Context: an optimization exercise on an open-source flow, tuned for small area, a short achievable clock period and few clock cycles. The choices shown serve that exercise and are no tape-out recipe. Where RTL was checked, it was by simulation tests only, not by an equivalence proof against the original. Not every run is shown, and edits may drop behaviour that the tests do not exercise. For runs 2 to 6, 9 and 13, only the layout was checked, not whether the RTL still works. Power and IR-drop figures of this design are not reliable: the tool's default activity estimate is inflated in some of its runs.

[design/flow/design.v]
`timescale 1ns / 1ps
module GCD(
    input         clk,
    input         rst,         
    input         start,       
    input  [15:0] a_in,
    input  [15:0] b_in,
    output        done,        
    output [15:0] Gcd,
    output [55:0] seg          
    );
    wire [3:0] ones, tens, hundreds, thousand1, thousand10, thousand100, million, million10;
    wire [6:0] _ones, _tens, _hundreds, _thousand1, _thousand10, _thousand100, _million, _million10;
    wire [55:0] disarray;
    reg [15:0] A, B, Temp, Rem, Quo;
    reg [15:0] GcdReg;
    reg        DoneReg;
    reg        Busy;
    reg [2:0] STATE;
    conversion c1(ones, _ones); conversion c6(tens, _tens); conversion c2(hundreds, _hundreds); conversion c3(thousand1, _thousand1); conversion c4(thousand10, _thousand10); conversion c5(thousand100, _thousand100);
    BCD BcdConversion({11'd0, GcdReg}, ones, tens, hundreds, thousand1, thousand10, thousand100, million, million10);
    conversion c7(million, _million); conversion c8(million10, _million10);
    assign disarray = {_million10,_million,_thousand100,_thousand10,_thousand1,_hundreds,_tens,_ones};
    assign seg = disarray;
    assign Gcd = GcdReg;
    assign done = DoneReg;
always @ (posedge clk) begin
    if (rst) begin
        Busy    <= 1'b0;
        DoneReg <= 1'b0;
        STATE   <= 3'd6;
    end else begin
        DoneReg <= 1'b0;
        if (!Busy) begin
            if (start) begin
                A     <= a_in;
                B     <= b_in;
                Busy  <= 1'b1;
                STATE <= 3'd6;
            end
        end else begin
            case (STATE)
            3'd0:    begin Quo <= A / B; STATE <= 3'd1; end
            3'd1:    begin Rem <= A % B; STATE <= 3'd2; end
            3'd2:    begin Temp <= B; STATE <= 3'd3; end
            3'd3:    begin A <= Temp; STATE <= 3'd4; end
            3'd4:    begin B <= Rem; STATE <= 3'd5; end
            3'd5:    begin Temp <= B; STATE <= 3'd6; end
            3'd6:    begin if (B != 16'd0) STATE <= 3'd0;
                     else STATE <= 3'd7; end
            3'd7:    begin GcdReg <= A; DoneReg <= 1'b1; Busy <= 1'b0; STATE <= 3'd6; end
            default: STATE <= 3'd7;
            endcase
        end
    end
end
endmodule
module BCD(
input [26:0] binary,
output reg [3:0] ones,
output reg [3:0] tens,
output reg [3:0] hundreds,
output reg [3:0] thousand1,
output reg [3:0] thousand10,
output reg [3:0] thousand100,
output reg [3:0] million,
output reg [3:0] million10
);
integer i;
always @ (binary) begin
ones = 4'b0000; tens = 4'b0000; hundreds = 4'b0000; thousand1 = 4'b0000; thousand10 = 4'b0000; thousand100 = 4'b0000; million = 4'b0000; million10 = 4'b0000;
for (i=26;i>=0;i=i-1) begin
if (million10 >= 4'b0101)
    million10 = million10 + 3;
if (million >= 4'b0101)
        million = million + 3;
if (thousand100 >= 4'b0101)
        thousand100 = thousand100 + 3;
if (thousand10 >= 4'b0101)
        thousand10 = thousand10 + 3;
if (thousand1 >= 4'b0101)
        thousand1 = thousand1 + 3;
if (hundreds >= 4'b0101)
        hundreds = hundreds + 3;
if (tens >= 4'b0101)
        tens = tens + 3;
if (ones >= 4'b0101)
        ones = ones + 3;
million10 = million10 << 1;
million10[0] = million[3];
million = million << 1;
million[0] = thousand100[3];
thousand100 = thousand100 << 1;
thousand100[0] = thousand10[3];
thousand10 = thousand10 << 1;
thousand10[0] = thousand1[3];
thousand1 = thousand1 << 1;
thousand1[0] = hundreds[3];
hundreds = hundreds << 1;
hundreds[0] = tens[3];
tens = tens << 1;
tens[0] = ones[3];
ones = ones << 1;
ones[0] = binary[i];
end
if (million10 == 4'b0000) begin million10 = 4'b1111;
    if (million == 4'b0000) begin million = 4'b1111;
        if (thousand100 == 4'b0000) begin thousand100 = 4'b1111;
            if (thousand10 == 4'b0000) begin thousand10 = 4'b1111;
                if (thousand1 == 4'b0000) begin thousand1 = 4'b1111;
                    if (hundreds == 4'b0000) begin hundreds = 4'b1111;
                        if (tens == 4'b0000) begin tens = 4'b1111;
                            if (ones == 4'b0000) begin ones = 4'b1111;
end
    end
        end
            end
                end
                    end
                        end
                            end
end
endmodule
module conversion(
    input [3:0]number,
    output reg [6:0]led
    );
    always @(number[3:0]) begin
        case (number[3:0])
            4'b0000: led = ~(7'b0111111);
            4'b0001: led = ~(7'b0000110);
            4'b0010: led = ~(7'b1011011);
            4'b0011: led = ~(7'b1001111);
            4'b0100: led = ~(7'b1100110);
            4'b0101: led = ~(7'b1101101);
            4'b0110: led = ~(7'b1111101);
            4'b0111: led = ~(7'b0000111);
            4'b1000: led = ~(7'b1111111);
            4'b1001: led = ~(7'b1101111);
            4'b1111: led = ~(7'b0000000);
            default: led = ~(7'b0000000);
        endcase
    end
endmodule
[design/flow/run.sh]
#!/bin/bash
# synth_recipe.tcl (not shown) runs the flow's synth.tcl, then flattens the netlist and writes it again
# the make line also repeats each setting of config.mk as NAME=value (left out here)
make -C /OpenROAD-flow-scripts/flow DESIGN_CONFIG=/design/flow/config.mk WORK_HOME=/design/flow/orfs CLKGATE_MAP_FILE= SYNTH_SCRIPT=/design/flow/synth_recipe.tcl finish
[design/flow/config.mk]
export PLATFORM = sky130hd
export DESIGN_NAME = GCD
export DESIGN_NICKNAME = GCD
export VERILOG_FILES = /design/flow/design.v
export SDC_FILE = /design/flow/constraint.sdc
export NUM_CORES = 4
export LEC_CHECK = 0
export CAP_MARGIN = 20
export CORE_MARGIN = 2
export CORE_UTILIZATION = 40
export SLEW_MARGIN = 20
[design/flow/constraint.sdc]
create_clock -name core_clock -period 38.0 [get_ports {clk}]
set_input_delay 7.6000 -clock core_clock [delete_from_list [all_inputs] [get_ports {clk}]]
set_output_delay 7.6000 -clock core_clock [all_outputs]
set_load 0.01 [all_outputs]
==> out/metrics.cfg, run 1 <==
[worst_setup_path]
worstSetupEndpointType = register
crit_family = compound AO/OA/AOI/OAI gates
start_kind = register
critPathMostFrequentCell = o21a_1
required_ns = 38.11
r2r_start = B[13]$_DFFE_PP_
cp_slowest_cell = or4b_2
path_max_fanout = 14
slowest_delay_ns = 0.66

[logic_synthesis]
synth-edff-count = 80
yosysSeqAreaShare_pct = 16.4
yosysUniqueCellTypes = 112
synth_cells = 1851
async_flop_share_pct = 0
syn_area_um2 = 15200
synth_area_leaders = ha_1 (19%), edfxtp_1 (16%), mux2_2 (6.6%), o21a_1 (5.1%), nor3_1 (4.1%)
synth_top_area_share_pct = 19.5

[min_path]
hold_class = register to register
hold_depth = 0

[clock_network]
cts.sinks = 85
root_buffer = clkbuf_16
cts_tree = built

[grt]
grt_use_met1_pct = 26.9
use_met3_pct = 1.92
grt_pass1_wl_um = 62200
grt_max_degree = 43
grt_use_met2_pct = 31.3
grt_pass1_vias = 12700
antenna_found_initial = 2

[sta]
min_period_ns = 35.86
fin_tns_setup_ns = 0
setup_viol = 0
slew_headroom_pct = 28.8
period_share_pct = 94.4
fmax_mhz = 27.9
slew_violations = 0

[die]
fp.dieH_um = 199
dieArea_um2 = 39600

[place]
hpwlAfterDp_um = 30900
gp_congestion = 0.869

[status]
outcome = complete, no violations

[routing]
drtPass1Iterations = 6
wl_per_cell_um = 15.9
drc = 0
vias = 13900

[final_layout]
final_cells = 2468
nets = 2224
syn_to_final_growth_pct = 14.2

Testbench counts for the RTL of run 1, summed over its fixed seeds: cycles 199,224.
run 1: state kept, by name (all words and copies together) (netlist names):
name     cells
A           16
B           16
GcdReg      16
Rem         16
Temp        16
STATE        3
Busy         1
DoneReg      1
run 1: worst max-delay path by stage:
stage | endpoint | start | slack, ns
after floorplan | Rem[14]$_DFFE_PP_ | B[12]$_DFFE_PP_ | 0.42
after detailed placement | Rem[13]$_DFFE_PP_ | B[12]$_DFFE_PP_ | -0.27
after CTS | Rem[13]$_DFFE_PP_ | B[12]$_DFFE_PP_ | 0.03
after global routing | Rem[10]$_DFFE_PP_ | B[7]$_DFFE_PP_ | -0.21
after global placement | Rem[15]$_DFFE_PP_ | B[12]$_DFFE_PP_ | 0.65
final | Rem[13]$_DFFE_PP_ | B[13]$_DFFE_PP_ | 2.14
run 1: final cells by class:
cell class,count,area [µm²]
Timing Repair Buffer,139,1270
Antenna cell,1,2.50
Fill cell,3669,20200
Clock inverter,7,75.1
Tap cell,511,639
Multi-Input combinational cell,1592,12200
Inverter,124,465
Clock buffer,9,225
Sequential cell,85,2500
run 1: synthesized netlist by cell type (47+ instances only):
| cell type | n |
|---|---|
| o31ai_1 | 57 |
| o21ai_0 | 61 |
| edfxtp_1 | 80 |
| a21o_1 | 47 |
| o21a_1 | 104 |
| ha_1 | 237 |
| a21oi_1 | 98 |
| nand2_1 | 123 |
| nor3_1 | 124 |
| mux2_2 | 89 |
| nor2_1 | 130 |
| inv_1 | 119 |
run 1: through the flow:
stage	util, %	worst slack [ns]	cell area, µm²	hold slack [ns]
final	46.3	2.14	17400	0.471
after CTS	45.1	0.0312	16900	0.472
after global routing	46.3	-0.210	17400	0.500
after detailed placement	44.2	-0.266	16600	0.453
after floorplan	-	0.424	15300	0.426
after global placement	44.2	0.647	16600	0.443
run 1: cell usage in the layout, fill, tap and decap left out, types with 36 or more instances in the layout:
master and n:
o31ai_1 56, nor2_1 128, nand2_1 123, clkdlybuf4s50_1 88, nor3_1 122, nand2b_1 44
a21oi_1 91, ha_1 237, mux2i_1 36, edfxtp_1 80, o21ai_0 51, inv_1 119
buf_4 43, a21o_1 46, o21a_1 104, mux2_2 89
run 1: per-layer routing:
metal	up-vias	wire [µm]	part of all wire, %
met5	-	13	0.033
met4	2	711	1.8
met3	51	1380	3.5
met2	210	17700	45
met1	6505	19400	49
li1	7128	-	-
run 1: repair_timing:
| action | CTS | global route |
|---|---|---|
| hold endpoints to repair | 0 | 0 |
| gates cloned | 0 | 5 |
| setup endpoints to repair | 16 | 16 |
| buffers inserted | 3 | 27 |
| pin swaps | 1 | 18 |
| hold buffers | 0 | 0 |
| resized for setup | 1 | 51 |
run 1: kinds of logic (layout without fill, tap and decap cells):
| logic type | count (synthesis) | in the layout | synth area share [%] |
|---|---|---|---|
| compound gates | 531 | 533 | 25.2 |
| xor+xnor | 42 | 42 | 2.47 |
| fa+ha+maj | 238 | 238 | 19.6 |
| buf+inv | 194 | 279 | 5.42 |
| flops | 85 | 85 | 16.4 |
| mux | 134 | 134 | 9.81 |
| other cells | 1 | 20 | 0.0246 |
| simple gates | 626 | 626 | 21.0 |
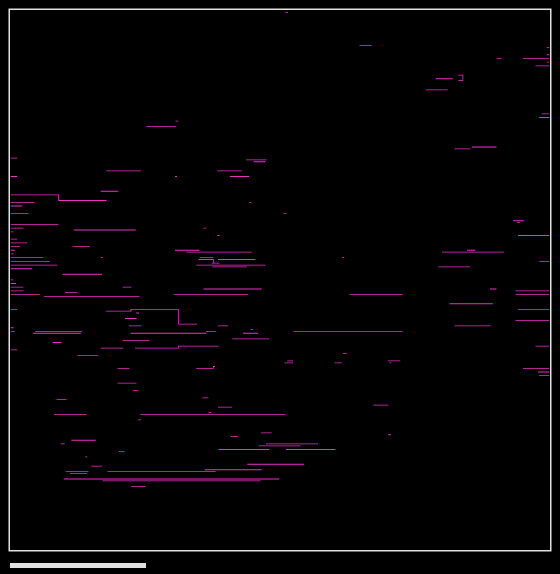
**Above:** run 1 (met3 routing).
The bar under the picture is 50 µm long.
nets with wire on the layer: 107
share of all routed wire: 3.5%
longest straight run: 79.1 µm

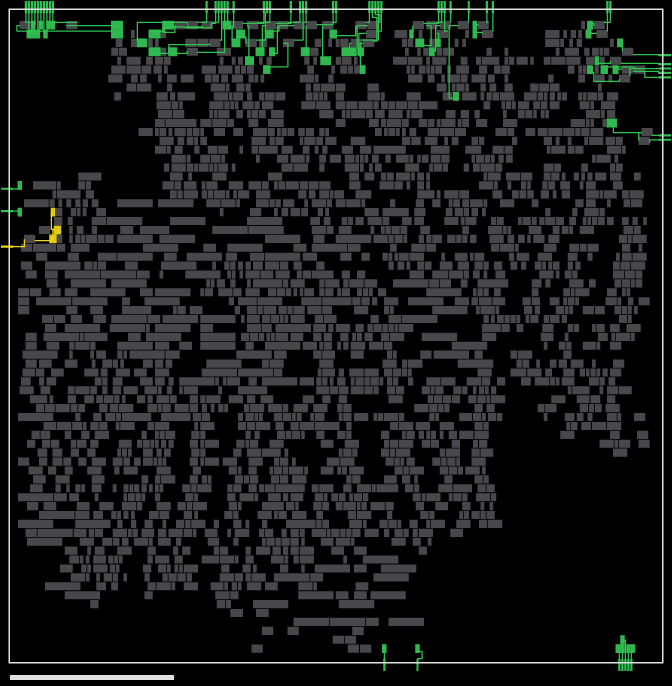
**Above:** run 1 (nets reached from selected ports).
The bar under the picture is 50 µm long.
| color | port | bits | direction | end cells | wire |
|---|---|---|---|---|---|
| yellow | start | 1 | input | 3 | 21.9 µm |
| green | seg | 56 | output | 55 | 743 µm |
port bufs: 88
I/O pins: 108

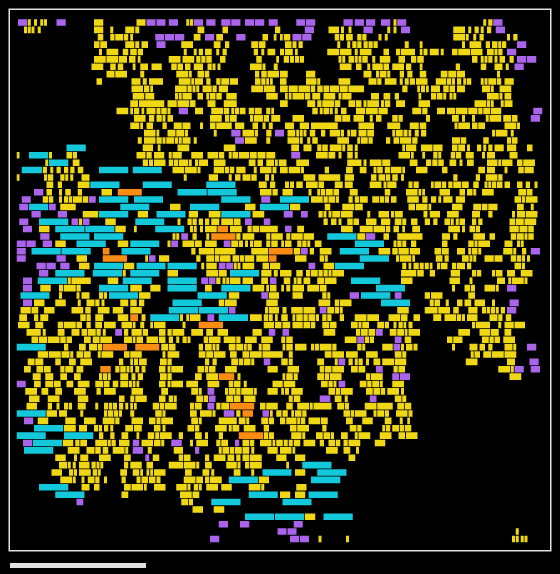
**Above:** run 1 (placement by cell class).
The bar under the picture is 50 µm long.
| color | class | cells | share of their area |
|---|---|---|---|
| cyan | sequential cells | 85 | 15% |
| orange | clock drivers and dummy loads | 16 | 1.8% |
| yellow | combinational and other logic | 1,716 | 76% |
| purple | remaining buffers and delay cells | 139 | 7.6% |
Util after Layout: 46.3%
Design Area, Final: 17,400 µm²
core area: 37,600 µm²

==> run 1 -> run 2 <==
==> design/flow/design.v (replaced) <==
`timescale 1ns / 1ps
module GCD(
    input         clk,
    input         rst,         
    input         start,       
    input  [15:0] a_in,
    input  [15:0] b_in,
    output        done,        
    output [15:0] Gcd,
    output [55:0] seg          
    );
    localparam STEPS = 3;      
    reg [15:0] A, B;
    reg        Busy;
    reg        DoneReg;
    reg [3:0]  D0, D1, D2, D3;  
    reg [2:0]  D4;              
    wire [15:0] R    = A | B;             
    wire [15:0] T    = R & (~R + 16'd1);  
    wire        Term = (A == 16'd0) || (B == 16'd0);
    function [31:0] gstep(input [15:0] a, input [15:0] b, input [15:0] t);
        reg        ao, bo;
        reg [16:0] dab, dba;
        begin
            ao  = |(a & t);
            bo  = |(b & t);
            dab = {1'b0, a} - {1'b0, b};
            dba = {1'b0, b} - {1'b0, a};
            if (!ao)           gstep = {1'b0, a[15:1], b};
            else if (!bo)      gstep = {a, 1'b0, b[15:1]};
            else if (!dab[16]) gstep = {dab[16:1], b};
            else               gstep = {a, dba[16:1]};
        end
    endfunction
    reg [15:0] an, bn;
    integer s;
    always @* begin
        an = A; bn = B;
        for (s = 0; s < STEPS; s = s + 1)
            {an, bn} = gstep(an, bn, T);
    end
    reg [19:0] bcd;
    reg [3:0]  d0, d1, d2, d3;
    reg [2:0]  d4;
    integer i;
    always @* begin
        bcd = 20'd0;
        for (i = 15; i >= 0; i = i - 1) begin
            if (bcd[3:0]   >= 4'd5) bcd[3:0]   = bcd[3:0]   + 4'd3;
            if (bcd[7:4]   >= 4'd5) bcd[7:4]   = bcd[7:4]   + 4'd3;
            if (bcd[11:8]  >= 4'd5) bcd[11:8]  = bcd[11:8]  + 4'd3;
            if (bcd[15:12] >= 4'd5) bcd[15:12] = bcd[15:12] + 4'd3;
            bcd = {bcd[18:0], R[i]};
        end
        d4 = bcd[18:16];
        d3 = bcd[15:12];
        d2 = bcd[11:8];
        d1 = bcd[7:4];
        d0 = bcd[3:0];
        if (d4 == 3'd0) begin
            if (d3 == 4'd0) begin
                d3 = 4'hF;
                if (d2 == 4'd0) begin
                    d2 = 4'hF;
                    if (d1 == 4'd0) begin
                        d1 = 4'hF;
                        if (d0 == 4'd0) d0 = 4'hF;
                    end
                end
            end
        end
    end
    function [6:0] seg7(input [3:0] d);
        case (d)
            4'd0: seg7 = 7'b1000000;
            4'd1: seg7 = 7'b1111001;
            4'd2: seg7 = 7'b0100100;
            4'd3: seg7 = 7'b0110000;
            4'd4: seg7 = 7'b0011001;
            4'd5: seg7 = 7'b0010010;
            4'd6: seg7 = 7'b0000010;
            4'd7: seg7 = 7'b1111000;
            4'd8: seg7 = 7'b0000000;
            4'd9: seg7 = 7'b0010000;
            default: seg7 = 7'b1111111;
        endcase
    endfunction
    assign seg  = {7'h7F, 7'h7F, 7'h7F,
                   seg7(D4 == 3'd0 ? 4'hF : {1'b0, D4}),
                   seg7(D3), seg7(D2), seg7(D1), seg7(D0)};
    assign Gcd  = R;
    assign done = DoneReg;
    always @(posedge clk) begin
        D0 <= d0; D1 <= d1; D2 <= d2; D3 <= d3; D4 <= d4;
        if (start) begin
            A <= a_in;
            B <= b_in;
        end else begin
            A <= an;
            B <= bn;
        end
        if (rst) begin
            Busy    <= 1'b0;
            DoneReg <= 1'b0;
        end else begin
            DoneReg <= Busy && Term && !start;
            if (start)     Busy <= 1'b1;
            else if (Term) Busy <= 1'b0;
        end
    end
endmodule
==> run 2 against run 1 <==
- synthesized cell count is 26% higher
- clock-buffer cell count grew 2
- critical path type unchanged
- largest cell class unchanged
==> out/metrics.cfg, run 2 <==
[place]
io_buffers = 86
gp_congestion = 1.02
hpwlAfterDp_um = 45000

[final_layout]
reg.largest.list = A: 16 flops, B: 16 flops
final_cells = 2864
final_core_util_pct = 43.7
diodes = 0
final_cell_mix = nor2_1 (222), nand2_1 (183), inv_1 (181), a21oi_1 (178), ha_1 (165)
fillers = 4221
syn_to_final_growth_pct = 8.43

[logic_synthesis]
ys_top_cells_by_count = nor2_1 (223), nand2_1 (183), inv_1 (181)
yosysMostFrequentCell = nor2_1
synth_area_leaders = ha_1 (13%), dfxtp_1 (8.0%), a21oi_1 (5.5%), nor2_1 (5.1%), nand2_1 (4.2%)
synth-edff-count = 0
synth_top_area_share_pct = 12.6
syn_area_um2 = 16300
synth_cells = 2332
yosysUniqueCellTypes = 133

[routing]
drc = 0
wl_per_cell_um = 19.5

[status]
outcome = complete, no violations

[die]
dieArea_um2 = 42500
fp.dieH_um = 206

[clock_network]
ctsResizeCount = 0
cts.sinks = 65

[worst_setup_path]
required_ns = 38.24
path_max_fanout = 14
start_kind = register

[sta]
fin_tns_setup_ns = 0
period_share_pct = 41.9

[grt]
grt_max_degree = 61

==> run 2: cells by family (layout without fill, tap and decap cells) <==
kind of cell	after synthesis	after routing	share of synthesized area (%)
AO/OA/AOI/OAI	823	823	35.5
multiplexers	93	93	6.32
XOR/XNOR	101	101	5.99
flip-flops	65	65	7.97
AND/OR/NAND/NOR	735	735	22.1
buffers and inverters	343	323	8.68
other	1	21	0.0230
adder cells (fa/ha/maj)	171	171	13.4
==> run 2: final cells by class <==
type,count,area (µm²),area share (%)
clock buffer,11,243,1.37
clock inverter,4,20.0,0.113
inverter,197,739,4.18
multi-input combinational,1944,13700,77.3
sequential,65,1300,7.35
tap,532,666,3.76
timing repair buffer,111,1040,5.89
==> run 2: metal layers <==
layer / routed length, µm / up-vias / track usage [%]
met2: 26900 / 628 / 45.3
li1: - / 8508 / -
met3: 2520 / 138 / 2.84
met5: 0 / - / 0
met4: 2770 / 0 / 12.7
met1: 23600 / 8218 / 31.4
==> run 2: worst register-to-register path, delay by kind of cell (launching register included) <==
family | cells | cell delay (ns)
fa+ha+maj | 15 | 3.44
xor+xnor | 8 | 1.73
compound gates | 17 | 4.26
flops | 1 | 0.47
buf+inv | 10 | 0.83
mux | 4 | 0.92
simple gates | 21 | 4.19
==> run 2: worst paths after layout <==
path,endpoint,from,cells after the start
worst min register to register,DoneReg$_SDFF_PP0_,Busy$_SDFFE_PP0P_,2
worst min-delay path,DoneReg$_SDFF_PP0_,Busy$_SDFFE_PP0P_,2
worst max register to register,seg7$func$/design/flow/design.v:90$5478.$result[3]$_DFF_P_,A[15]$_DFF_P_,75
worst max-delay path,seg7$func$/design/flow/design.v:90$5478.$result[3]$_DFF_P_,A[15]$_DFF_P_,75
==> run 2: through the flow <==
| stage | worst slack [ns] | area [µm²] |
|---|---|---|
| final | 22.07 | 17700 |
| after global routing | 20.53 | 17700 |
| after CTS | 22.14 | 17700 |
| after detailed placement | 22.24 | 17400 |
| after global placement | 22.85 | 17400 |
| after floorplan | 24.11 | 16400 |
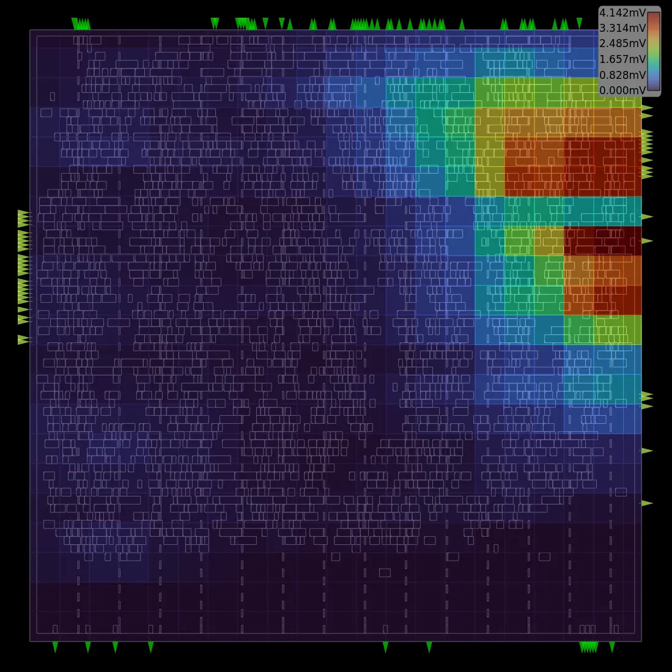
**Above:** run 2 (IR drop over the die).

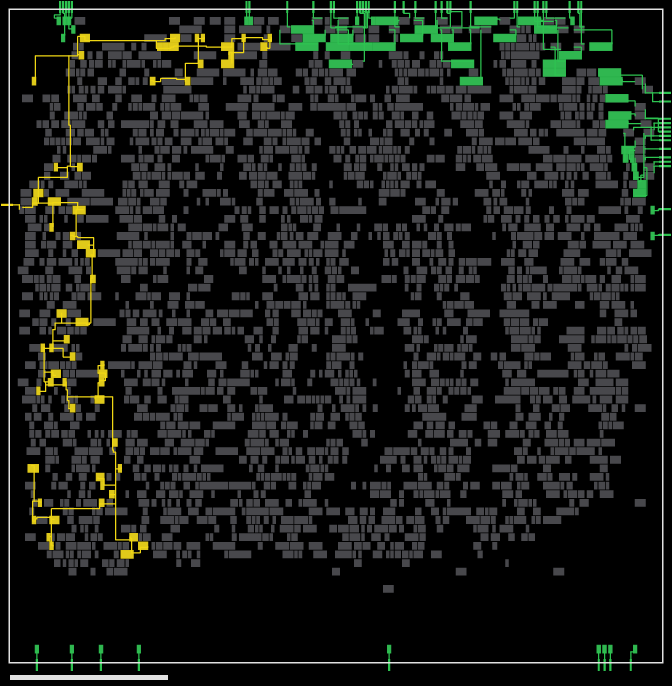
**Above:** run 2 (nets reached from selected ports).
The bar under the picture is 50 µm long.
| color | port | bits | direction | end cells | wire |
|---|---|---|---|---|---|
| yellow | start | 1 | input | 60 | 552 µm |
| green | seg | 56 | output | 56 | 613 µm |

--- run 3 (changed files replaced; the others as in run 2) ---
==> design/flow/design.v <==
`timescale 1ns / 1ps
module GCD(
    input         clk,
    input         rst,         
    input         start,       
    input  [15:0] a_in,
    input  [15:0] b_in,
    output        done,        
    output [15:0] Gcd,
    output [55:0] seg          
    );
    localparam STEPS = 3;      
    reg [16:0] F, G;
    reg [5:0]  D;
    reg [3:0]  K;
    reg        Busy;
    reg        Slow;           
    reg        Low;            
    reg [2:0]  Cnt;            
    reg        DoneReg;
    reg [18:0] Dg;             
    function [43:0] gstep(input [16:0] f, input [16:0] g, input [5:0] d,
                          input [3:0] k);
        reg        sub, swap;
        reg [17:0] sm;
        reg [16:0] fo, go;
        reg [5:0]  dx;
        reg [1:0]  dec;
        begin
            sub  = !(f[1] ^ g[1]);
            sm   = {g[16], g} + ({f[16], f} ^ {18{sub}}) + {17'd0, sub};
            swap = d[5];
            case ({f[0], g[0]})
            2'b00: begin    
                fo = {f[16], f[16:1]};
                go = {g[16], g[16:1]};
            end
            2'b01: begin    
                fo = g;
                go = {f[16], f[16:1]};
            end
            2'b10: begin    
                fo = f;
                go = g[1] ? {g[16], g[16:1]} : {{2{g[16]}}, g[16:2]};
            end
            default: begin
                fo = swap ? g : f;
                go = sm[2] ? {sm[17], sm[17:2]} : {{2{sm[17]}}, sm[17:3]};
            end
            endcase
            dx  = ((!f[0] && g[0]) || (f[0] && g[0] && swap)) ? ~d : d;
            dec = !f[0] ? 2'd0
                : !g[0] ? (g[1] ? 2'd1 : 2'd2)
                : swap  ? (sm[2] ? 2'd0 : 2'd1)
                :         (sm[2] ? 2'd1 : 2'd2);
            gstep = {fo, go, dx - {4'd0, dec}, k + {3'd0, !f[0] && !g[0]}};
        end
    endfunction
    reg [16:0] fn, gn, fp, gp;
    reg [5:0]  dn;
    reg [3:0]  kn, kp;
    integer s;
    always @* begin
        fn = F; gn = G; dn = D; kn = K;
        fp = F; gp = G; kp = K;
        for (s = 0; s < STEPS; s = s + 1) begin
            if (s == STEPS - 1) begin fp = fn; gp = gn; kp = kn; end
            {fn, gn, dn, kn} = gstep(fn, gn, dn, kn);
        end
    end
    wire        TermP = (gp == 17'd0) && (fp[0] || fp == 17'd0);
    wire [16:0] Absf  = fp[16] ? -fp : fp;
    wire        Big   = |Absf[15:8];
    wire        Fast  = !Big && (kp == 4'd0);
    function [3:0] add3(input [3:0] x);
        case (x)
            4'd5: add3 = 4'd8;
            4'd6: add3 = 4'd9;
            4'd7: add3 = 4'd10;
            4'd8: add3 = 4'd11;
            4'd9: add3 = 4'd12;
            default: add3 = x;
        endcase
    endfunction
    function [9:0] bcd8(input [7:0] v);
        reg [11:0] r;
        integer i;
        begin
            r = 12'd0;
            for (i = 7; i >= 0; i = i - 1) begin
                r[3:0] = add3(r[3:0]);
                r[7:4] = add3(r[7:4]);
                r = {r[10:0], v[i]};
            end
            bcd8 = r[9:0];
        end
    endfunction
    function [18:0] dabble(input [18:0] d, input bit_in);
        dabble = {d[17:16],
                  add3(d[15:12]), add3(d[11:8]), add3(d[7:4]), add3(d[3:0]),
                  bit_in};
    endfunction
    wire [9:0] B8 = bcd8(Big ? Absf[15:8] : Absf[7:0]);
    wire z4 = (Dg[18:16] == 3'd0);
    wire z3 = z4 && (Dg[15:12] == 4'd0);
    wire z2 = z3 && (Dg[11:8] == 4'd0);
    wire z1 = z2 && (Dg[7:4] == 4'd0);
    wire z0 = z1 && (Dg[3:0] == 4'd0);
    function [6:0] seg7(input blank, input [3:0] d);
        if (blank) seg7 = 7'b1111111;
        else case (d)
            4'd0: seg7 = 7'b1000000;
            4'd1: seg7 = 7'b1111001;
            4'd2: seg7 = 7'b0100100;
            4'd3: seg7 = 7'b0110000;
            4'd4: seg7 = 7'b0011001;
            4'd5: seg7 = 7'b0010010;
            4'd6: seg7 = 7'b0000010;
            4'd7: seg7 = 7'b1111000;
            4'd8: seg7 = 7'b0000000;
            4'd9: seg7 = 7'b0010000;
            default: seg7 = 7'b1111111;
        endcase
    endfunction
    assign seg  = {7'h7F, 7'h7F, 7'h7F,
                   seg7(z4, {1'b0, Dg[18:16]}),
                   seg7(z3, Dg[15:12]), seg7(z2, Dg[11:8]),
                   seg7(z1, Dg[7:4]), seg7(z0, Dg[3:0])};
    assign Gcd  = F[15:0];
    assign done = DoneReg;
    wire Conv = Busy && !Slow && TermP;
    always @(posedge clk) begin
        if (start) begin
            F <= {1'b0, a_in};
            G <= {1'b0, b_in};
            D <= 6'd0;
            K <= 4'd0;
        end else if (Slow) begin
            if (!Low) begin
                F <= {F[15:0], 1'b0};
                K <= K - 4'd1;
            end
        end else begin
            F <= Conv ? Absf : fn;
            G <= gn;
            D <= dn;
            K <= kn;
        end
        if (Slow) Dg <= dabble(Dg, Low ? F[Cnt] : 1'b0);
        else      Dg <= {9'd0, B8};
        if (Slow) Cnt <= Cnt - 3'd1;
        else      Cnt <= 3'd7;
        if (rst) begin
            Busy    <= 1'b0;
            Slow    <= 1'b0;
            DoneReg <= 1'b0;
        end else begin
            DoneReg <= 1'b0;
            if (start) begin
                Busy <= 1'b1;
            end else if (Slow) begin
                if (Low) begin
                    if (Cnt == 3'd0) begin
                        Low <= 1'b0;
                        if (K == 4'd0) begin
                            Slow    <= 1'b0;
                            Busy    <= 1'b0;
                            DoneReg <= 1'b1;
                        end
                    end
                end else if (K == 4'd1) begin
                    Slow    <= 1'b0;
                    Busy    <= 1'b0;
                    DoneReg <= 1'b1;
                end
            end else if (Conv) begin
                if (Fast) begin
                    Busy    <= 1'b0;
                    DoneReg <= 1'b1;
                end else begin
                    Slow <= 1'b1;
                    Low  <= Big;
                end
            end
        end
    end
endmodule
==> design/flow/config.mk <==
export PLATFORM = sky130hd
export DESIGN_NAME = GCD
export DESIGN_NICKNAME = GCD
export VERILOG_FILES = /design/flow/design.v
export SDC_FILE = /design/flow/constraint.sdc
export NUM_CORES = 4
export LEC_CHECK = 0
export ABC_AREA = 1
export CAP_MARGIN = 20
export CORE_MARGIN = 2
export CORE_UTILIZATION = 40
export SLEW_MARGIN = 20
==> run 3 against run 2 <==
- die area fell by 9.9%
- area after synthesis fell by 10%
- flip-flop and latch count grew 33
- wire length shrank 5.5%
- fmax is 40% higher
- non-clock buffer count decreased by 10
- clock-buffer cell count decreased by 1
- clock skew is 0.0028 ns higher
- first-iteration DRC count is 0.26% lower
- register-to-register slack improved by 6.2 ns
==> out/metrics.cfg, run 3 <==
[worst_setup_path]
slowest_delay_ns = 0.55
r2r_start = G[1]$_DFFE_PN_
path_max_fanout = 8
timing.rr.end = D[4]$_SDFFE_PP0N_
cp_slowest_cell = clkdlybuf4s50_1
reg2reg_depth = 40
cp_num_cells = 8
crit_family = simple AND/OR/NAND/NOR gates

[sta]
slew_headroom_pct = 35.9
min_period_ns = 11.38
slew_violations = 0
period_share_pct = 29.9
fin_tns_setup_ns = 0
setup_viol = 0

[clock_network]
root_buffer = clkbuf_16
ctsHoldBuffers = 0
cts_tree = built
cts_setup_buffers = 0
cts.sinks = 98

[logic_synthesis]
yosysMostFrequentCell = nand2_1
syn_area_um2 = 14700
yosysSeqAreaShare_pct = 15.6
synth_area_leaders = nand2_1 (13%), dfxtp_1 (8.9%), ha_1 (8.8%), inv_1 (8.1%), o21ai_0 (6.9%)

[routing]
vias = 15800
wl_per_cell_um = 18.5
drtPass1Iterations = 5
drc = 0

[final_layout]
diodes = 0
final_cell_mix = nand2_1 (519), inv_1 (314), o21ai_0 (202), a21oi_1 (182), nand3_1 (163)
fin_area_um2 = 16000
final_common_cell = nand2_1

[grt]
grt_pass1_wl_um = 82500
antenna_found_initial = 0
grt_pass1_vias = 15100

[status]
outcome = complete, no violations

[place]
place_worst_setup_slack_ns = 26.62
place_area_um2 = 15700
io_buffers = 86

[min_path]
hp-start = Cnt[0]$_SDFF_PN1_

[die]
core_um2 = 36300
dieArea_um2 = 38300
io_pins = 108
fp.dieH_um = 196

-- run 3: how the worst max path moves through the flow --
stage	end	slack [ns]	from
6_report	seg[0]	26.62	Dg[17]$_SDFF_PN0_
5_1_grt	seg[0]	25.98	Dg[17]$_SDFF_PN0_
4_1_cts	seg[0]	26.19	Dg[17]$_SDFF_PN0_
3_5_place_dp	seg[0]	26.62	Dg[17]$_SDFF_PN0_
3_3_place_gp	seg[0]	26.77	Dg[17]$_SDFF_PN0_
2_1_floorplan	seg[0]	28.14	Dg[17]$_SDFF_PN0_
-- run 3: layer usage --
metal,global-route usage (%),wire [µm]
met5,0,0
met4,12.8,2500
met3,3.56,3880
met2,46.1,24500
met1,34.5,21900
-- run 3: layout make-up --
type | instances | area, µm²
multi-input combinational | 1812 | 10500
fill | 3850 | 20400
clock buffer | 10 | 239
timing repair buffer | 101 | 981
clock inverter | 6 | 60.1
tap | 468 | 586
inverter | 359 | 1360
sequential | 98 | 2290
-- run 3: logic make-up (layout without fill, tap and decap cells) --
kind of cell / after synthesis / in the layout / share of synthesized area, %
other: 1 / 21 / 0.0255
AOI/OAI and AO/OA: 569 / 569 / 22.5
DFF: 98 / 98 / 15.6
buffers and inverters: 475 / 476 / 13.7
adders and majority gates: 107 / 107 / 9.32
and+or+nand+nor: 1010 / 1010 / 32.4
xor gates and xnor gates: 105 / 105 / 6.47
-- run 3: per-stage QoR --
| stage | cells | util (%) |
|---|---|---|
| after detailed placement | 2837 | 43.1 |
| after floorplan | 2385 | - |
| after global routing | 2854 | 43.9 |
| after CTS | 2853 | 43.9 |
| after global placement | 2837 | 43.1 |
| final | 2854 | 43.9 |
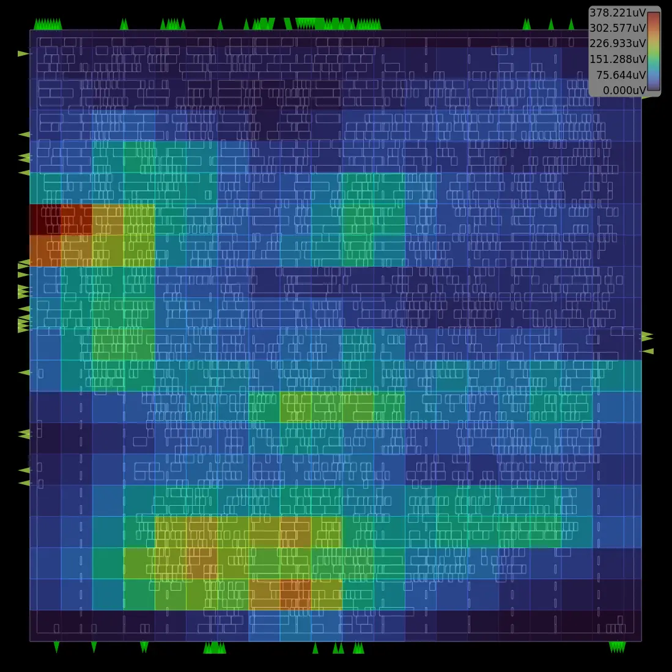
**Above:** run 3 (IR drop over the die).

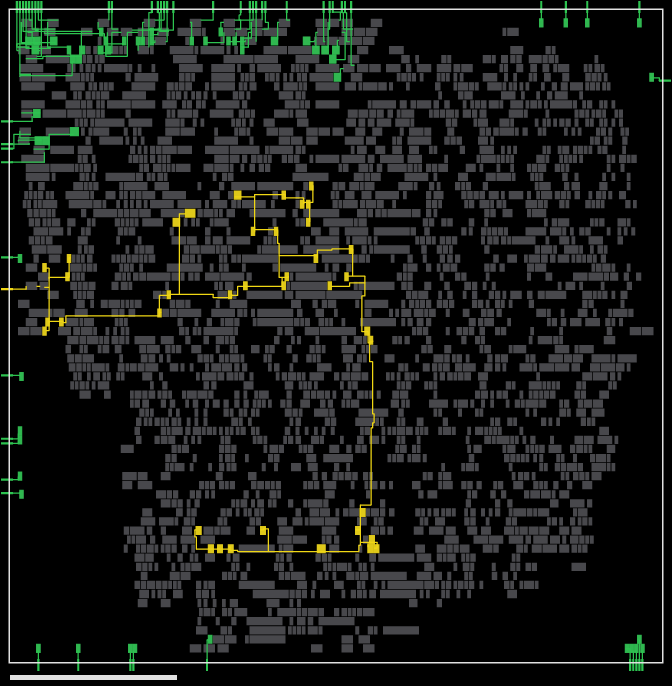
**Above:** run 3 (nets reached from selected ports).
The bar under the picture is 50 µm long.
| color | port | bits | direction | end cells | wire |
|---|---|---|---|---|---|
| yellow | start | 1 | input | 39 | 448 µm |
| green | seg | 56 | output | 56 | 703 µm |

==> run 3 -> run 4 <==
--- a/design/flow/config.mk
+++ b/design/flow/config.mk
@@ -6,5 +6,5 @@
 export NUM_CORES = 4
 export LEC_CHECK = 0
-export ABC_AREA = 1
+export ABC_CLOCK_PERIOD_IN_PS = 9000
 export CAP_MARGIN = 20
 export CORE_MARGIN = 2
==> run 4 against run 3 <==
- critical path type is now register to register
- register-to-register slack got worse by 2.7 ns
- worst setup slack got worse by 1.1 ns
- synthesized cell count is 15% lower
- first-iteration DRC count is 38% higher
- still clean on timing, DRC and antenna
- worst hold slack gained 0.026 ns
- final area is 1.4% higher
- core utilization grew 0.30 points
==> out/metrics.cfg, run 4 <==
[worst_setup_path]
path_max_fanout = 29
r2r_start = G[1]$_DFFE_PN_
slowest_delay_ns = 0.91
cp-endpoint = D[4]$_SDFFE_PP0N_
start_kind = register
critPathMostFrequentCell = ha_1
cp_slowest_cell = xnor2_2
required_ns = 38.22

[logic_synthesis]
yosysSeqAreaShare_pct = 15.4
ys_top_cells_by_count = nand2_1 (191), a21oi_1 (158), nor2_1 (145)
synth_top_area_share_pct = 8.73
synth_cells = 2014
syn_area_um2 = 14900
synth_area_leaders = dfxtp_1 (8.7%), ha_1 (8.6%), edfxtp_1 (6.6%), a21oi_1 (5.3%), xnor2_1 (5.1%)
yosysMostFrequentCell = nand2_1
async_flop_share_pct = 0
synth-edff-count = 33

[place]
place_area_um2 = 15900
io_buffers = 86
gp_congestion = 0.984

[sta]
fmax_mhz = 80.3
period_share_pct = 32.8
slew_violations = 0
min_period_ns = 12.46
slew_headroom_pct = 28.4
setup_viol = 0

[clock_network]
ctsHoldBuffers = 0
cts_tree = built
ctsResizeCount = 0
root_buffer = clkbuf_16

[status]
outcome = complete, no violations

[die]
fp.dieH_um = 197
io_pins = 108

[final_layout]
fillers = 3684
syn_to_final_growth_pct = 8.67
nets = 2132

[routing]
drc = 0
wl_per_cell_um = 23.1

[grt]
antenna_found_initial = 1

[min_path]
hold_class = register to register

run 4: how the worst min path moves through the flow:
stage                 startpoint           endpoint  cells past startpoint
6_report       Cnt[0]$_SDFF_PN1_  Cnt[0]$_SDFF_PN1_                      1
5_1_grt        Cnt[0]$_SDFF_PN1_  Cnt[0]$_SDFF_PN1_                      1
4_1_cts        Cnt[0]$_SDFF_PN1_  Cnt[0]$_SDFF_PN1_                      1
3_5_place_dp   Cnt[0]$_SDFF_PN1_  Cnt[0]$_SDFF_PN1_                      1
3_3_place_gp   Cnt[0]$_SDFF_PN1_  Cnt[0]$_SDFF_PN1_                      1
2_1_floorplan  Cnt[0]$_SDFF_PN1_  Cnt[0]$_SDFF_PN1_                      1
run 4: layout make-up:
type	instances	area, µm²	share of cell area (%)
tap	468	586	3.62
clock buffer	9	225	1.39
clock inverter	7	80.1	0.494
timing repair buffer	120	1110	6.86
sequential	98	2290	14.2
inverter	99	372	2.29
multi-input combinational	1662	11500	71.2
run 4: cell families (layout without fill, tap and decap cells):
logic type	Yosys count	count (layout)	synth area share [%]
AOI/OAI and AO/OA	734	734	35.4
xor gates and xnor gates	121	121	7.39
adders and majority gates	108	108	9.25
buffers and inverters	274	235	8.03
DFF	98	98	15.4
muxes	58	58	4.18
other	1	21	0.0252
and+or+nand+nor	620	620	20.3
run 4: through the flow:
step	std cells	util (%)	worst slack [ns]
5_1_grt	2463	44.2	24.53
3_5_place_dp	2447	43.4	25.42
4_1_cts	2463	44.2	25.35
3_3_place_gp	2447	43.4	25.72
2_1_floorplan	2034	-	27.96
6_report	2463	44.2	25.54
run 4: per-layer routing:
metal | share of wire, % | global-route usage (%) | vias to the layer above | routed length, µm
met2 | 45 | 45.2 | 765 | 25300
li1 | - | - | 7472 | -
met1 | 42 | 37.3 | 7512 | 23800
met5 | 0 | 0 | - | 0
met4 | 5.3 | 14.6 | 0 | 3020
met3 | 8.4 | 4.64 | 170 | 4800
run 4: worst max-delay path: cells and delay by family (launching register included):
family | cells | cell delay (ns)
adders and majority gates | 6 | 2.14
DFF | 1 | 0.72
xor gates and xnor gates | 8 | 3.03
buffers and inverters | 5 | 1.62
and+or+nand+nor | 10 | 2.82
AOI/OAI and AO/OA | 7 | 1.95
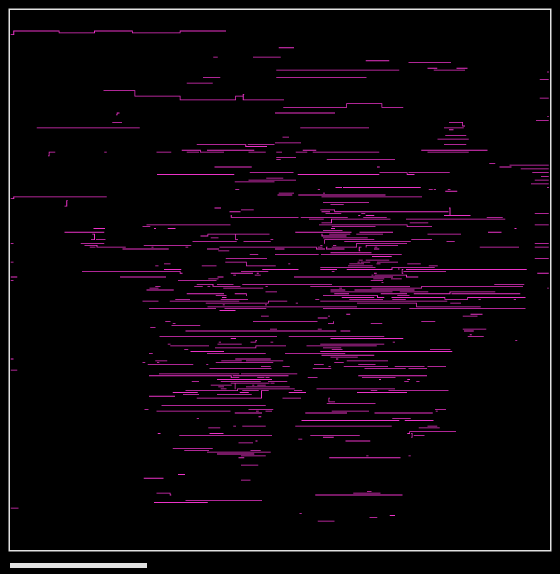
**Above:** run 4 (met3 routing).
The bar under the picture is 50 µm long.
main direction: horizontal
share of all routed wire: 8.4%
wire length on this layer: 4,800 µm
nets with wire on the layer: 262
longest straight run: 54.7 µm
WL final: 56,900 µm
met3 Use GR: 4.64%

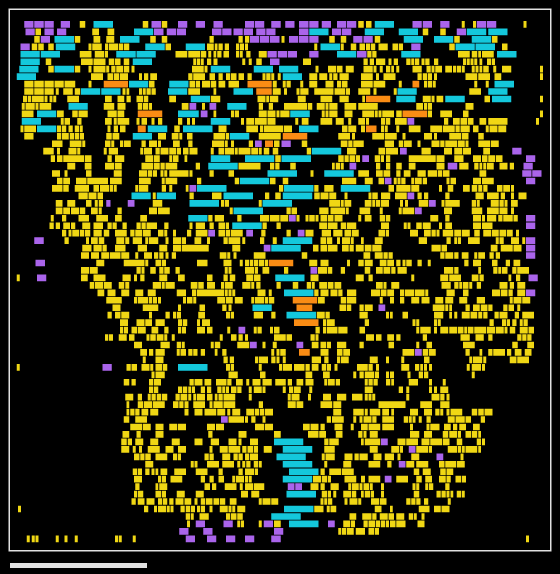
**Above:** run 4 (placement by cell class).
The bar under the picture is 50 µm long.
| color | class | cells | share of their area |
|---|---|---|---|
| cyan | sequential cells | 98 | 15% |
| orange | clock drivers and dummy loads | 16 | 2.0% |
| yellow | combinational and other logic | 1,761 | 76% |
| purple | remaining buffers and delay cells | 120 | 7.1% |

==> run 4 -> run 5 <==
--- a/design/flow/design.v
+++ b/design/flow/design.v
@@ -10,5 +10,5 @@
     output [55:0] seg          
     );
-    localparam STEPS = 3;      
+    localparam STEPS = 2;      
     reg [16:0] F, G;
     reg [5:0]  D;
@@ -70,5 +70,5 @@
     end
     wire        TermP = (gp == 17'd0) && (fp[0] || fp == 17'd0);
-    wire [16:0] Absf  = fp[16] ? -fp : fp;
+    wire [16:0] Absf  = {fp[16:1] ^ {16{fp[16]}}, fp[0]};
     wire        Big   = |Absf[15:8];
     wire        Fast  = !Big && (kp == 4'd0);
@@ -102,32 +102,37 @@
     endfunction
     wire [9:0] B8 = bcd8(Big ? Absf[15:8] : Absf[7:0]);
-    wire z4 = (Dg[18:16] == 3'd0);
-    wire z3 = z4 && (Dg[15:12] == 4'd0);
-    wire z2 = z3 && (Dg[11:8] == 4'd0);
-    wire z1 = z2 && (Dg[7:4] == 4'd0);
-    wire z0 = z1 && (Dg[3:0] == 4'd0);
-    function [6:0] seg7(input blank, input [3:0] d);
-        if (blank) seg7 = 7'b1111111;
-        else case (d)
-            4'd0: seg7 = 7'b1000000;
-            4'd1: seg7 = 7'b1111001;
-            4'd2: seg7 = 7'b0100100;
-            4'd3: seg7 = 7'b0110000;
-            4'd4: seg7 = 7'b0011001;
-            4'd5: seg7 = 7'b0010010;
-            4'd6: seg7 = 7'b0000010;
-            4'd7: seg7 = 7'b1111000;
-            4'd8: seg7 = 7'b0000000;
-            4'd9: seg7 = 7'b0010000;
-            default: seg7 = 7'b1111111;
-        endcase
+    function [4:0] zflags(input [18:0] d);
+        reg z4, z3, z2, z1, z0;
+        begin
+            z4 = (d[18:16] == 3'd0);
+            z3 = z4 && (d[15:12] == 4'd0);
+            z2 = z3 && (d[11:8] == 4'd0);
+            z1 = z2 && (d[7:4] == 4'd0);
+            z0 = z1 && (d[3:0] == 4'd0);
+            zflags = {z4, z3, z2, z1, z0};
+        end
     endfunction
+    function [6:0] seg7(input blank, input [3:0] x);
+        reg a, b, c, d, e, f, g;
+        begin
+            a = (!x[3] && !x[2] && !x[1] && x[0]) || (x[2] && !x[1] && !x[0]);
+            b = x[2] && (x[1] ^ x[0]);
+            c = !x[2] && x[1] && !x[0];
+            d = a || (x[2] && x[1] && x[0]);
+            e = x[0] || (x[2] && !x[1]);
+            f = (!x[3] && !x[2] && (x[1] || x[0])) || (x[2] && x[1] && x[0]);
+            g = (!x[3] && !x[2] && !x[1]) || (x[2] && x[1] && x[0]);
+            seg7 = {g, f, e, d, c, b, a} | {7{blank}};
+        end
+    endfunction
+    reg [4:0] Zr;              
     assign seg  = {7'h7F, 7'h7F, 7'h7F,
-                   seg7(z4, {1'b0, Dg[18:16]}),
-                   seg7(z3, Dg[15:12]), seg7(z2, Dg[11:8]),
-                   seg7(z1, Dg[7:4]), seg7(z0, Dg[3:0])};
+                   seg7(Zr[4], {1'b0, Dg[18:16]}),
+                   seg7(Zr[3], Dg[15:12]), seg7(Zr[2], Dg[11:8]),
+                   seg7(Zr[1], Dg[7:4]), seg7(Zr[0], Dg[3:0])};
     assign Gcd  = F[15:0];
     assign done = DoneReg;
     wire Conv = Busy && !Slow && TermP;
+    wire [18:0] DgNext = dabble(Dg, Low ? F[Cnt] : 1'b0);
     always @(posedge clk) begin
         if (start) begin
@@ -147,6 +152,12 @@
             K <= kn;
         end
-        if (Slow) Dg <= dabble(Dg, Low ? F[Cnt] : 1'b0);
-        else      Dg <= {9'd0, B8};
+        if (Slow) begin
+            Dg <= DgNext;
+            Zr <= zflags(DgNext);
+        end else begin
+            Dg <= {9'd0, B8};
+            Zr <= {2'b11, Absf[7:0] < 8'd100, Absf[7:0] < 8'd10,
+                   Absf[7:0] == 8'd0};
+        end
         if (Slow) Cnt <= Cnt - 3'd1;
         else      Cnt <= 3'd7;
--- a/design/flow/config.mk
+++ b/design/flow/config.mk
@@ -6,5 +6,5 @@
 export NUM_CORES = 4
 export LEC_CHECK = 0
-export ABC_CLOCK_PERIOD_IN_PS = 9000
+export ABC_AREA = 1
 export CAP_MARGIN = 20
 export CORE_MARGIN = 2
==> run 5 against run 4 <==
- still clean
- critical path depth shrank 32
- sequential share of layout area is 1.0 points higher
- non-clock buffer count fell by 21
- die area down 26%
- core utilization is 0.58 points higher
- synthesized cell count is 12% lower
- clock-buffer cell count stayed put
- critical path type is now register to primary output
- largest cell class unchanged
==> out/metrics.cfg, run 5 <==
[clock_network]
ctsHoldBuffers = 0
root_buffer = clkbuf_16
cts.sinks = 75
ctsResizeCount = 0

[routing]
drtPass1Iterations = 8
wl_per_cell_um = 17.7
drc = 0
wl_um = 37900
vias = 12000

[logic_synthesis]
synth-edff-count = 33
synth_cells = 1763
synth_area_leaders = nand2_1 (14%), edfxtp_1 (9.1%), ha_1 (8.2%), dfxtp_1 (7.7%), a21oi_1 (6.5%)
synth_top_area_share_pct = 14.0

[status]
outcome = complete, no violations

[final_layout]
final_cell_mix = nand2_1 (407), inv_1 (187), nor2_1 (147), a21oi_1 (141), nand3_1 (139)
final_common_cell = nand2_1
regMostFlops = Dg

[sta]
period_share_pct = 25.5
slew_headroom_pct = 37.8
slew_violations = 0
min_period_ns = 9.71
setup_viol = 0
hold_slack_ns = 0.468

[worst_setup_path]
worstSetupEndpointType = primary output
slowest_delay_ns = 0.60
cp_slowest_cell = clkdlybuf4s50_1
path_max_fanout = 6
required_ns = 30.40

[die]
fp.dieH_um = 169
core_um2 = 26900
io_pins = 108

[place]
place_worst_setup_slack_ns = 28.39
hpwlAfterDp_um = 29000

[grt]
grt_pass1_vias = 10700

[min_path]
hold_class = register to register

## run 5: cell types whose count changed after synthesis, moves of 27 or more
cell,change
xnor2_1,-72
ha_1,-31
nand2_2,+35
mux2i_1,-42
inv_1,+96
nand2b_1,-34
nor3_1,-33
xor2_1,+27
nand2_1,+216
a21o_1,-31
a211oi_1,-30
clkbuf_1,-74
nand3_1,+97
a221oi_1,-37
## run 5: per-stage QoR
stage | util (%) | area [µm²]
after floorplan | - | 11000
after global placement | 43.7 | 11800
after detailed placement | 43.7 | 11800
after CTS | 44.8 | 12000
after global routing | 44.8 | 12000
final | 44.8 | 12000
## run 5: cell type report
cell class | count | area (µm²) | share of cell area [%]
inverters | 202 | 758 | 6.29
multi-input cells | 1403 | 7780 | 64.6
flip-flops and latches | 75 | 1830 | 15.2
clock inverters | 7 | 63.8 | 0.530
well taps | 341 | 427 | 3.54
repair buffers | 99 | 958 | 7.96
clock buffers | 9 | 225 | 1.87
## run 5: worst paths after layout
kind / from / endpoint / slack (ns) / cells past startpoint
max: Dg[8]$_DFF_P_ / seg[19] / 28.29 / 4
min: Dg[17]$_SDFF_PN0_ / Dg[18]$_SDFF_PN0_ / 0.47 / 2
max reg2reg: G[1]$_DFFE_PN_ / D[5]$_SDFFE_PP0N_ / 31.62 / 29
min reg2reg: Dg[17]$_SDFF_PN0_ / Dg[18]$_SDFF_PN0_ / 0.47 / 2
## run 5: cell families (layout without fill, tap and decap cells)
| logic type | Yosys count | after routing | share of synthesized area (%) |
|---|---|---|---|
| buffers and inverters | 305 | 317 | 12.7 |
| AOI/OAI and AO/OA | 428 | 428 | 23.2 |
| adders and majority gates | 74 | 74 | 8.61 |
| xor gates and xnor gates | 75 | 75 | 6.15 |
| other | 1 | 21 | 0.0343 |
| DFF | 75 | 75 | 16.8 |
| and+or+nand+nor | 805 | 805 | 32.6 |
## run 5: worst max-delay path, delay by kind of cell, from the launching register on
family	cells	cell delay [ns]
buffers and inverters	2	0.74
flip-flops	1	0.41
AO/OA/AOI/OAI	1	0.36
adder cells (fa/ha/maj)	1	0.23
## run 5: per-layer routing
metal / global-route usage (%) / wire length (µm)
met1: 39.5 / 18000
met5: 0 / 0
met2: 38.4 / 15900
met3: 3.85 / 3100
met4: 7.66 / 878
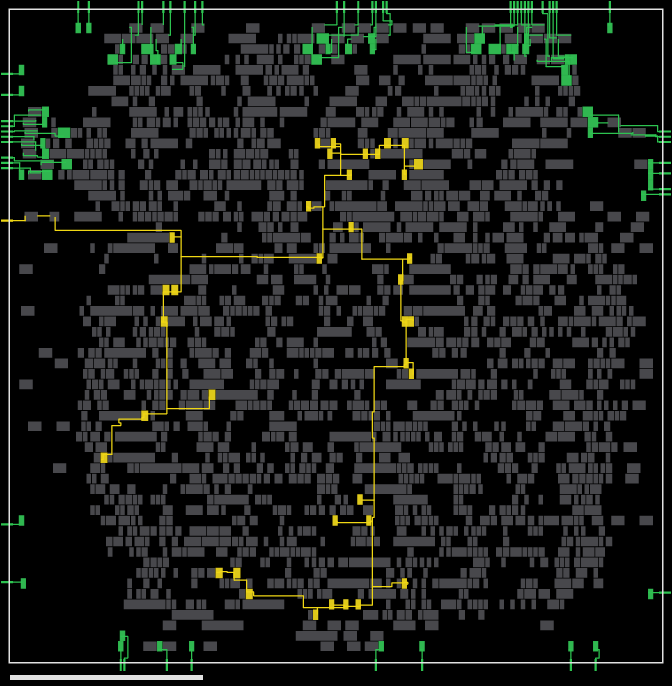
**Above:** run 5 (nets reached from selected ports).
The bar under the picture is 50 µm long.
| color | port | bits | direction | end cells | wire |
|---|---|---|---|---|---|
| yellow | start | 1 | input | 37 | 484 µm |
| green | seg | 56 | output | 56 | 595 µm |
port bufs: 86

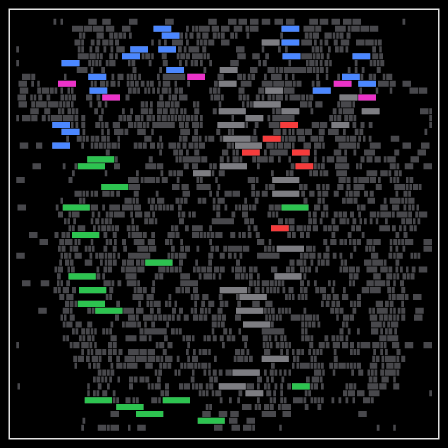
**Above:** run 5 (sequential cells colored by netlist name).
Other sequential cells in the stronger gray, the rest of the logic in the fainter gray.
| color | signal | placed flops |
|---|---|---|
| blue | Dg | 19 |
| magenta | Zr | 5 |
| green | G | 17 |
| red | D | 6 |
Util after Layout: 44.8%
Reg area: 1830 µm²
sequential cell area share: 15.2%

==> run 5 -> run 6 <==
--- a/design/flow/design.v
+++ b/design/flow/design.v
@@ -10,5 +10,5 @@
     output [55:0] seg          
     );
-    localparam STEPS = 2;      
+    localparam STEPS = 3;      
     reg [16:0] F, G;
     reg [5:0]  D;
==> run 6 against run 5 <==
- critical path type is now primary input to register
- die area is 24% higher
- highest routed layer unchanged
- non-clock buffer count grew 3
- sequential share of layout area shrank 2.8 points
- global-route usage grew 2.2 points
- register-to-register slack worse by 2.7 ns
- still clean on timing, DRC and antenna
- core utilization shrank 0.58 points
- worst setup slack got worse by 0.68 ns
==> out/metrics.cfg, run 6 <==
[status]
outcome = complete, no violations

[final_layout]
fin_area_um2 = 14800
reg.largest.list = Dg: 19 flops, F: 17 flops, G: 17 flops
largest_reg_flops = 19
final_cell_mix = nand2_1 (468), inv_1 (254), a21oi_1 (195), nand3_1 (195), o21ai_0 (178)
regMostFlops = Dg
nets = 2352
diodes = 0

[worst_setup_path]
start_kind = primary input
path_max_fanout = 36
worstSetupEndpointType = register

[sta]
min_period_ns = 10.39
fmax_mhz = 96.2
setup_viol = 0
setup_slack_ns = 27.61

[routing]
drc = 0
wl_um = 51700
drtPass1Iterations = 6

[clock_network]
cts_setup_buffers = 0
root_buffer = clkbuf_16
ctsHoldBuffers = 0
cts.sinks = 75
ctsResizeCount = 0
cts_tree = built

[min_path]
hold_class = register to register

[logic_synthesis]
yosysMostFrequentCell = nand2_1
yosysUniqueCellTypes = 72
synth_cells = 2209
syn_area_um2 = 13600
yosysSeqAreaShare_pct = 13.5
synth-edff-count = 33
synth_area_leaders = nand2_1 (13%), ha_1 (8.8%), edfxtp_1 (7.3%), a21oi_1 (7.2%), nand3_1 (7.2%)
synth_top_area_share_pct = 13.0

[grt]
grt_max_degree = 47
grt_pass1_wl_um = 79800
antenna_found_initial = 0

[die]
core_um2 = 33400
dieArea_um2 = 35400
fp.dieH_um = 188

[place]
place_area_um2 = 14500
gp_congestion = 0.955
io_buffers = 86

-- run 6: worst max-delay path: stages --
cell             delay [ns]
clkdlybuf4s50_1        0.40
buf_4                  0.25
nor2_1                 0.78
clkinv_1               0.99
o211ai_1               0.51
-- run 6: layout make-up --
| class | count | area, µm² | area share (%) |
|---|---|---|---|
| flip-flops and latches | 75 | 1830 | 12.4 |
| clock inverters | 6 | 71.3 | 0.482 |
| inverters | 283 | 1070 | 7.25 |
| repair buffers | 102 | 981 | 6.63 |
| multi-input cells | 1747 | 10100 | 67.9 |
| clock buffers | 10 | 229 | 1.55 |
| well taps | 448 | 561 | 3.79 |
-- run 6: worst paths after layout --
| check | from | endpoint | slack, ns | depth (start not counted) |
|---|---|---|---|---|
| worst max-delay path | start | F[14]$_DFFE_PP_ | 27.61 | 5 |
| worst min-delay path | Busy$_SDFFE_PP0P_ | Busy$_SDFFE_PP0P_ | 0.47 | 2 |
| worst max register to register | G[1]$_DFFE_PN_ | D[4]$_SDFFE_PP0N_ | 28.97 | 40 |
| worst min register to register | Busy$_SDFFE_PP0P_ | Busy$_SDFFE_PP0P_ | 0.47 | 2 |
-- run 6: metrics by stage --
stage	instances	hold slack, ns
final	2671	0.470
after global routing	2671	0.492
after CTS	2671	0.471
after detailed placement	2655	0.461
after global placement	2655	0.447
after floorplan	2229	0.433
-- run 6: layer usage --
metal  GRT usage [%]  wire length, µm  vias up
li1                -                -     7480
met1            40.4            23300     7140
met2            44.2            22500      707
met3            3.16             3950       91
met4            10.4             1930        0
met5               0                0        -
-- run 6: cells by family after synthesis --
logic type,Yosys count,share of synthesized area (%)
AOI/OAI and AO/OA,586,25.6
xor gates and xnor gates,102,6.64
adders and majority gates,99,9.36
buffers and inverters,407,12.9
DFF,75,13.5
other,1,0.0277
and+or+nand+nor,939,31.9
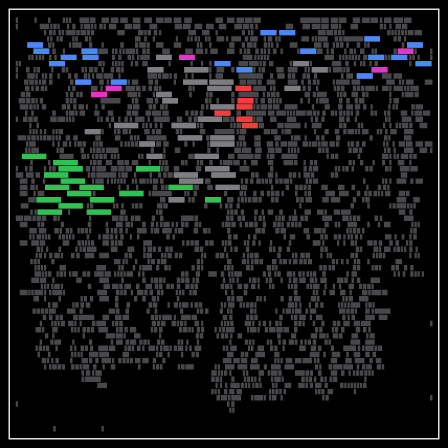
**Above:** run 6 (sequential cells colored by netlist name).
Other sequential cells in the stronger gray, the rest of the logic in the fainter gray.
| color | signal | placed flops |
|---|---|---|
| green | G | 17 |
| magenta | Zr | 5 |
| red | D | 6 |
| blue | Dg | 19 |
not colored: 28
sequential cell area share: 12.4%
Util after Layout: 44.2%

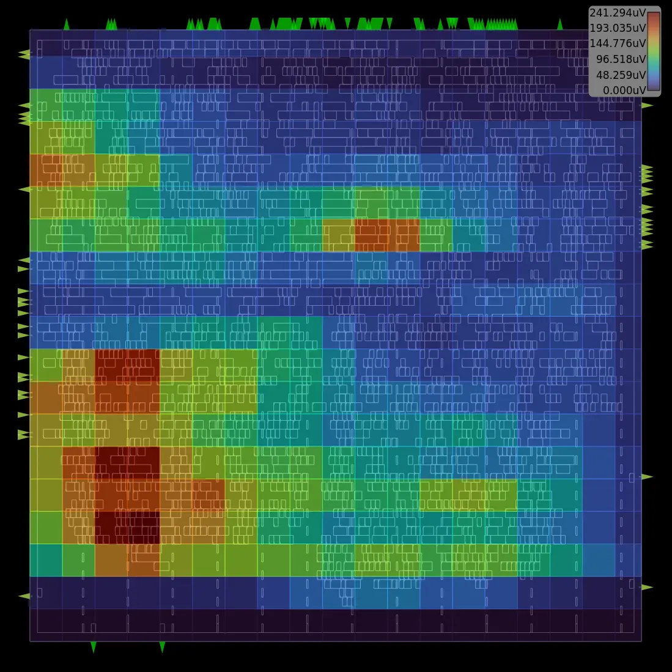
**Above:** run 6 (IR drop over the die).

==> run 6 -> run 7 <==
--- a/design/flow/design.v
+++ b/design/flow/design.v
@@ -12,5 +12,5 @@
     localparam STEPS = 3;      
     reg [16:0] F, G;
-    reg [5:0]  D;
+    reg [4:0]  D;
     reg [3:0]  K;
     reg        Busy;
@@ -20,15 +20,15 @@
     reg        DoneReg;
     reg [18:0] Dg;             
-    function [43:0] gstep(input [16:0] f, input [16:0] g, input [5:0] d,
+    function [42:0] gstep(input [16:0] f, input [16:0] g, input [4:0] d,
                           input [3:0] k);
         reg        sub, swap;
-        reg [17:0] sm;
+        reg [15:0] sq;
         reg [16:0] fo, go;
-        reg [5:0]  dx;
+        reg [4:0]  dx;
         reg [1:0]  dec;
         begin
             sub  = !(f[1] ^ g[1]);
-            sm   = {g[16], g} + ({f[16], f} ^ {18{sub}}) + {17'd0, sub};
-            swap = d[5];
+            sq   = {g[16], g[16:2]} + ({f[16], f[16:2]} ^ {16{sub}}) + 16'd1;
+            swap = d[4];
             case ({f[0], g[0]})
             2'b00: begin    
@@ -46,5 +46,5 @@
             default: begin
                 fo = swap ? g : f;
-                go = sm[2] ? {sm[17], sm[17:2]} : {{2{sm[17]}}, sm[17:3]};
+                go = sq[0] ? {sq[15], sq} : {{2{sq[15]}}, sq[15:1]};
             end
             endcase
@@ -52,11 +52,11 @@
             dec = !f[0] ? 2'd0
                 : !g[0] ? (g[1] ? 2'd1 : 2'd2)
-                : swap  ? (sm[2] ? 2'd0 : 2'd1)
-                :         (sm[2] ? 2'd1 : 2'd2);
-            gstep = {fo, go, dx - {4'd0, dec}, k + {3'd0, !f[0] && !g[0]}};
+                : swap  ? (sq[0] ? 2'd0 : 2'd1)
+                :         (sq[0] ? 2'd1 : 2'd2);
+            gstep = {fo, go, dx - {3'd0, dec}, k + {3'd0, !f[0] && !g[0]}};
         end
     endfunction
     reg [16:0] fn, gn, fp, gp;
-    reg [5:0]  dn;
+    reg [4:0]  dn;
     reg [3:0]  kn, kp;
     integer s;
@@ -139,5 +139,5 @@
             F <= {1'b0, a_in};
             G <= {1'b0, b_in};
-            D <= 6'd0;
+            D <= 5'd0;
             K <= 4'd0;
         end else if (Slow) begin
--- a/design/flow/config.mk
+++ b/design/flow/config.mk
@@ -6,7 +6,8 @@
 export NUM_CORES = 4
 export LEC_CHECK = 0
-export ABC_AREA = 1
+export ABC_CLOCK_PERIOD_IN_PS = 8000
 export CAP_MARGIN = 20
 export CORE_MARGIN = 2
 export CORE_UTILIZATION = 40
+export GPL_TIMING_DRIVEN = 0
 export SLEW_MARGIN = 20
==> run 7 against run 6 <==
- highest routed layer is now met5
- non-clock buffer count rose by 139
- register-to-register slack got worse by 4.6 ns
- flip-flop and latch count fell by 1
- final area rose by 0.83%
- still clean on timing, DRC and antenna
- clock-buffer cell count rose by 3
- critical endpoint is now G[15]$_DFFE_PN_
- first-iteration DRC count fell by 0.95%
- worst setup slack got worse by 3.2 ns
- area after synthesis fell by 3.2%
==> out/metrics.cfg, run 7 <==
[status]
outcome = complete, no violations

[logic_synthesis]
synthXorXnorAreaFrac_pct = 7.27
synth-edff-count = 33
synth_area_leaders = ha_1 (8.9%), edfxtp_1 (7.5%), dfxtp_1 (6.3%), a21oi_1 (5.8%), xnor2_1 (5.7%)
yosysMostFrequentCell = nand2_1
muxShareOfSynthArea_pct = 7.78
synth_cells = 1783
synthSimpleGateAreaFrac_pct = 18.0
synth_top_family_by_area = compound AO/OA/AOI/OAI gates

[worst_setup_path]
cp_num_cells = 37
cp_slowest_cell = xnor2_1
required_ns = 38.06
path_max_fanout = 10
start_kind = register
worstSetupEndpointType = register
r2r_start = G[1]$_DFFE_PN_
crit_family = compound AO/OA/AOI/OAI gates
slowest_delay_ns = 0.95
startpoint = G[1]$_DFFE_PN_
reg2reg_depth = 37
cp_num_buf_inv = 7

[sta]
fin_tns_setup_ns = 0
slew_headroom_pct = 20.7
slew_violations = 0
min_period_ns = 13.61
fmax_mhz = 73.5
setup_viol = 0

[routing]
drtPass1Iterations = 7
drc = 0

[grt]
grt_use_met2_pct = 45.6
grt_use_met1_pct = 43.7
grt_pass1_wl_um = 80100
grt.busiest_layer = met2
grt_max_degree = 17

[die]
fp.dieH_um = 185
dieArea_um2 = 34300
io_pins = 108
core_um2 = 32500

[final_layout]
largest_reg_flops = 19
fin_area_um2 = 14900
fillers = 3296
final_cell_mix = nand2_1 (175), a21oi_1 (152), nor2_1 (142), o21ai_0 (137), ha_1 (93)

[place]
hpwlAfterDp_um = 42300

[clock_network]
ctsResizeCount = 0
cts.sinks = 74
cts_tree = built

[min_path]
hold_class = register to register
hp-start = Cnt[0]$_SDFF_PN1_
hold_depth = 1

Testbench counts for the RTL of run 7, summed over its fixed seeds: cycles 22,027.
==> run 7: cells by family (layout without fill, tap and decap cells) <==
logic type | Yosys count | after routing
buffers and inverters | 252 | 354
DFF | 74 | 74
muxes | 96 | 96
and+or+nand+nor | 507 | 507
xor gates and xnor gates | 109 | 109
AOI/OAI and AO/OA | 643 | 643
other | 1 | 21
adders and majority gates | 101 | 101
==> run 7: worst paths after layout <==
kind / endpoint / slack (ns)
setup / recovery: G[15]$_DFFE_PN_ / 24.39
hold / removal: Cnt[0]$_SDFF_PN1_ / 0.46
setup reg to reg: G[15]$_DFFE_PN_ / 24.39
hold reg to reg: Cnt[0]$_SDFF_PN1_ / 0.46
==> run 7: final cells by class <==
| cell class | instances | area, µm² | share of cell area, % |
|---|---|---|---|
| multi-input combinational | 1477 | 10200 | 68.6 |
| sequential | 74 | 1810 | 12.1 |
| timing repair buffer | 86 | 856 | 5.74 |
| buffer | 155 | 797 | 5.34 |
| tap | 442 | 553 | 3.71 |
| inverter | 97 | 364 | 2.44 |
| clock buffer | 13 | 283 | 1.90 |
| clock inverter | 3 | 17.5 | 0.117 |
==> run 7: worst register-to-register path: cells and delay by family (launching register included) <==
kind	cells	cell delay, ns
AO/OA/AOI/OAI	18	4.63
XOR/XNOR	7	3.23
flip-flops	1	0.39
AND/OR/NAND/NOR	2	0.22
buffers and inverters	7	3.82
adder cells (fa/ha/maj)	3	1.04
==> run 7: routing by layer <==
metal  wire length [µm]  vias to the layer above
met5                 23                        -
met4               2030                        4
met3               5070                      112
met2              22400                      772
met1              23800                     6951
li1                   -                     6814
==> run 7: through the flow <==
stage	setup slack, ns	utilization [%]	std cells	hold WS [ns]
2_1_floorplan	27.99	-	1803	0.424
3_3_place_gp	24.63	45.0	2330	0.443
3_5_place_dp	24.89	45.0	2331	0.453
4_1_cts	24.83	46.0	2347	0.467
5_1_grt	23.70	46.0	2347	0.503
6_report	24.39	46.0	2347	0.459
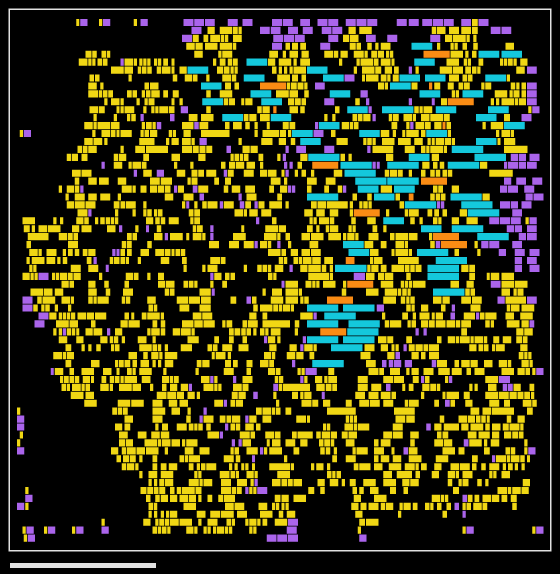
**Above:** run 7 (placement by cell class).
The bar under the picture is 50 µm long.
| color | class | cells | share of their area |
|---|---|---|---|
| yellow | combinational and other logic | 1,574 | 74% |
| purple | remaining buffers and delay cells | 241 | 12% |
| orange | clock drivers and dummy loads | 16 | 2.1% |
| cyan | sequential cells | 74 | 13% |

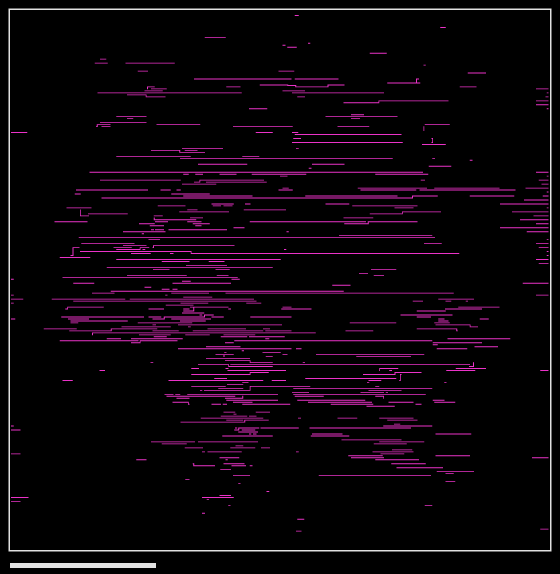
**Above:** run 7 (met3 routing).
The bar under the picture is 50 µm long.
nets with wire on the layer: 300
main direction: horizontal
WL final: 53,300 µm
DR vias: 14.7k
met3 Use GR: 5.27%

==> run 7 -> run 8 <==
--- a/design/flow/config.mk
+++ b/design/flow/config.mk
@@ -6,8 +6,7 @@
 export NUM_CORES = 4
 export LEC_CHECK = 0
-export ABC_CLOCK_PERIOD_IN_PS = 8000
+export ABC_AREA = 1
 export CAP_MARGIN = 20
 export CORE_MARGIN = 2
 export CORE_UTILIZATION = 40
-export GPL_TIMING_DRIVEN = 0
 export SLEW_MARGIN = 20
==> run 8 against run 7 <==
- register-to-register slack better by 4.9 ns
- sequential share of layout area is 1.0 points higher
- clock skew hardly changed
- area after synthesis is 4.5% lower
- global-route usage is 3.5 points lower
==> out/metrics.cfg, run 8 <==
[routing]
wl_met3_um = 4660
drtPass1Iterations = 6
highest-signal-layer = met4
met1_length_um = 20200
wl_per_cell_um = 18.6
dr_wl_met2_um = 18800
drc = 0
wl_um = 45500

[clock_network]
ctsResizeCount = 0
cts.sinks = 74

[worst_setup_path]
cp_num_buf_inv = 3
worstSetupEndpointType = register

[logic_synthesis]
syn_area_um2 = 12500
synthAdderAreaFrac_pct = 10.4
yosysMostFrequentCell = nand2_1
yosysUniqueCellTypes = 56
ys_top_cells_by_count = nand2_1 (452), inv_1 (263), nand3_1 (158)
synth-edff-count = 33
synth_cells = 2035
yosysSeqAreaShare_pct = 14.4
synth_area_leaders = nand2_1 (14%), ha_1 (9.3%), edfxtp_1 (7.9%), inv_1 (7.9%), dfxtp_1 (6.5%)
synth_top_area_share_pct = 13.5
async_flop_share_pct = 0
muxShareOfSynthArea_pct = 0.0798

[min_path]
hold_class = register to register

[final_layout]
diodes = 0
largest_reg_flops = 19
regMostFlops = Dg
reg.largest.list = Dg: 19 flops, F: 17 flops, G: 17 flops

[sta]
setup_viol = 0
slew_violations = 0
slew_headroom_pct = 32.4
min_period_ns = 9.81

[grt]
grt_max_degree = 48
antenna_found_initial = 0
grt_pass1_wl_um = 70900
grt_pass1_vias = 12700

[place]
hpwlAfterDp_um = 35300

[die]
core_um2 = 30700

[status]
outcome = complete, no violations

-- run 8: cell families after synthesis --
family                     Yosys count
buffers and inverters              408
AOI/OAI and AO/OA                  522
muxes                                1
DFF                                 74
and+or+nand+nor                    817
xor gates and xnor gates           112
adders and majority gates          100
other                                1
-- run 8: path summary, 6_finish.rpt --
path / startpoint / to / slack, ns / cells after the start
max: start / K[2]$_SDFFE_PP0P_ / 28.19 / 5
max reg2reg: G[1]$_DFFE_PN_ / G[15]$_DFFE_PN_ / 29.26 / 38
min: Dg[17]$_SDFF_PN0_ / Dg[18]$_SDFF_PN0_ / 0.47 / 2
min reg2reg: Dg[17]$_SDFF_PN0_ / Dg[18]$_SDFF_PN0_ / 0.47 / 2
-- run 8: layout make-up --
| class | count | area (µm²) |
|---|---|---|
| Clock inverter | 5 | 40.0 |
| Clock buffer | 11 | 275 |
| Multi-Input combinational cell | 1573 | 9090 |
| Sequential cell | 74 | 1810 |
| Fill cell | 3306 | 17000 |
| Tap cell | 396 | 495 |
| Inverter | 283 | 1060 |
| Timing Repair Buffer | 105 | 1000 |
-- run 8: metal layers --
metal / track usage, % / up-vias
li1: - / 6863
met1: 38.2 / 6513
met2: 40.2 / 688
met3: 5.44 / 98
met4: 10.7 / 0
met5: 0 / -
-- run 8: stage by stage --
step / hold slack, ns / std cells / area, µm² / worst slack (ns)
2_1_floorplan: 0.433 / 2055 / 12600 / 29.16
3_3_place_gp: 0.455 / 2430 / 13400 / 27.93
3_5_place_dp: 0.466 / 2431 / 13500 / 27.75
4_1_cts: 0.475 / 2447 / 13800 / 28.13
5_1_grt: 0.486 / 2447 / 13800 / 27.99
6_report: 0.471 / 2447 / 13800 / 28.19
-- run 8: worst reg2reg max path, delay by kind of cell (launching register included) --
family | cells | cell delay [ns]
AOI/OAI and AO/OA | 14 | 2.69
xor gates and xnor gates | 7 | 1.87
adders and majority gates | 4 | 1.32
buffers and inverters | 5 | 0.99
DFF | 1 | 0.37
and+or+nand+nor | 8 | 1.28
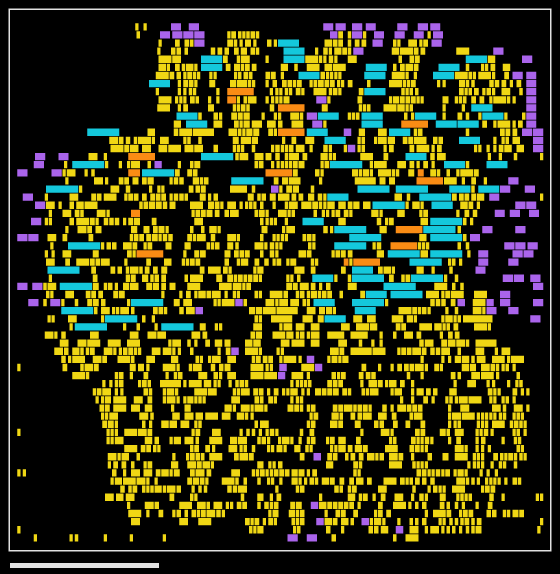
**Above:** run 8 (placement by cell class).
The bar under the picture is 50 µm long.
| color | class | cells | share of their area |
|---|---|---|---|
| cyan | sequential cells | 74 | 14% |
| orange | clock drivers and dummy loads | 16 | 2.4% |
| purple | remaining buffers and delay cells | 105 | 7.6% |
| yellow | combinational and other logic | 1,856 | 76% |

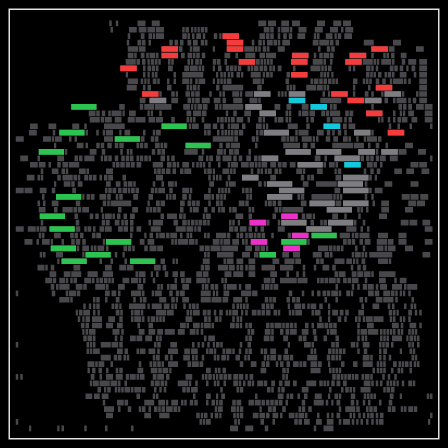
**Above:** run 8 (sequential cells colored by netlist name).
Other sequential cells in the stronger gray, the rest of the logic in the fainter gray.
| color | signal | placed flops |
|---|---|---|
| red | Dg | 19 |
| cyan | K | 4 |
| magenta | D | 5 |
| green | G | 17 |
not colored: 29
Reg area: 1810 µm²
sequential cell area share: 13.1%
Util after Layout: 44.8%

==> run 8 -> run 9 <==
--- a/design/flow/design.v
+++ b/design/flow/design.v
@@ -10,5 +10,5 @@
     output [55:0] seg          
     );
-    localparam STEPS = 3;      
+    localparam STEPS = 4;      
     reg [16:0] F, G;
     reg [4:0]  D;
@@ -22,36 +22,24 @@
     function [42:0] gstep(input [16:0] f, input [16:0] g, input [4:0] d,
                           input [3:0] k);
-        reg        sub, swap;
+        reg        sub, swap, odd2;
         reg [15:0] sq;
+        reg [17:0] x;
         reg [16:0] fo, go;
         reg [4:0]  dx;
-        reg [1:0]  dec;
+        reg [1:0]  sh, dec;
         begin
             sub  = !(f[1] ^ g[1]);
             sq   = {g[16], g[16:2]} + ({f[16], f[16:2]} ^ {16{sub}}) + 16'd1;
             swap = d[4];
-            case ({f[0], g[0]})
-            2'b00: begin    
-                fo = {f[16], f[16:1]};
-                go = {g[16], g[16:1]};
-            end
-            2'b01: begin    
-                fo = g;
-                go = {f[16], f[16:1]};
-            end
-            2'b10: begin    
-                fo = f;
-                go = g[1] ? {g[16], g[16:1]} : {{2{g[16]}}, g[16:2]};
-            end
-            default: begin
-                fo = swap ? g : f;
-                go = sq[0] ? {sq[15], sq} : {{2{sq[15]}}, sq[15:1]};
-            end
-            endcase
-            dx  = ((!f[0] && g[0]) || (f[0] && g[0] && swap)) ? ~d : d;
-            dec = !f[0] ? 2'd0
-                : !g[0] ? (g[1] ? 2'd1 : 2'd2)
-                : swap  ? (sq[0] ? 2'd0 : 2'd1)
-                :         (sq[0] ? 2'd1 : 2'd2);
+            odd2 = f[0] && g[0];
+            x    = odd2 ? {sq[15], sq, 1'b0}
+                 : (f[0] || !g[0]) ? {g[16], g} : {f[16], f};
+            sh   = (!f[0] || x[1]) ? 2'd1 : x[2] ? 2'd2 : 2'd3;
+            go   = (sh == 2'd1) ? x[17:1]
+                 : (sh == 2'd2) ? {x[17], x[17:2]} : {{2{x[17]}}, x[17:3]};
+            fo   = !f[0] ? (g[0] ? g : {f[16], f[16:1]})
+                         : (odd2 && swap) ? g : f;
+            dx   = ((!f[0] && g[0]) || (odd2 && swap)) ? ~d : d;
+            dec  = !f[0] ? 2'd0 : (odd2 && swap) ? sh - 2'd1 : sh;
             gstep = {fo, go, dx - {3'd0, dec}, k + {3'd0, !f[0] && !g[0]}};
         end
@@ -136,5 +124,5 @@
     wire [18:0] DgNext = dabble(Dg, Low ? F[Cnt] : 1'b0);
     always @(posedge clk) begin
-        if (start) begin
+        if (!Busy) begin
             F <= {1'b0, a_in};
             G <= {1'b0, b_in};
==> run 9 against run 8 <==
- cell count increased by 13%
- global-route usage increased by 0.63 points
- worst setup slack got worse by 2.2 ns
- clock-buffer cell count decreased by 1
- die area increased by 11%
- synthesized cell count increased by 11%
- critical path type is now register to register
- largest cell class unchanged
- highest routed layer unchanged
==> out/metrics.cfg, run 9 <==
[status]
outcome = complete, no violations

[worst_setup_path]
critPathMostFrequentCell = nand2_1
r2r_slack_ns = 25.97
worstSetupEndpointType = register
slowest_delay_ns = 0.58
required_ns = 38.09
timing.rr.end = G[13]$_DFFE_PP_
r2r_start = F[1]$_DFFE_PP_
path_max_fanout = 15
cp_slowest_cell = xor2_1
startpoint = F[1]$_DFFE_PP_
start_kind = register

[clock_network]
cts_tree = built
ctsHoldBuffers = 0
ctsResizeCount = 0
cts_setup_buffers = 0
cts.sinks = 74
root_buffer = clkbuf_16

[final_layout]
nets = 2442
diodes = 0
final_cell_mix = nand2_1 (597), inv_1 (315), nand3_1 (179), nor2_1 (158), a21oi_1 (131)
syn_to_final_growth_pct = 9.45
final_common_cell = nand2_1

[routing]
wl_per_cell_um = 18.5
wl_um = 51200
drtPass1Iterations = 7
vias = 15300

[sta]
setup_slack_ns = 25.97
slew_violations = 0
slew_headroom_pct = 33.7
min_period_ns = 12.03
period_share_pct = 31.7
setup_viol = 0
fmax_mhz = 83.1

[place]
gp_congestion = 1.02
hpwlAfterDp_um = 42000
io_buffers = 86
place_worst_setup_slack_ns = 26.25

[min_path]
hold_class = register to register
hp-start = Cnt[0]$_SDFF_PN1_

[logic_synthesis]
synth_area_leaders = nand2_1 (16%), ha_1 (8.6%), inv_1 (8.5%), edfxtp_1 (7.1%), nand3_1 (6.4%)
syn_area_um2 = 13900
synth_cells = 2266
yosysSeqAreaShare_pct = 13.0
yosysUniqueCellTypes = 79
yosysMostFrequentCell = nand2_1
ys_top_cells_by_count = nand2_1 (597), inv_1 (315), nand3_1 (179)
synth_top_area_share_pct = 16.1

[die]
dieArea_um2 = 36300
io_pins = 108
core_um2 = 34400

[grt]
grt_pass1_vias = 13900
grt_pass1_wl_um = 78400
grt_max_degree = 36

==> run 9: how the worst min path moves through the flow <==
stage / end / slack (ns) / cells after the start
after global placement: Cnt[0]$_SDFF_PN1_ / 0.43 / 1
after global routing: Cnt[0]$_SDFF_PN1_ / 0.48 / 1
after detailed placement: Cnt[0]$_SDFF_PN1_ / 0.43 / 1
after floorplan: Cnt[0]$_SDFF_PN1_ / 0.41 / 1
final: Cnt[0]$_SDFF_PN1_ / 0.45 / 1
after CTS: Cnt[0]$_SDFF_PN1_ / 0.45 / 1
==> run 9: logic make-up after synthesis <==
group | share of synthesized area [%]
other cells | 0.0270
buf+inv | 13.9
compound gates | 19.3
simple gates | 36.3
flops | 13.0
fa+ha+maj | 9.99
xor+xnor | 7.43
==> run 9: critical path, delay by kind of cell (launching register included) <==
family                   cells  cell delay (ns)
AO/OA/AOI/OAI               15             2.18
XOR/XNOR                     7             1.74
adder cells (fa/ha/maj)      8             2.70
buffers and inverters        8             1.18
flip-flops                   1             0.54
AND/OR/NAND/NOR             20             3.44
==> run 9: metrics by stage <==
stage                     hold WS (ns)  cell area [µm²]  cells  utilization, %
after global placement           0.434            14900   2746            43.4
after detailed placement         0.434            14900   2746            43.4
final                            0.453            15200   2762            44.3
after global routing             0.481            15200   2762            44.3
after CTS                        0.450            15200   2762            44.3
after floorplan                  0.410            14000   2286               -
==> run 9: per-layer routing <==
layer / GRT usage (%) / vias to the layer above / part of all wire [%]
li1: - / 7506 / -
met1: 39.3 / 7021 / 46
met2: 42.7 / 625 / 43
met3: 2.72 / 114 / 6.7
met4: 11.6 / 0 / 4.5
met5: 0 / - / 0
==> run 9: area by class of cell <==
cell class / instances / area (µm²)
sequential: 74 / 1810
timing repair buffer: 98 / 951
multi-input combinational: 1768 / 10200
tap: 455 / 569
clock buffer: 10 / 250
fill: 3666 / 19200
inverter: 351 / 1350
clock inverter: 6 / 52.6
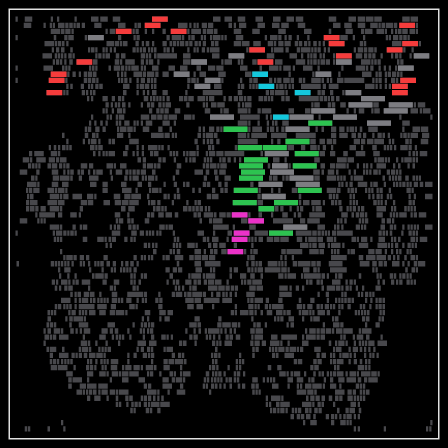
**Above:** run 9 (sequential cells colored by netlist name).
Other sequential cells in the stronger gray, the rest of the logic in the fainter gray.
| color | signal | placed flops |
|---|---|---|
| red | Dg | 19 |
| green | G | 17 |
| cyan | K | 4 |
| magenta | D | 5 |
not colored: 29

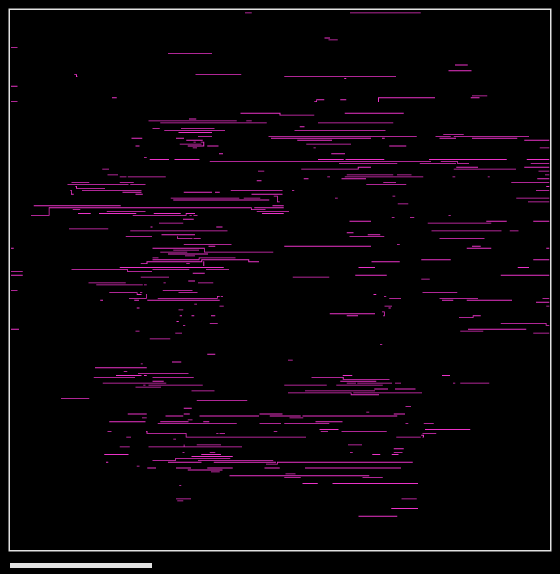
**Above:** run 9 (met3 routing).
The bar under the picture is 50 µm long.
longest straight run: 77.7 µm
wire length on this layer: 3,420 µm
nets with wire on the layer: 256
share of all routed wire: 6.7%
main direction: horizontal

==> run 9 -> run 10 <==
--- a/design/flow/design.v
+++ b/design/flow/design.v
@@ -10,5 +10,5 @@
     output [55:0] seg          
     );
-    localparam STEPS = 4;      
+    localparam STEPS = 3;      
     reg [16:0] F, G;
     reg [4:0]  D;
==> run 10 against run 9 <==
- still clean on timing, DRC and antenna
- wire length decreased by 24%
- non-clock buffer count decreased by 3
- area after synthesis decreased by 19%
- clock-buffer cell count decreased by 1
- highest routed layer unchanged
==> out/metrics.cfg, run 10 <==
[logic_synthesis]
synth-edff-count = 33
synth_cells = 1815
yosysMostFrequentCell = nand2_1
yosysSeqAreaShare_pct = 16.1
ys_top_cells_by_count = nand2_1 (450), inv_1 (286), nand3_1 (134)
synth_area_leaders = nand2_1 (15%), inv_1 (9.5%), edfxtp_1 (8.8%), ha_1 (8.3%), dfxtp_1 (7.3%)

[sta]
fin_tns_setup_ns = 0
period_share_pct = 25.3
setup_viol = 0
hold_slack_ns = 0.452
setup_slack_ns = 28.37
fmax_mhz = 104
min_period_ns = 9.63
slew_violations = 0

[final_layout]
nets = 1973
syn_to_final_growth_pct = 11.2
largest_reg_flops = 19

[grt]
antenna_found_initial = 0
grt_pass1_vias = 11100
grt_pass1_wl_um = 60000

[place]
place_worst_setup_slack_ns = 28.72
gp_congestion = 1.01

[worst_setup_path]
start_kind = register
required_ns = 30.40

[routing]
highest-signal-layer = met4
met1_length_um = 17100
wl_met3_um = 3760

[clock_network]
cts_tree = built
cts_setup_buffers = 0

[min_path]
hold_class = register to register

[status]
outcome = complete, no violations

[die]
dieArea_um2 = 29500

Testbench counts for the RTL of run 10, summed over its fixed seeds: cycles 20,374.
[run 10: cell type report]
type / count / area, µm² / area share, %
diodes: 1 / 2.50 / 0.0200
multi-input cells: 1372 / 7860 / 62.8
repair buffers: 95 / 928 / 7.41
well taps: 378 / 473 / 3.78
clock buffers: 9 / 225 / 1.80
flip-flops and latches: 74 / 1810 / 14.5
inverters: 304 / 1140 / 9.13
clock inverters: 7 / 76.3 / 0.609
[run 10: path summary, 6_finish.rpt]
path / slack, ns / from / end / cells after the start
worst max-delay path: 28.37 / Dg[4]$_DFF_P_ / seg[12] / 4
worst min register to register: 0.45 / Cnt[0]$_SDFF_PN1_ / Cnt[0]$_SDFF_PN1_ / 1
worst min-delay path: 0.45 / Cnt[0]$_SDFF_PN1_ / Cnt[0]$_SDFF_PN1_ / 1
worst max register to register: 29.06 / F[1]$_DFFE_PP_ / G[13]$_DFFE_PP_ / 46
[run 10: cell families after synthesis]
kind of cell | count (synthesis) | share of synthesized area (%)
fa+ha+maj | 82 | 9.57
buf+inv | 389 | 14.8
simple gates | 806 | 31.2
other cells | 1 | 0.0333
flops | 74 | 16.1
compound gates | 366 | 20.7
xor+xnor | 97 | 7.61
[run 10: critical path, delay by kind of cell, from the launching register on]
kind / cells / cell delay (ns)
buffers and inverters: 2 / 0.73
DFF: 1 / 0.43
AOI/OAI and AO/OA: 1 / 0.31
adders and majority gates: 1 / 0.23
[run 10: layer usage]
layer	vias up	global-route usage [%]
met3	61	4.72
met2	547	41.7
met1	5607	36.4
met5	-	0
li1	6035	-
met4	0	6.50
[run 10: through the flow]
| stage | util [%] | cells |
|---|---|---|
| final | 45.1 | 2240 |
| after global routing | 45.1 | 2239 |
| after CTS | 45.1 | 2239 |
| after detailed placement | 44.0 | 2223 |
| after global placement | 44.0 | 2223 |
| after floorplan | - | 1835 |
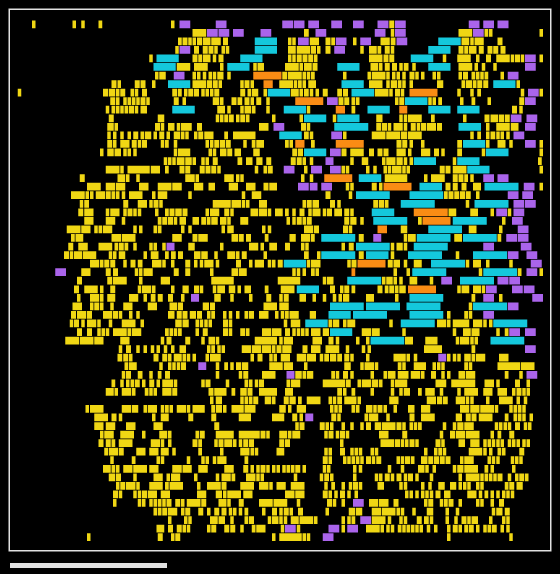
**Above:** run 10 (placement by cell class).
The bar under the picture is 50 µm long.
| color | class | cells | share of their area |
|---|---|---|---|
| purple | remaining buffers and delay cells | 95 | 7.7% |
| yellow | combinational and other logic | 1,676 | 75% |
| cyan | sequential cells | 74 | 15% |
| orange | clock drivers and dummy loads | 16 | 2.5% |

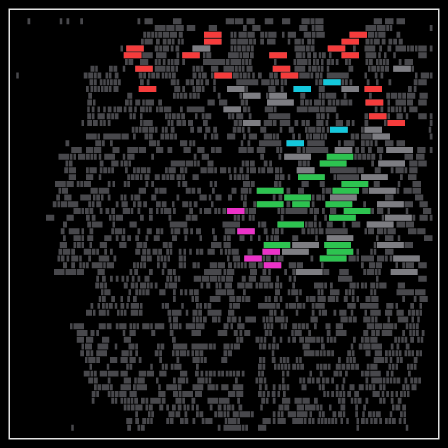
**Above:** run 10 (sequential cells colored by netlist name).
Other sequential cells in the stronger gray, the rest of the logic in the fainter gray.
| color | signal | placed flops |
|---|---|---|
| magenta | D | 5 |
| red | Dg | 19 |
| cyan | K | 4 |
| green | G | 17 |
not colored: 29
sequential cell area share: 14.5%
Util after Layout: 45.1%

==> run 10 -> run 11 <==
--- a/design/flow/config.mk
+++ b/design/flow/config.mk
@@ -9,4 +9,6 @@
 export CAP_MARGIN = 20
 export CORE_MARGIN = 2
-export CORE_UTILIZATION = 40
+export CORE_UTILIZATION = 65
+export CTS_BUF_LIST = sky130_fd_sc_hd__clkbuf_8
+export PLACE_DENSITY = 0.8
 export SLEW_MARGIN = 20
==> run 11 against run 10 <==
- still clean on timing, DRC and antenna
- sequential share of layout area is 0.35 points higher
- register-to-register slack worse by 0.22 ns
- via count is 2.3% higher
- core utilization is 26 points higher
- worst hold slack better by 0.033 ns
==> out/metrics.cfg, run 11 <==
[status]
outcome = complete, no violations

[grt]
antenna_found_initial = 0
grt_max_degree = 38
grt_pass1_vias = 10900
grt_pass1_wl_um = 56000

[logic_synthesis]
yosysSeqAreaShare_pct = 16.1
synth_area_leaders = nand2_1 (15%), inv_1 (9.5%), edfxtp_1 (8.8%), ha_1 (8.3%), dfxtp_1 (7.3%)
synthAdderAreaFrac_pct = 9.57
yosysMostFrequentCell = nand2_1
synthSimpleGateAreaFrac_pct = 31.2
muxShareOfSynthArea_pct = 0
synth_compound_area_share_pct = 20.7
synth_top_family_by_area = simple AND/OR/NAND/NOR gates

[worst_setup_path]
slowest_delay_ns = 0.60
cp_slowest_cell = clkdlybuf4s50_1
path_max_fanout = 6
cp_num_cells = 4
worstPathCellList = inv_1, ha_1, o311ai_0, clkdlybuf4s50_1
required_ns = 30.40
start_kind = register
cp_num_buf_inv = 2

[final_layout]
largest_reg_flops = 19
final_cell_mix = nand2_1 (450), inv_1 (286), nand3_1 (134), nor2_1 (124), a21oi_1 (105)
final_common_cell = nand2_1
reg.largest.list = Dg: 19 flops, F: 17 flops, G: 17 flops
regMostFlops = Dg

[sta]
period_share_pct = 25.5
fmax_mhz = 103

[routing]
drtPass1Iterations = 8
vias = 12500
wl_um = 36400

[die]
core_um2 = 17100
dieArea_um2 = 18400

[min_path]
hold_class = register to register
hold_depth = 2

[clock_network]
ctsHoldBuffers = 0

## run 11: changes by cell type in the layout (fill, tap and decap cells not counted), moves of 2 or more
| cell | previous run | this run |
|---|---|---|
| clkbuf_16 | 9 | 0 |
| clkbuf_8 | 0 | 9 |
| clkinv_4 | 2 | 0 |
| inv_6 | 2 | 4 |
## run 11: per-layer routing
| layer | wire (µm) | vias to the layer above | share of wire (%) | track usage, % |
|---|---|---|---|---|
| met5 | 0 | - | 0 | 0 |
| met4 | 1180 | 0 | 3.2 | 12.7 |
| met3 | 4370 | 80 | 12 | 8.34 |
| met2 | 15500 | 703 | 43 | 58.0 |
| met1 | 15400 | 5724 | 42 | 54.7 |
| li1 | - | 6026 | - | - |
## run 11: area by class of cell
cell class | instances | area (µm²)
Tap cell | 225 | 282
Timing Repair Buffer | 94 | 921
Sequential cell | 74 | 1810
Inverter | 304 | 1140
Fill cell | 1581 | 4890
Clock buffer | 9 | 124
Clock inverter | 7 | 83.8
Multi-Input combinational cell | 1372 | 7860
## run 11: final timing paths
path / slack (ns) / start / to
max: 28.33 / Dg[4]$_DFF_P_ / seg[12]
min: 0.48 / Dg[17]$_SDFF_PN0_ / Dg[18]$_SDFF_PN0_
max reg2reg: 28.84 / F[1]$_DFFE_PP_ / G[12]$_DFFE_PP_
min reg2reg: 0.48 / Dg[17]$_SDFF_PN0_ / Dg[18]$_SDFF_PN0_
## run 11: stage by stage
| stage | area [µm²] | setup slack (ns) | hold WS (ns) | std cells |
|---|---|---|---|---|
| after floorplan | 11300 | 29.16 | 0.411 | 1835 |
| after global placement | 12000 | 28.77 | 0.432 | 2069 |
| after detailed placement | 12000 | 28.69 | 0.468 | 2069 |
| after CTS | 12200 | 28.31 | 0.488 | 2085 |
| after global routing | 12200 | 27.90 | 0.501 | 2085 |
| final | 12200 | 28.33 | 0.485 | 2085 |
## run 11: kinds of logic (layout without fill, tap and decap cells)
family                     Yosys count  in the layout
and+or+nand+nor                    806            806
other                                1             21
xor gates and xnor gates            97             97
buffers and inverters              389            414
adders and majority gates           82             82
AOI/OAI and AO/OA                  366            366
DFF                                 74             74
## run 11: worst reg2reg max path: cells and delay by family, from the launching register on
kind	cells	cell delay (ns)
AO/OA/AOI/OAI	15	3.47
XOR/XNOR	4	0.74
adder cells (fa/ha/maj)	4	1.54
buffers and inverters	7	0.87
flip-flops	1	0.52
AND/OR/NAND/NOR	16	1.85
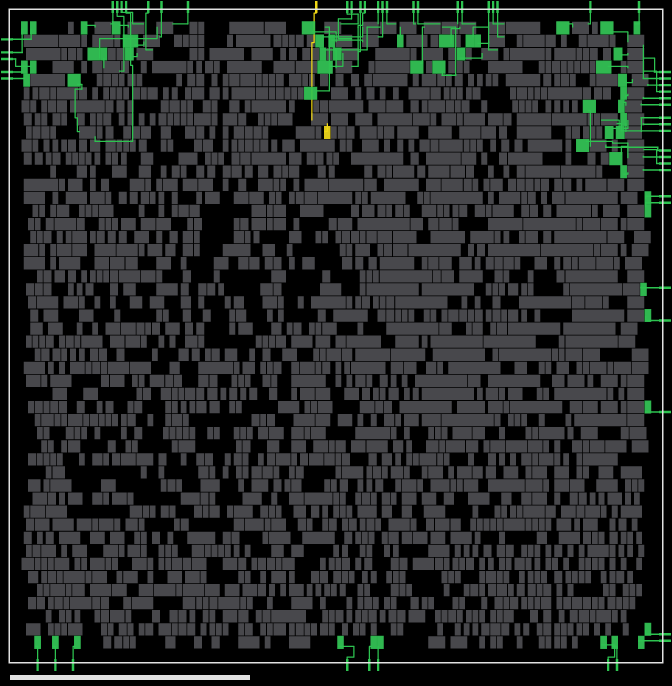
**Above:** run 11 (nets reached from selected ports).
The bar under the picture is 50 µm long.
| color | port | bits | direction | end cells | wire |
|---|---|---|---|---|---|
| yellow | start | 1 | input | 1 | 25.9 µm |
| green | seg | 56 | output | 56 | 562 µm |

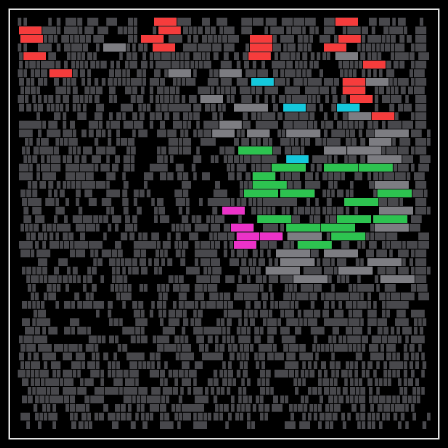
**Above:** run 11 (sequential cells colored by netlist name).
Other sequential cells in the stronger gray, the rest of the logic in the fainter gray.
| color | signal | placed flops |
|---|---|---|
| magenta | D | 5 |
| green | G | 17 |
| red | Dg | 19 |
| cyan | K | 4 |

==> run 11 -> run 12 <==
--- a/design/flow/design.v
+++ b/design/flow/design.v
@@ -59,4 +59,5 @@
     wire        TermP = (gp == 17'd0) && (fp[0] || fp == 17'd0);
     wire [16:0] Absf  = {fp[16:1] ^ {16{fp[16]}}, fp[0]};
+    wire        Big16 = |Absf[15:12];
     wire        Big   = |Absf[15:8];
     wire        Fast  = !Big && (kp == 4'd0);
@@ -89,5 +90,6 @@
                   bit_in};
     endfunction
-    wire [9:0] B8 = bcd8(Big ? Absf[15:8] : Absf[7:0]);
+    wire [7:0] V8 = Big16 ? Absf[15:8] : Big ? Absf[11:4] : Absf[7:0];
+    wire [9:0] B8 = bcd8(V8);
     function [4:0] zflags(input [18:0] d);
         reg z4, z3, z2, z1, z0;
@@ -124,8 +126,8 @@
     wire [18:0] DgNext = dabble(Dg, Low ? F[Cnt] : 1'b0);
     always @(posedge clk) begin
+        G <= Busy ? gn : {1'b0, b_in};
+        D <= Busy ? dn : 5'd0;
         if (!Busy) begin
             F <= {1'b0, a_in};
-            G <= {1'b0, b_in};
-            D <= 5'd0;
             K <= 4'd0;
         end else if (Slow) begin
@@ -136,6 +138,4 @@
         end else begin
             F <= Conv ? Absf : fn;
-            G <= gn;
-            D <= dn;
             K <= kn;
         end
@@ -145,9 +145,8 @@
         end else begin
             Dg <= {9'd0, B8};
-            Zr <= {2'b11, Absf[7:0] < 8'd100, Absf[7:0] < 8'd10,
-                   Absf[7:0] == 8'd0};
+            Zr <= {2'b11, V8 < 8'd100, V8 < 8'd10, V8 == 8'd0};
         end
         if (Slow) Cnt <= Cnt - 3'd1;
-        else      Cnt <= 3'd7;
+        else      Cnt <= {Big16, 2'b11};
         if (rst) begin
             Busy    <= 1'b0;
--- a/design/flow/config.mk
+++ b/design/flow/config.mk
@@ -9,6 +9,5 @@
 export CAP_MARGIN = 20
 export CORE_MARGIN = 2
-export CORE_UTILIZATION = 65
+export CORE_UTILIZATION = 40
 export CTS_BUF_LIST = sky130_fd_sc_hd__clkbuf_8
-export PLACE_DENSITY = 0.8
 export SLEW_MARGIN = 20
==> run 12 against run 11 <==
- cell count up 9.9%
- final area up 2.5%
- non-clock buffer count up 1
- critical path depth unchanged
- die area up 62%
- worst setup slack worse by 0.037 ns
- core utilization down 26 points
- global-route usage down 12 points
- via count down 0.99%
- first-iteration DRC count down 10%
- critical path type unchanged
==> out/metrics.cfg, run 12 <==
[worst_setup_path]
slowest_delay_ns = 0.60
r2r_slack_ns = 28.78
start_kind = register
r2r_start = F[1]$_DFFE_PP_
cp_num_buf_inv = 2
worstSetupEndpointType = primary output
crit_family = buffers and inverters

[final_layout]
largest_reg_flops = 19
final_cell_mix = nand2_1 (472), inv_1 (287), nand3_1 (130), nor2_1 (123), a21oi_1 (114)
syn_to_final_growth_pct = 10.3
multiInputGateArea_um2 = 8110

[logic_synthesis]
synth_cells = 1866
yosysUniqueCellTypes = 68
synth_area_leaders = nand2_1 (16%), dfxtp_1 (10%), inv_1 (9.5%), ha_1 (8.3%), nand3_1 (5.7%)
ys_top_cells_by_count = nand2_1 (472), inv_1 (287), nand3_1 (130)
yosysMostFrequentCell = nand2_1
synth_top_area_share_pct = 15.6

[clock_network]
cts_setup_buffers = 0
cts.sinks = 74
cts_tree = built

[sta]
period_share_pct = 25.6
setup_viol = 0

[grt]
grt_pass1_vias = 11300
grt_pass1_wl_um = 62500

[place]
io_buffers = 86

[routing]
drtPass1Iterations = 5
wl_um = 40200
drc = 0
wl_per_cell_um = 17.5

[die]
dieArea_um2 = 29800
io_pins = 108

[status]
outcome = complete, no violations

Testbench counts for the RTL of run 12, summed over its fixed seeds: cycles 19,906.
## run 12: per-stage QoR
step	setup WS (ns)	instances	cell area, µm²	utilization [%]
after floorplan	29.14	1886	11400	-
after global placement	28.71	2274	12300	44.2
after detailed placement	28.66	2274	12300	44.2
after CTS	28.24	2290	12500	44.9
after global routing	28.13	2290	12500	45.0
final	28.29	2291	12500	45.0
## run 12: final cells by class
| cell class | count | area share, % |
|---|---|---|
| timing repair buffer | 95 | 7.41 |
| multi-input combinational | 1418 | 64.7 |
| inverter | 309 | 9.25 |
| clock inverter | 7 | 0.649 |
| clock buffer | 9 | 0.988 |
| antenna | 1 | 0.0200 |
| sequential | 74 | 13.2 |
| tap | 378 | 3.77 |
## run 12: final timing paths
kind,to,depth (start not counted)
worst min register to register,Cnt[0]$_SDFF_PN1_,1
worst min-delay path,Cnt[0]$_SDFF_PN1_,1
worst max register to register,G[11]$_DFF_P_,49
worst max-delay path,seg[12],4
## run 12: kinds of logic after synthesis
| logic type | synth area share, % |
|---|---|
| AO/OA/AOI/OAI | 21.0 |
| buffers and inverters | 14.9 |
| XOR/XNOR | 6.63 |
| AND/OR/NAND/NOR | 33.3 |
| flip-flops | 14.5 |
| multiplexers | 0.0881 |
| other | 0.0330 |
| adder cells (fa/ha/maj) | 9.49 |
## run 12: per-layer routing
layer | part of all wire (%) | track usage (%) | wire length, µm
met1 | 46 | 36.9 | 18600
met2 | 42 | 40.0 | 16900
met3 | 8.7 | 5.41 | 3490
met4 | 3.0 | 8.08 | 1200
met5 | 0 | 0 | 0
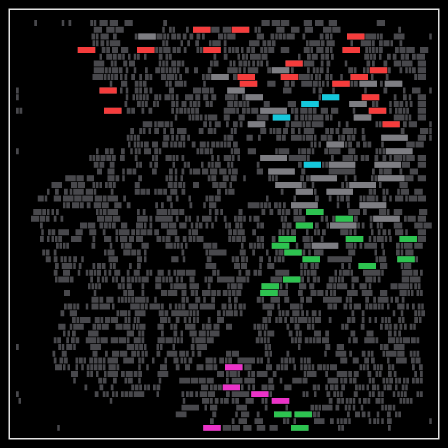
**Above:** run 12 (sequential cells colored by netlist name).
Other sequential cells in the stronger gray, the rest of the logic in the fainter gray.
| color | signal | placed flops |
|---|---|---|
| green | G | 17 |
| red | Dg | 19 |
| cyan | K | 4 |
| magenta | D | 5 |
not colored: 29
Util after Layout: 45.0%
Reg area: 1650 µm²
sequential cell area share: 13.2%

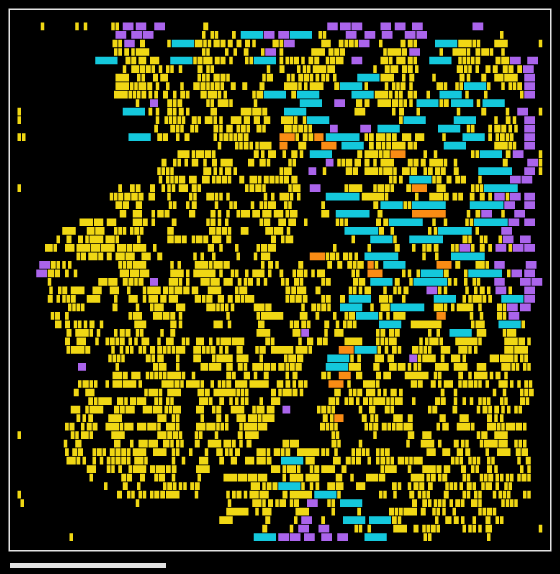
**Above:** run 12 (placement by cell class).
The bar under the picture is 50 µm long.
| color | class | cells | share of their area |
|---|---|---|---|
| yellow | combinational and other logic | 1,727 | 77% |
| purple | remaining buffers and delay cells | 95 | 7.7% |
| cyan | sequential cells | 74 | 14% |
| orange | clock drivers and dummy loads | 16 | 1.7% |
core area: 27,900 µm²
Rows: 61
Design Area, Final: 12,500 µm²

==> run 12 -> run 13 <==
--- a/design/flow/design.v
+++ b/design/flow/design.v
@@ -19,5 +19,5 @@
     reg [2:0]  Cnt;            
     reg        DoneReg;
-    reg [18:0] Dg;             
+    reg [34:0] Sg;             
     function [42:0] gstep(input [16:0] f, input [16:0] g, input [4:0] d,
                           input [3:0] k);
@@ -59,5 +59,4 @@
     wire        TermP = (gp == 17'd0) && (fp[0] || fp == 17'd0);
     wire [16:0] Absf  = {fp[16:1] ^ {16{fp[16]}}, fp[0]};
-    wire        Big16 = |Absf[15:12];
     wire        Big   = |Absf[15:8];
     wire        Fast  = !Big && (kp == 4'd0);
@@ -90,5 +89,5 @@
                   bit_in};
     endfunction
-    wire [7:0] V8 = Big16 ? Absf[15:8] : Big ? Absf[11:4] : Absf[7:0];
+    wire [7:0] V8 = Big ? Absf[15:8] : Absf[7:0];
     wire [9:0] B8 = bcd8(V8);
     function [4:0] zflags(input [18:0] d);
@@ -116,9 +115,22 @@
         end
     endfunction
-    reg [4:0] Zr;              
-    assign seg  = {7'h7F, 7'h7F, 7'h7F,
-                   seg7(Zr[4], {1'b0, Dg[18:16]}),
-                   seg7(Zr[3], Dg[15:12]), seg7(Zr[2], Dg[11:8]),
-                   seg7(Zr[1], Dg[7:4]), seg7(Zr[0], Dg[3:0])};
+    function [3:0] unseg7(input [6:0] s);
+        reg a, b, c, d, e, f, g;
+        begin
+            {g, f, e, d, c, b, a} = s;
+            unseg7 = {!a && !b && !c && !d && !f && !g,
+                      (b && !c) || (a && !f) || (g && f && !a),
+                      (f && !(g && a)) || (b && !e),
+                      e && !c && !(a && !f)};
+        end
+    endfunction
+    function [34:0] segs(input [18:0] d, input [4:0] z);
+        segs = {seg7(z[4], {1'b0, d[18:16]}), seg7(z[3], d[15:12]),
+                seg7(z[2], d[11:8]), seg7(z[1], d[7:4]), seg7(z[0], d[3:0])};
+    endfunction
+    wire [3:0]  Dg4 = unseg7(Sg[34:28]);
+    wire [18:0] Dg  = {Dg4[2:0], unseg7(Sg[27:21]), unseg7(Sg[20:14]),
+                       unseg7(Sg[13:7]), unseg7(Sg[6:0])};
+    assign seg  = {7'h7F, 7'h7F, 7'h7F, Sg};
     assign Gcd  = F[15:0];
     assign done = DoneReg;
@@ -126,8 +138,8 @@
     wire [18:0] DgNext = dabble(Dg, Low ? F[Cnt] : 1'b0);
     always @(posedge clk) begin
-        G <= Busy ? gn : {1'b0, b_in};
-        D <= Busy ? dn : 5'd0;
         if (!Busy) begin
             F <= {1'b0, a_in};
+            G <= {1'b0, b_in};
+            D <= 5'd0;
             K <= 4'd0;
         end else if (Slow) begin
@@ -138,15 +150,13 @@
         end else begin
             F <= Conv ? Absf : fn;
+            G <= gn;
+            D <= dn;
             K <= kn;
         end
-        if (Slow) begin
-            Dg <= DgNext;
-            Zr <= zflags(DgNext);
-        end else begin
-            Dg <= {9'd0, B8};
-            Zr <= {2'b11, V8 < 8'd100, V8 < 8'd10, V8 == 8'd0};
-        end
+        if (Slow) Sg <= segs(DgNext, zflags(DgNext));
+        else      Sg <= segs({9'd0, B8}, {2'b11, V8 < 8'd100, V8 < 8'd10,
+                                          V8 == 8'd0});
         if (Slow) Cnt <= Cnt - 3'd1;
-        else      Cnt <= {Big16, 2'b11};
+        else      Cnt <= 3'd7;
         if (rst) begin
             Busy    <= 1'b0;
==> run 13 against run 12 <==
- area after synthesis grew 2.8%
- critical path type is now register to register
- highest routed layer unchanged
- cell count grew 1.7%
- clock-buffer cell count is the same
- largest cell class unchanged
==> out/metrics.cfg, run 13 <==
[worst_setup_path]
cp_slowest_cell = nor2_1
crit_family = simple AND/OR/NAND/NOR gates
required_ns = 38.27
cp_num_buf_inv = 8

[logic_synthesis]
synth_top_area_share_pct = 16.1
synth_cells = 1899
synthSimpleGateAreaFrac_pct = 33.5
synthXorXnorAreaFrac_pct = 6.90
synth_area_leaders = nand2_1 (16%), inv_1 (9.3%), dfxtp_1 (8.9%), edfxtp_1 (8.5%), ha_1 (7.1%)

[status]
outcome = complete, no violations

[routing]
vias = 12800
drc = 0
drtPass1Iterations = 6

[die]
num_rows = 62
fp.dieH_um = 175

[min_path]
hold_class = register to register

[grt]
grt.busiest_layer = met2
grt_pass1_wl_um = 64600
use_met3_pct = 3.72

[clock_network]
ctsResizeCount = 0
root_buffer = clkbuf_8

[sta]
slew_headroom_pct = 29.4
fin_tns_setup_ns = 0
setup_slack_ns = 28.42

run 13: worst max-delay path by stage:
stage / to / startpoint / slack (ns) / depth (start not counted)
after floorplan: D[4]$_SDFFE_PN0N_ / F[1]$_DFFE_PP_ / 29.06 / 46
after detailed placement: D[4]$_SDFFE_PN0N_ / F[1]$_DFFE_PP_ / 28.08 / 42
final: D[4]$_SDFFE_PN0N_ / F[1]$_DFFE_PP_ / 28.42 / 42
after global routing: D[4]$_SDFFE_PN0N_ / F[1]$_DFFE_PP_ / 27.66 / 42
after global placement: D[4]$_SDFFE_PN0N_ / F[1]$_DFFE_PP_ / 28.34 / 42
after CTS: D[4]$_SDFFE_PN0N_ / F[1]$_DFFE_PP_ / 28.03 / 42
run 13: final cells by class:
| class | instances | area (µm²) | share of cell area (%) |
|---|---|---|---|
| flip-flops and latches | 85 | 2030 | 15.8 |
| clock buffers | 9 | 124 | 0.962 |
| inverters | 311 | 1170 | 9.11 |
| well taps | 384 | 480 | 3.73 |
| clock inverters | 7 | 92.6 | 0.719 |
| repair buffers | 94 | 925 | 7.18 |
| multi-input cells | 1441 | 8050 | 62.5 |
run 13: per-layer routing:
| metal | up-vias | routed length [µm] |
|---|---|---|
| li1 | 6280 | - |
| met1 | 5848 | 18700 |
| met2 | 538 | 18300 |
| met3 | 91 | 3110 |
| met4 | 0 | 1830 |
| met5 | - | 0 |
run 13: metrics by stage:
stage	std cells	util [%]	hold slack [ns]
finish	2331	44.9	0.429
global route	2331	44.9	0.459
CTS	2330	44.8	0.431
detailed placement	2314	44.1	0.406
global placement	2314	44.1	0.406
floorplan	1919	-	0.389
run 13: cell families (layout without fill, tap and decap cells):
| kind of cell | after synthesis | after routing |
|---|---|---|
| muxes | 1 | 1 |
| xor gates and xnor gates | 92 | 92 |
| other | 1 | 21 |
| adders and majority gates | 73 | 73 |
| AOI/OAI and AO/OA | 363 | 363 |
| buffers and inverters | 393 | 421 |
| and+or+nand+nor | 891 | 891 |
| DFF | 85 | 85 |
run 13: worst register-to-register path: cells and delay by family (launching register included):
family,cells,cell delay (ns)
xor gates and xnor gates,6,1.23
and+or+nand+nor,14,3.19
adders and majority gates,8,2.67
AOI/OAI and AO/OA,6,0.79
buffers and inverters,8,1.04
DFF,1,0.55
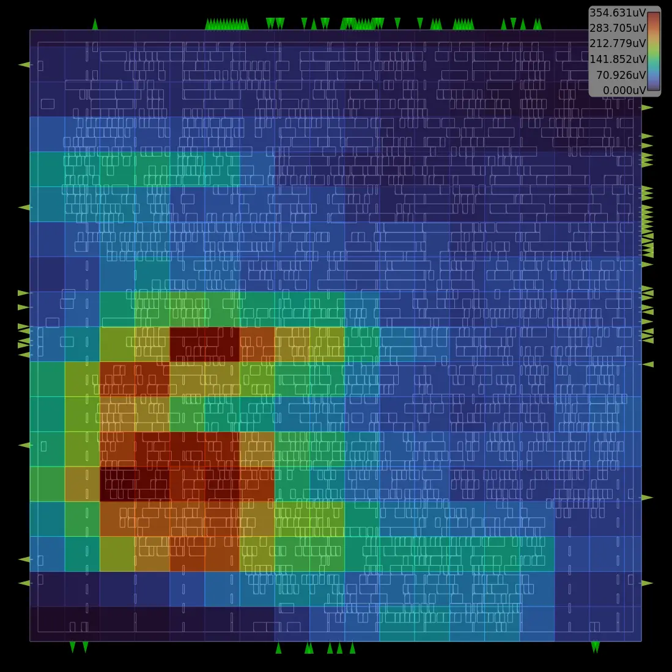
**Above:** run 13 (IR drop over the die).

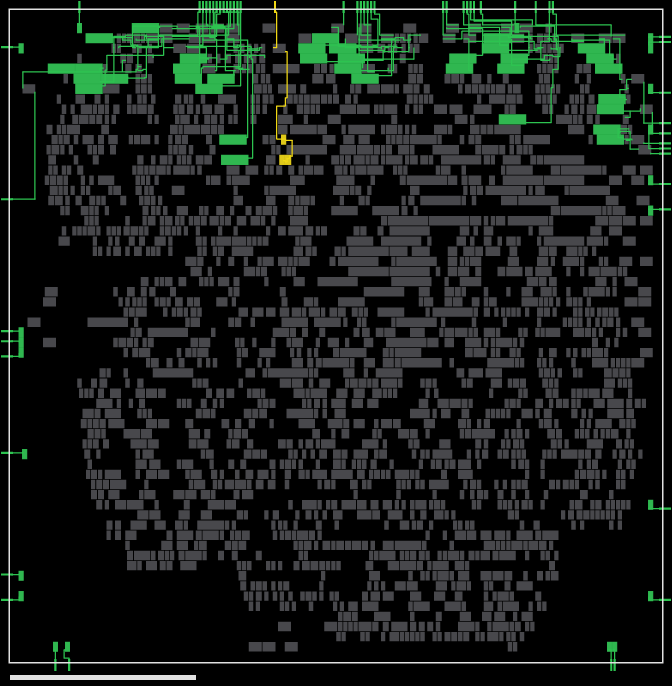
**Above:** run 13 (nets reached from selected ports).
The bar under the picture is 50 µm long.
| color | port | bits | direction | end cells | wire |
|---|---|---|---|---|---|
| yellow | start | 1 | input | 3 | 50.7 µm |
| green | seg | 56 | output | 56 | 1,400 µm |


==> layout pictures side by side <==
Nets reached from selected ports.
The bar under the picture is 50 µm long.
shot_01.png
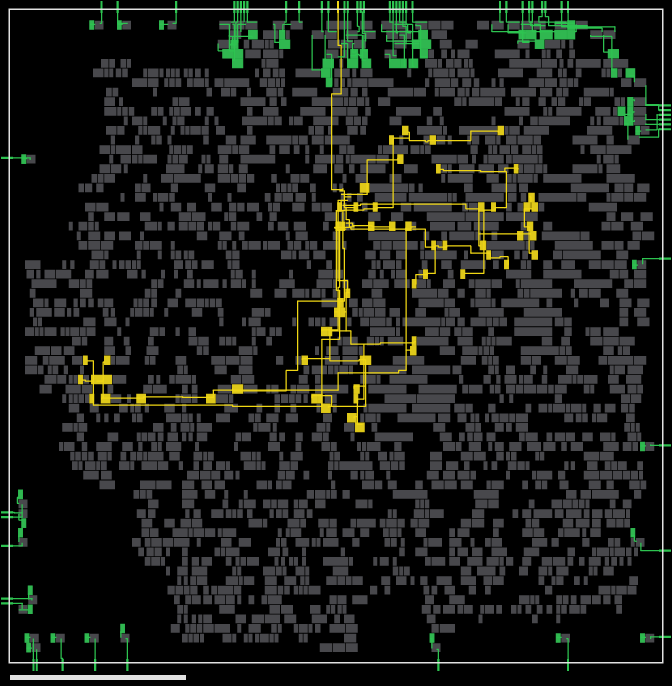
shot_02.png
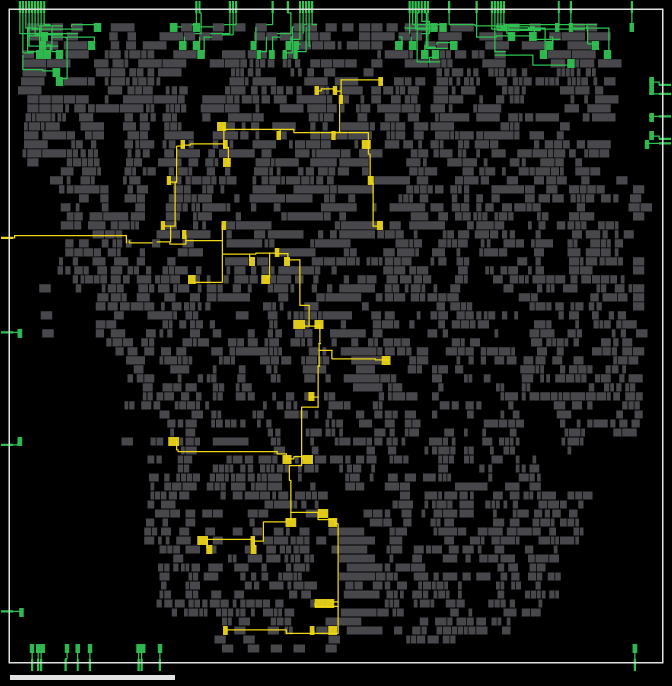
shot_03.png
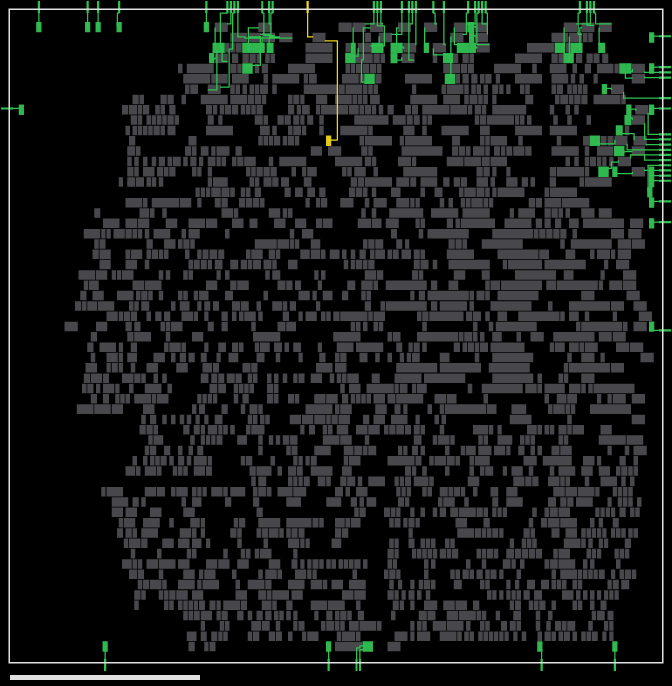
shot_04.png
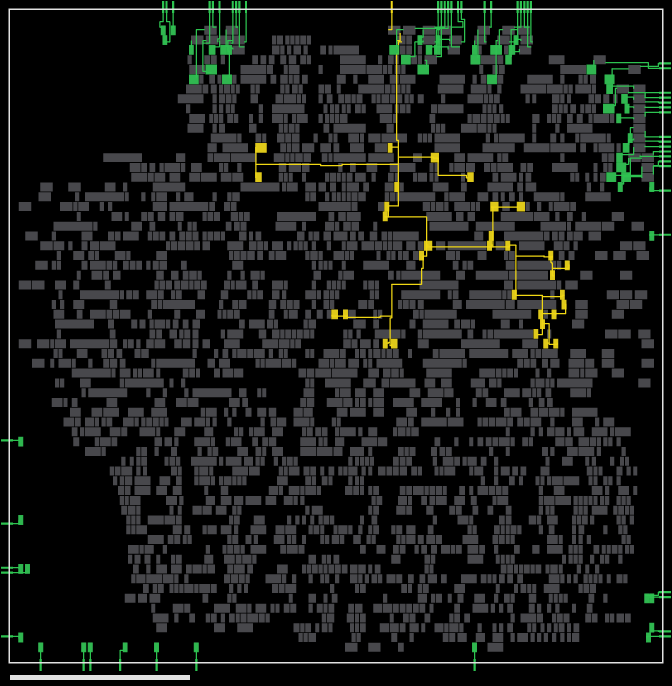
shot_05.png
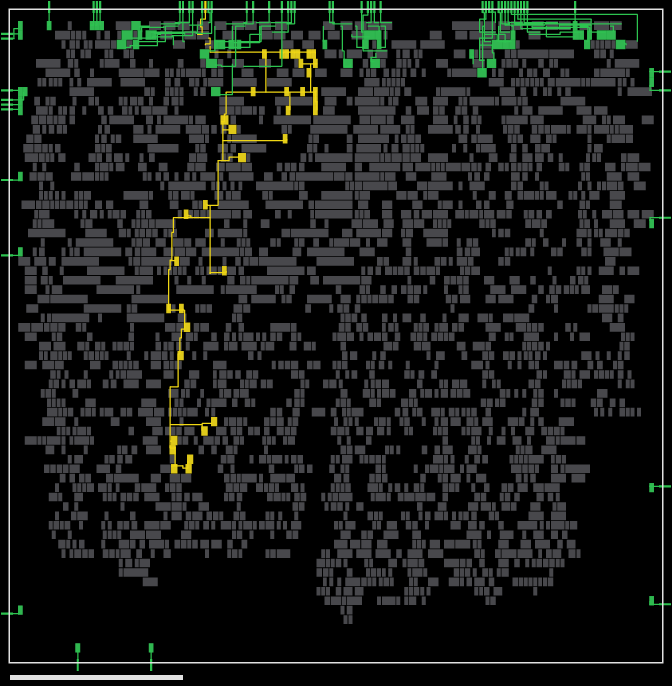
shot_06.png
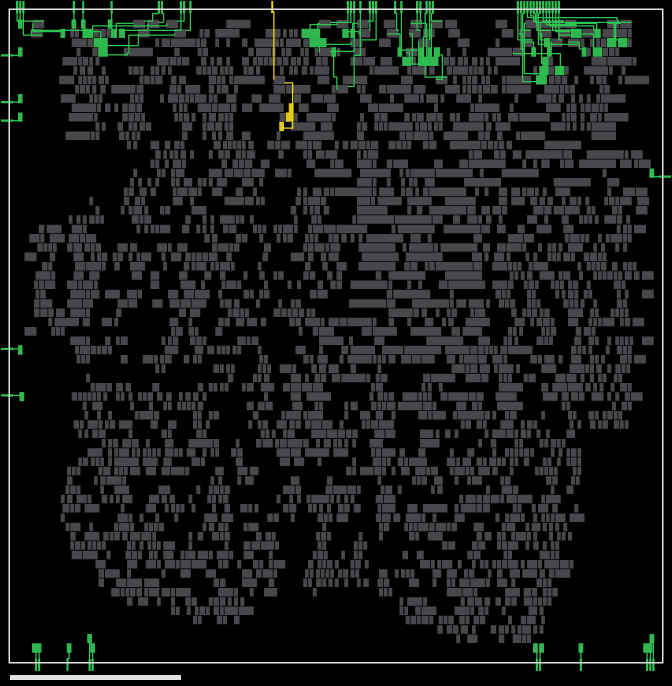
For run 4, see shot_02.png.
For run 9, see shot_06.png.
For run 6, see shot_05.png.
For run 7, see shot_01.png.
For run 10, see shot_03.png.
For run 8, see shot_04.png.


## Gallery

IR drop over the die.
image #1
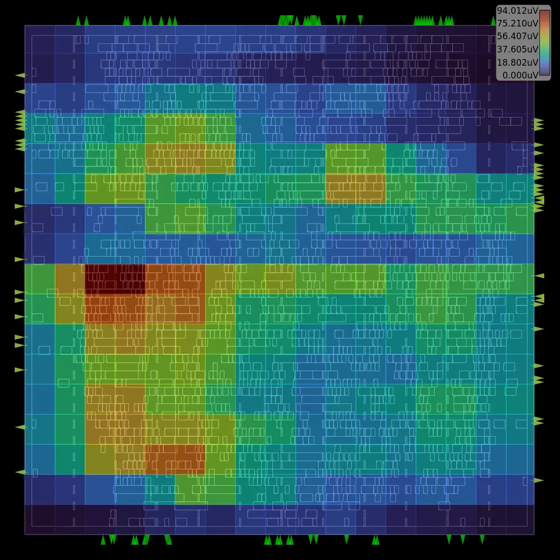
image #2
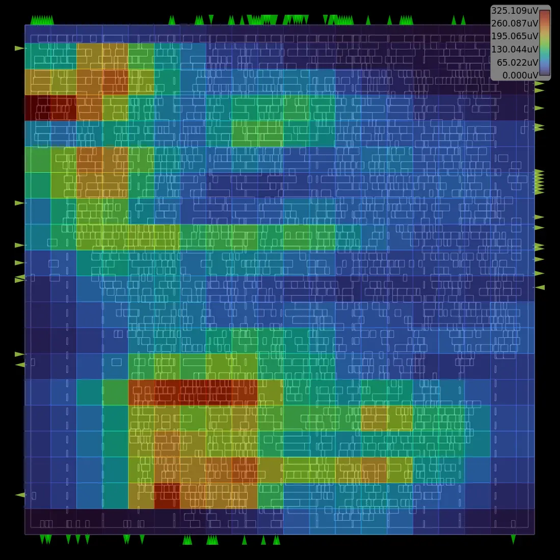
image #3
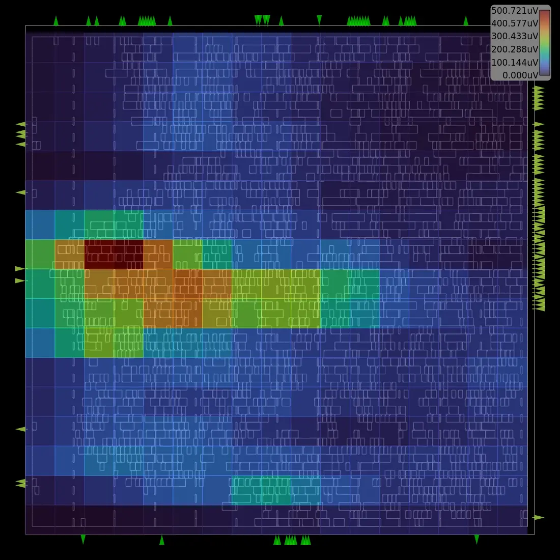
image #4
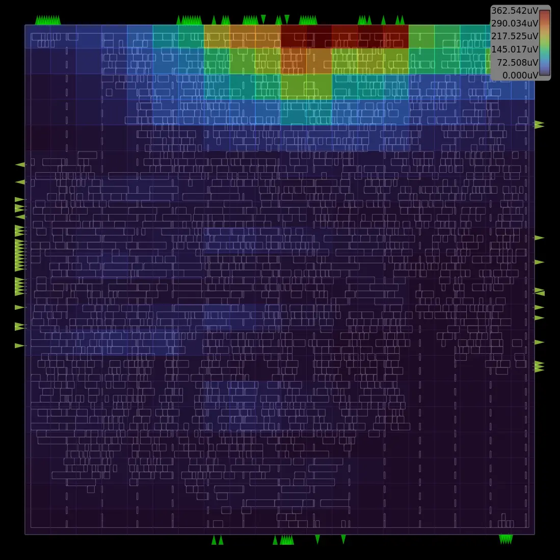
image #5
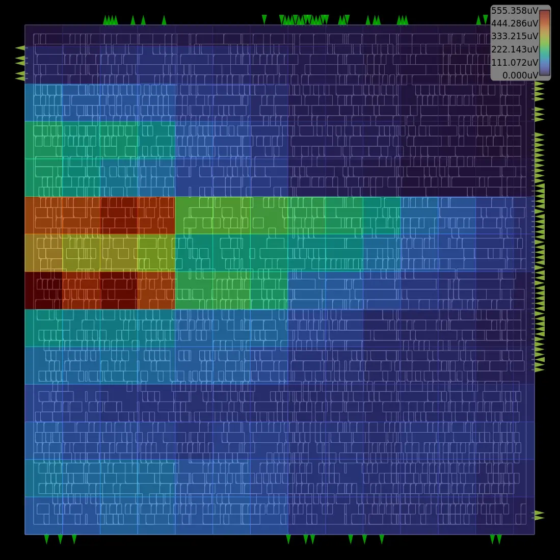
image #6
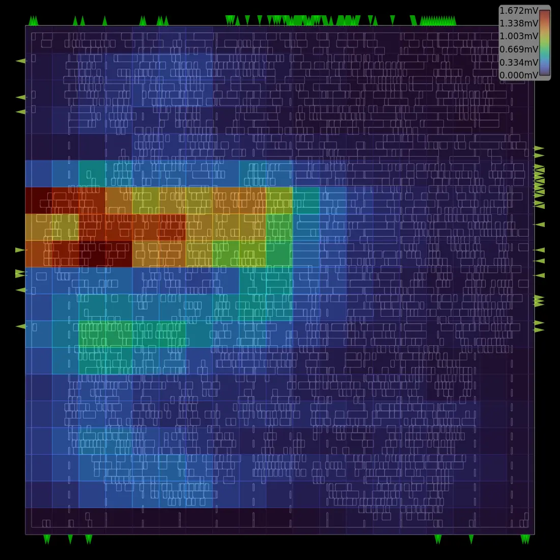
Image #5 comes from run 11.
Image #2 comes from run 4.
Image #3 comes from run 12.
Image #4 comes from run 1.
Image #6 comes from run 9.
Image #1 comes from run 5.

[static timing again, ports no longer ideal]
Ports are ideal in the flow. The routed layouts listed here were re-timed in OpenROAD.
Step 1: set_driving_cell puts a clkbuf_16 on clk and a buf_2 on each other input, an assumption about the parent block.
Step 2 adds t to the input delays and takes it off the output delays; t is the mean of the earliest and latest rising clock arrival at the registers after step 1. Input paths then give back, and output paths get back, about the clock's delay inside the block.
a / b / c = ideal / step 1 / step 2; a / b = the first two.
run | t, ns | slack for setup (ns) | worst data-port slew with drivers (ns) | pins driven straight from the clock port
run 1 | 0.398 | 2.143 / 2.143 / 2.143 | 0.08 | 1
run 2 | 0.409 | 22.068 / 22.068 / 22.068 | 0.08 | 1
run 3 | 0.409 | 26.620 / 26.572 / 26.981 | 0.06 | 1
run 4 | 0.409 | 25.543 / 25.543 / 25.543 | 0.05 | 1
run 5 | 0.407 | 28.291 / 28.244 / 28.354 | 0.04 | 1
run 6 | 0.388 | 27.607 / 27.623 / 27.235 | 0.07 | 1
run 7 | 0.382 | 24.390 / 24.390 / 24.390 | 0.07 | 1
run 8 | 0.395 | 28.190 / 28.213 / 27.818 | 0.05 | 1
run 9 | 0.379 | 25.966 / 25.966 / 25.966 | 0.06 | 1
run 10 | 0.370 | 28.372 / 28.335 / 28.705 | 0.08 | 1
run 11 | 0.390 | 28.326 / 28.291 / 28.680 | 0.04 | 1
run 12 | 0.405 | 28.289 / 28.245 / 28.650 | 0.06 | 1
run 13 | 0.402 | 28.425 / 28.425 / 28.425 | 0.08 | 1
After both steps setup and hold are still met in every run listed.
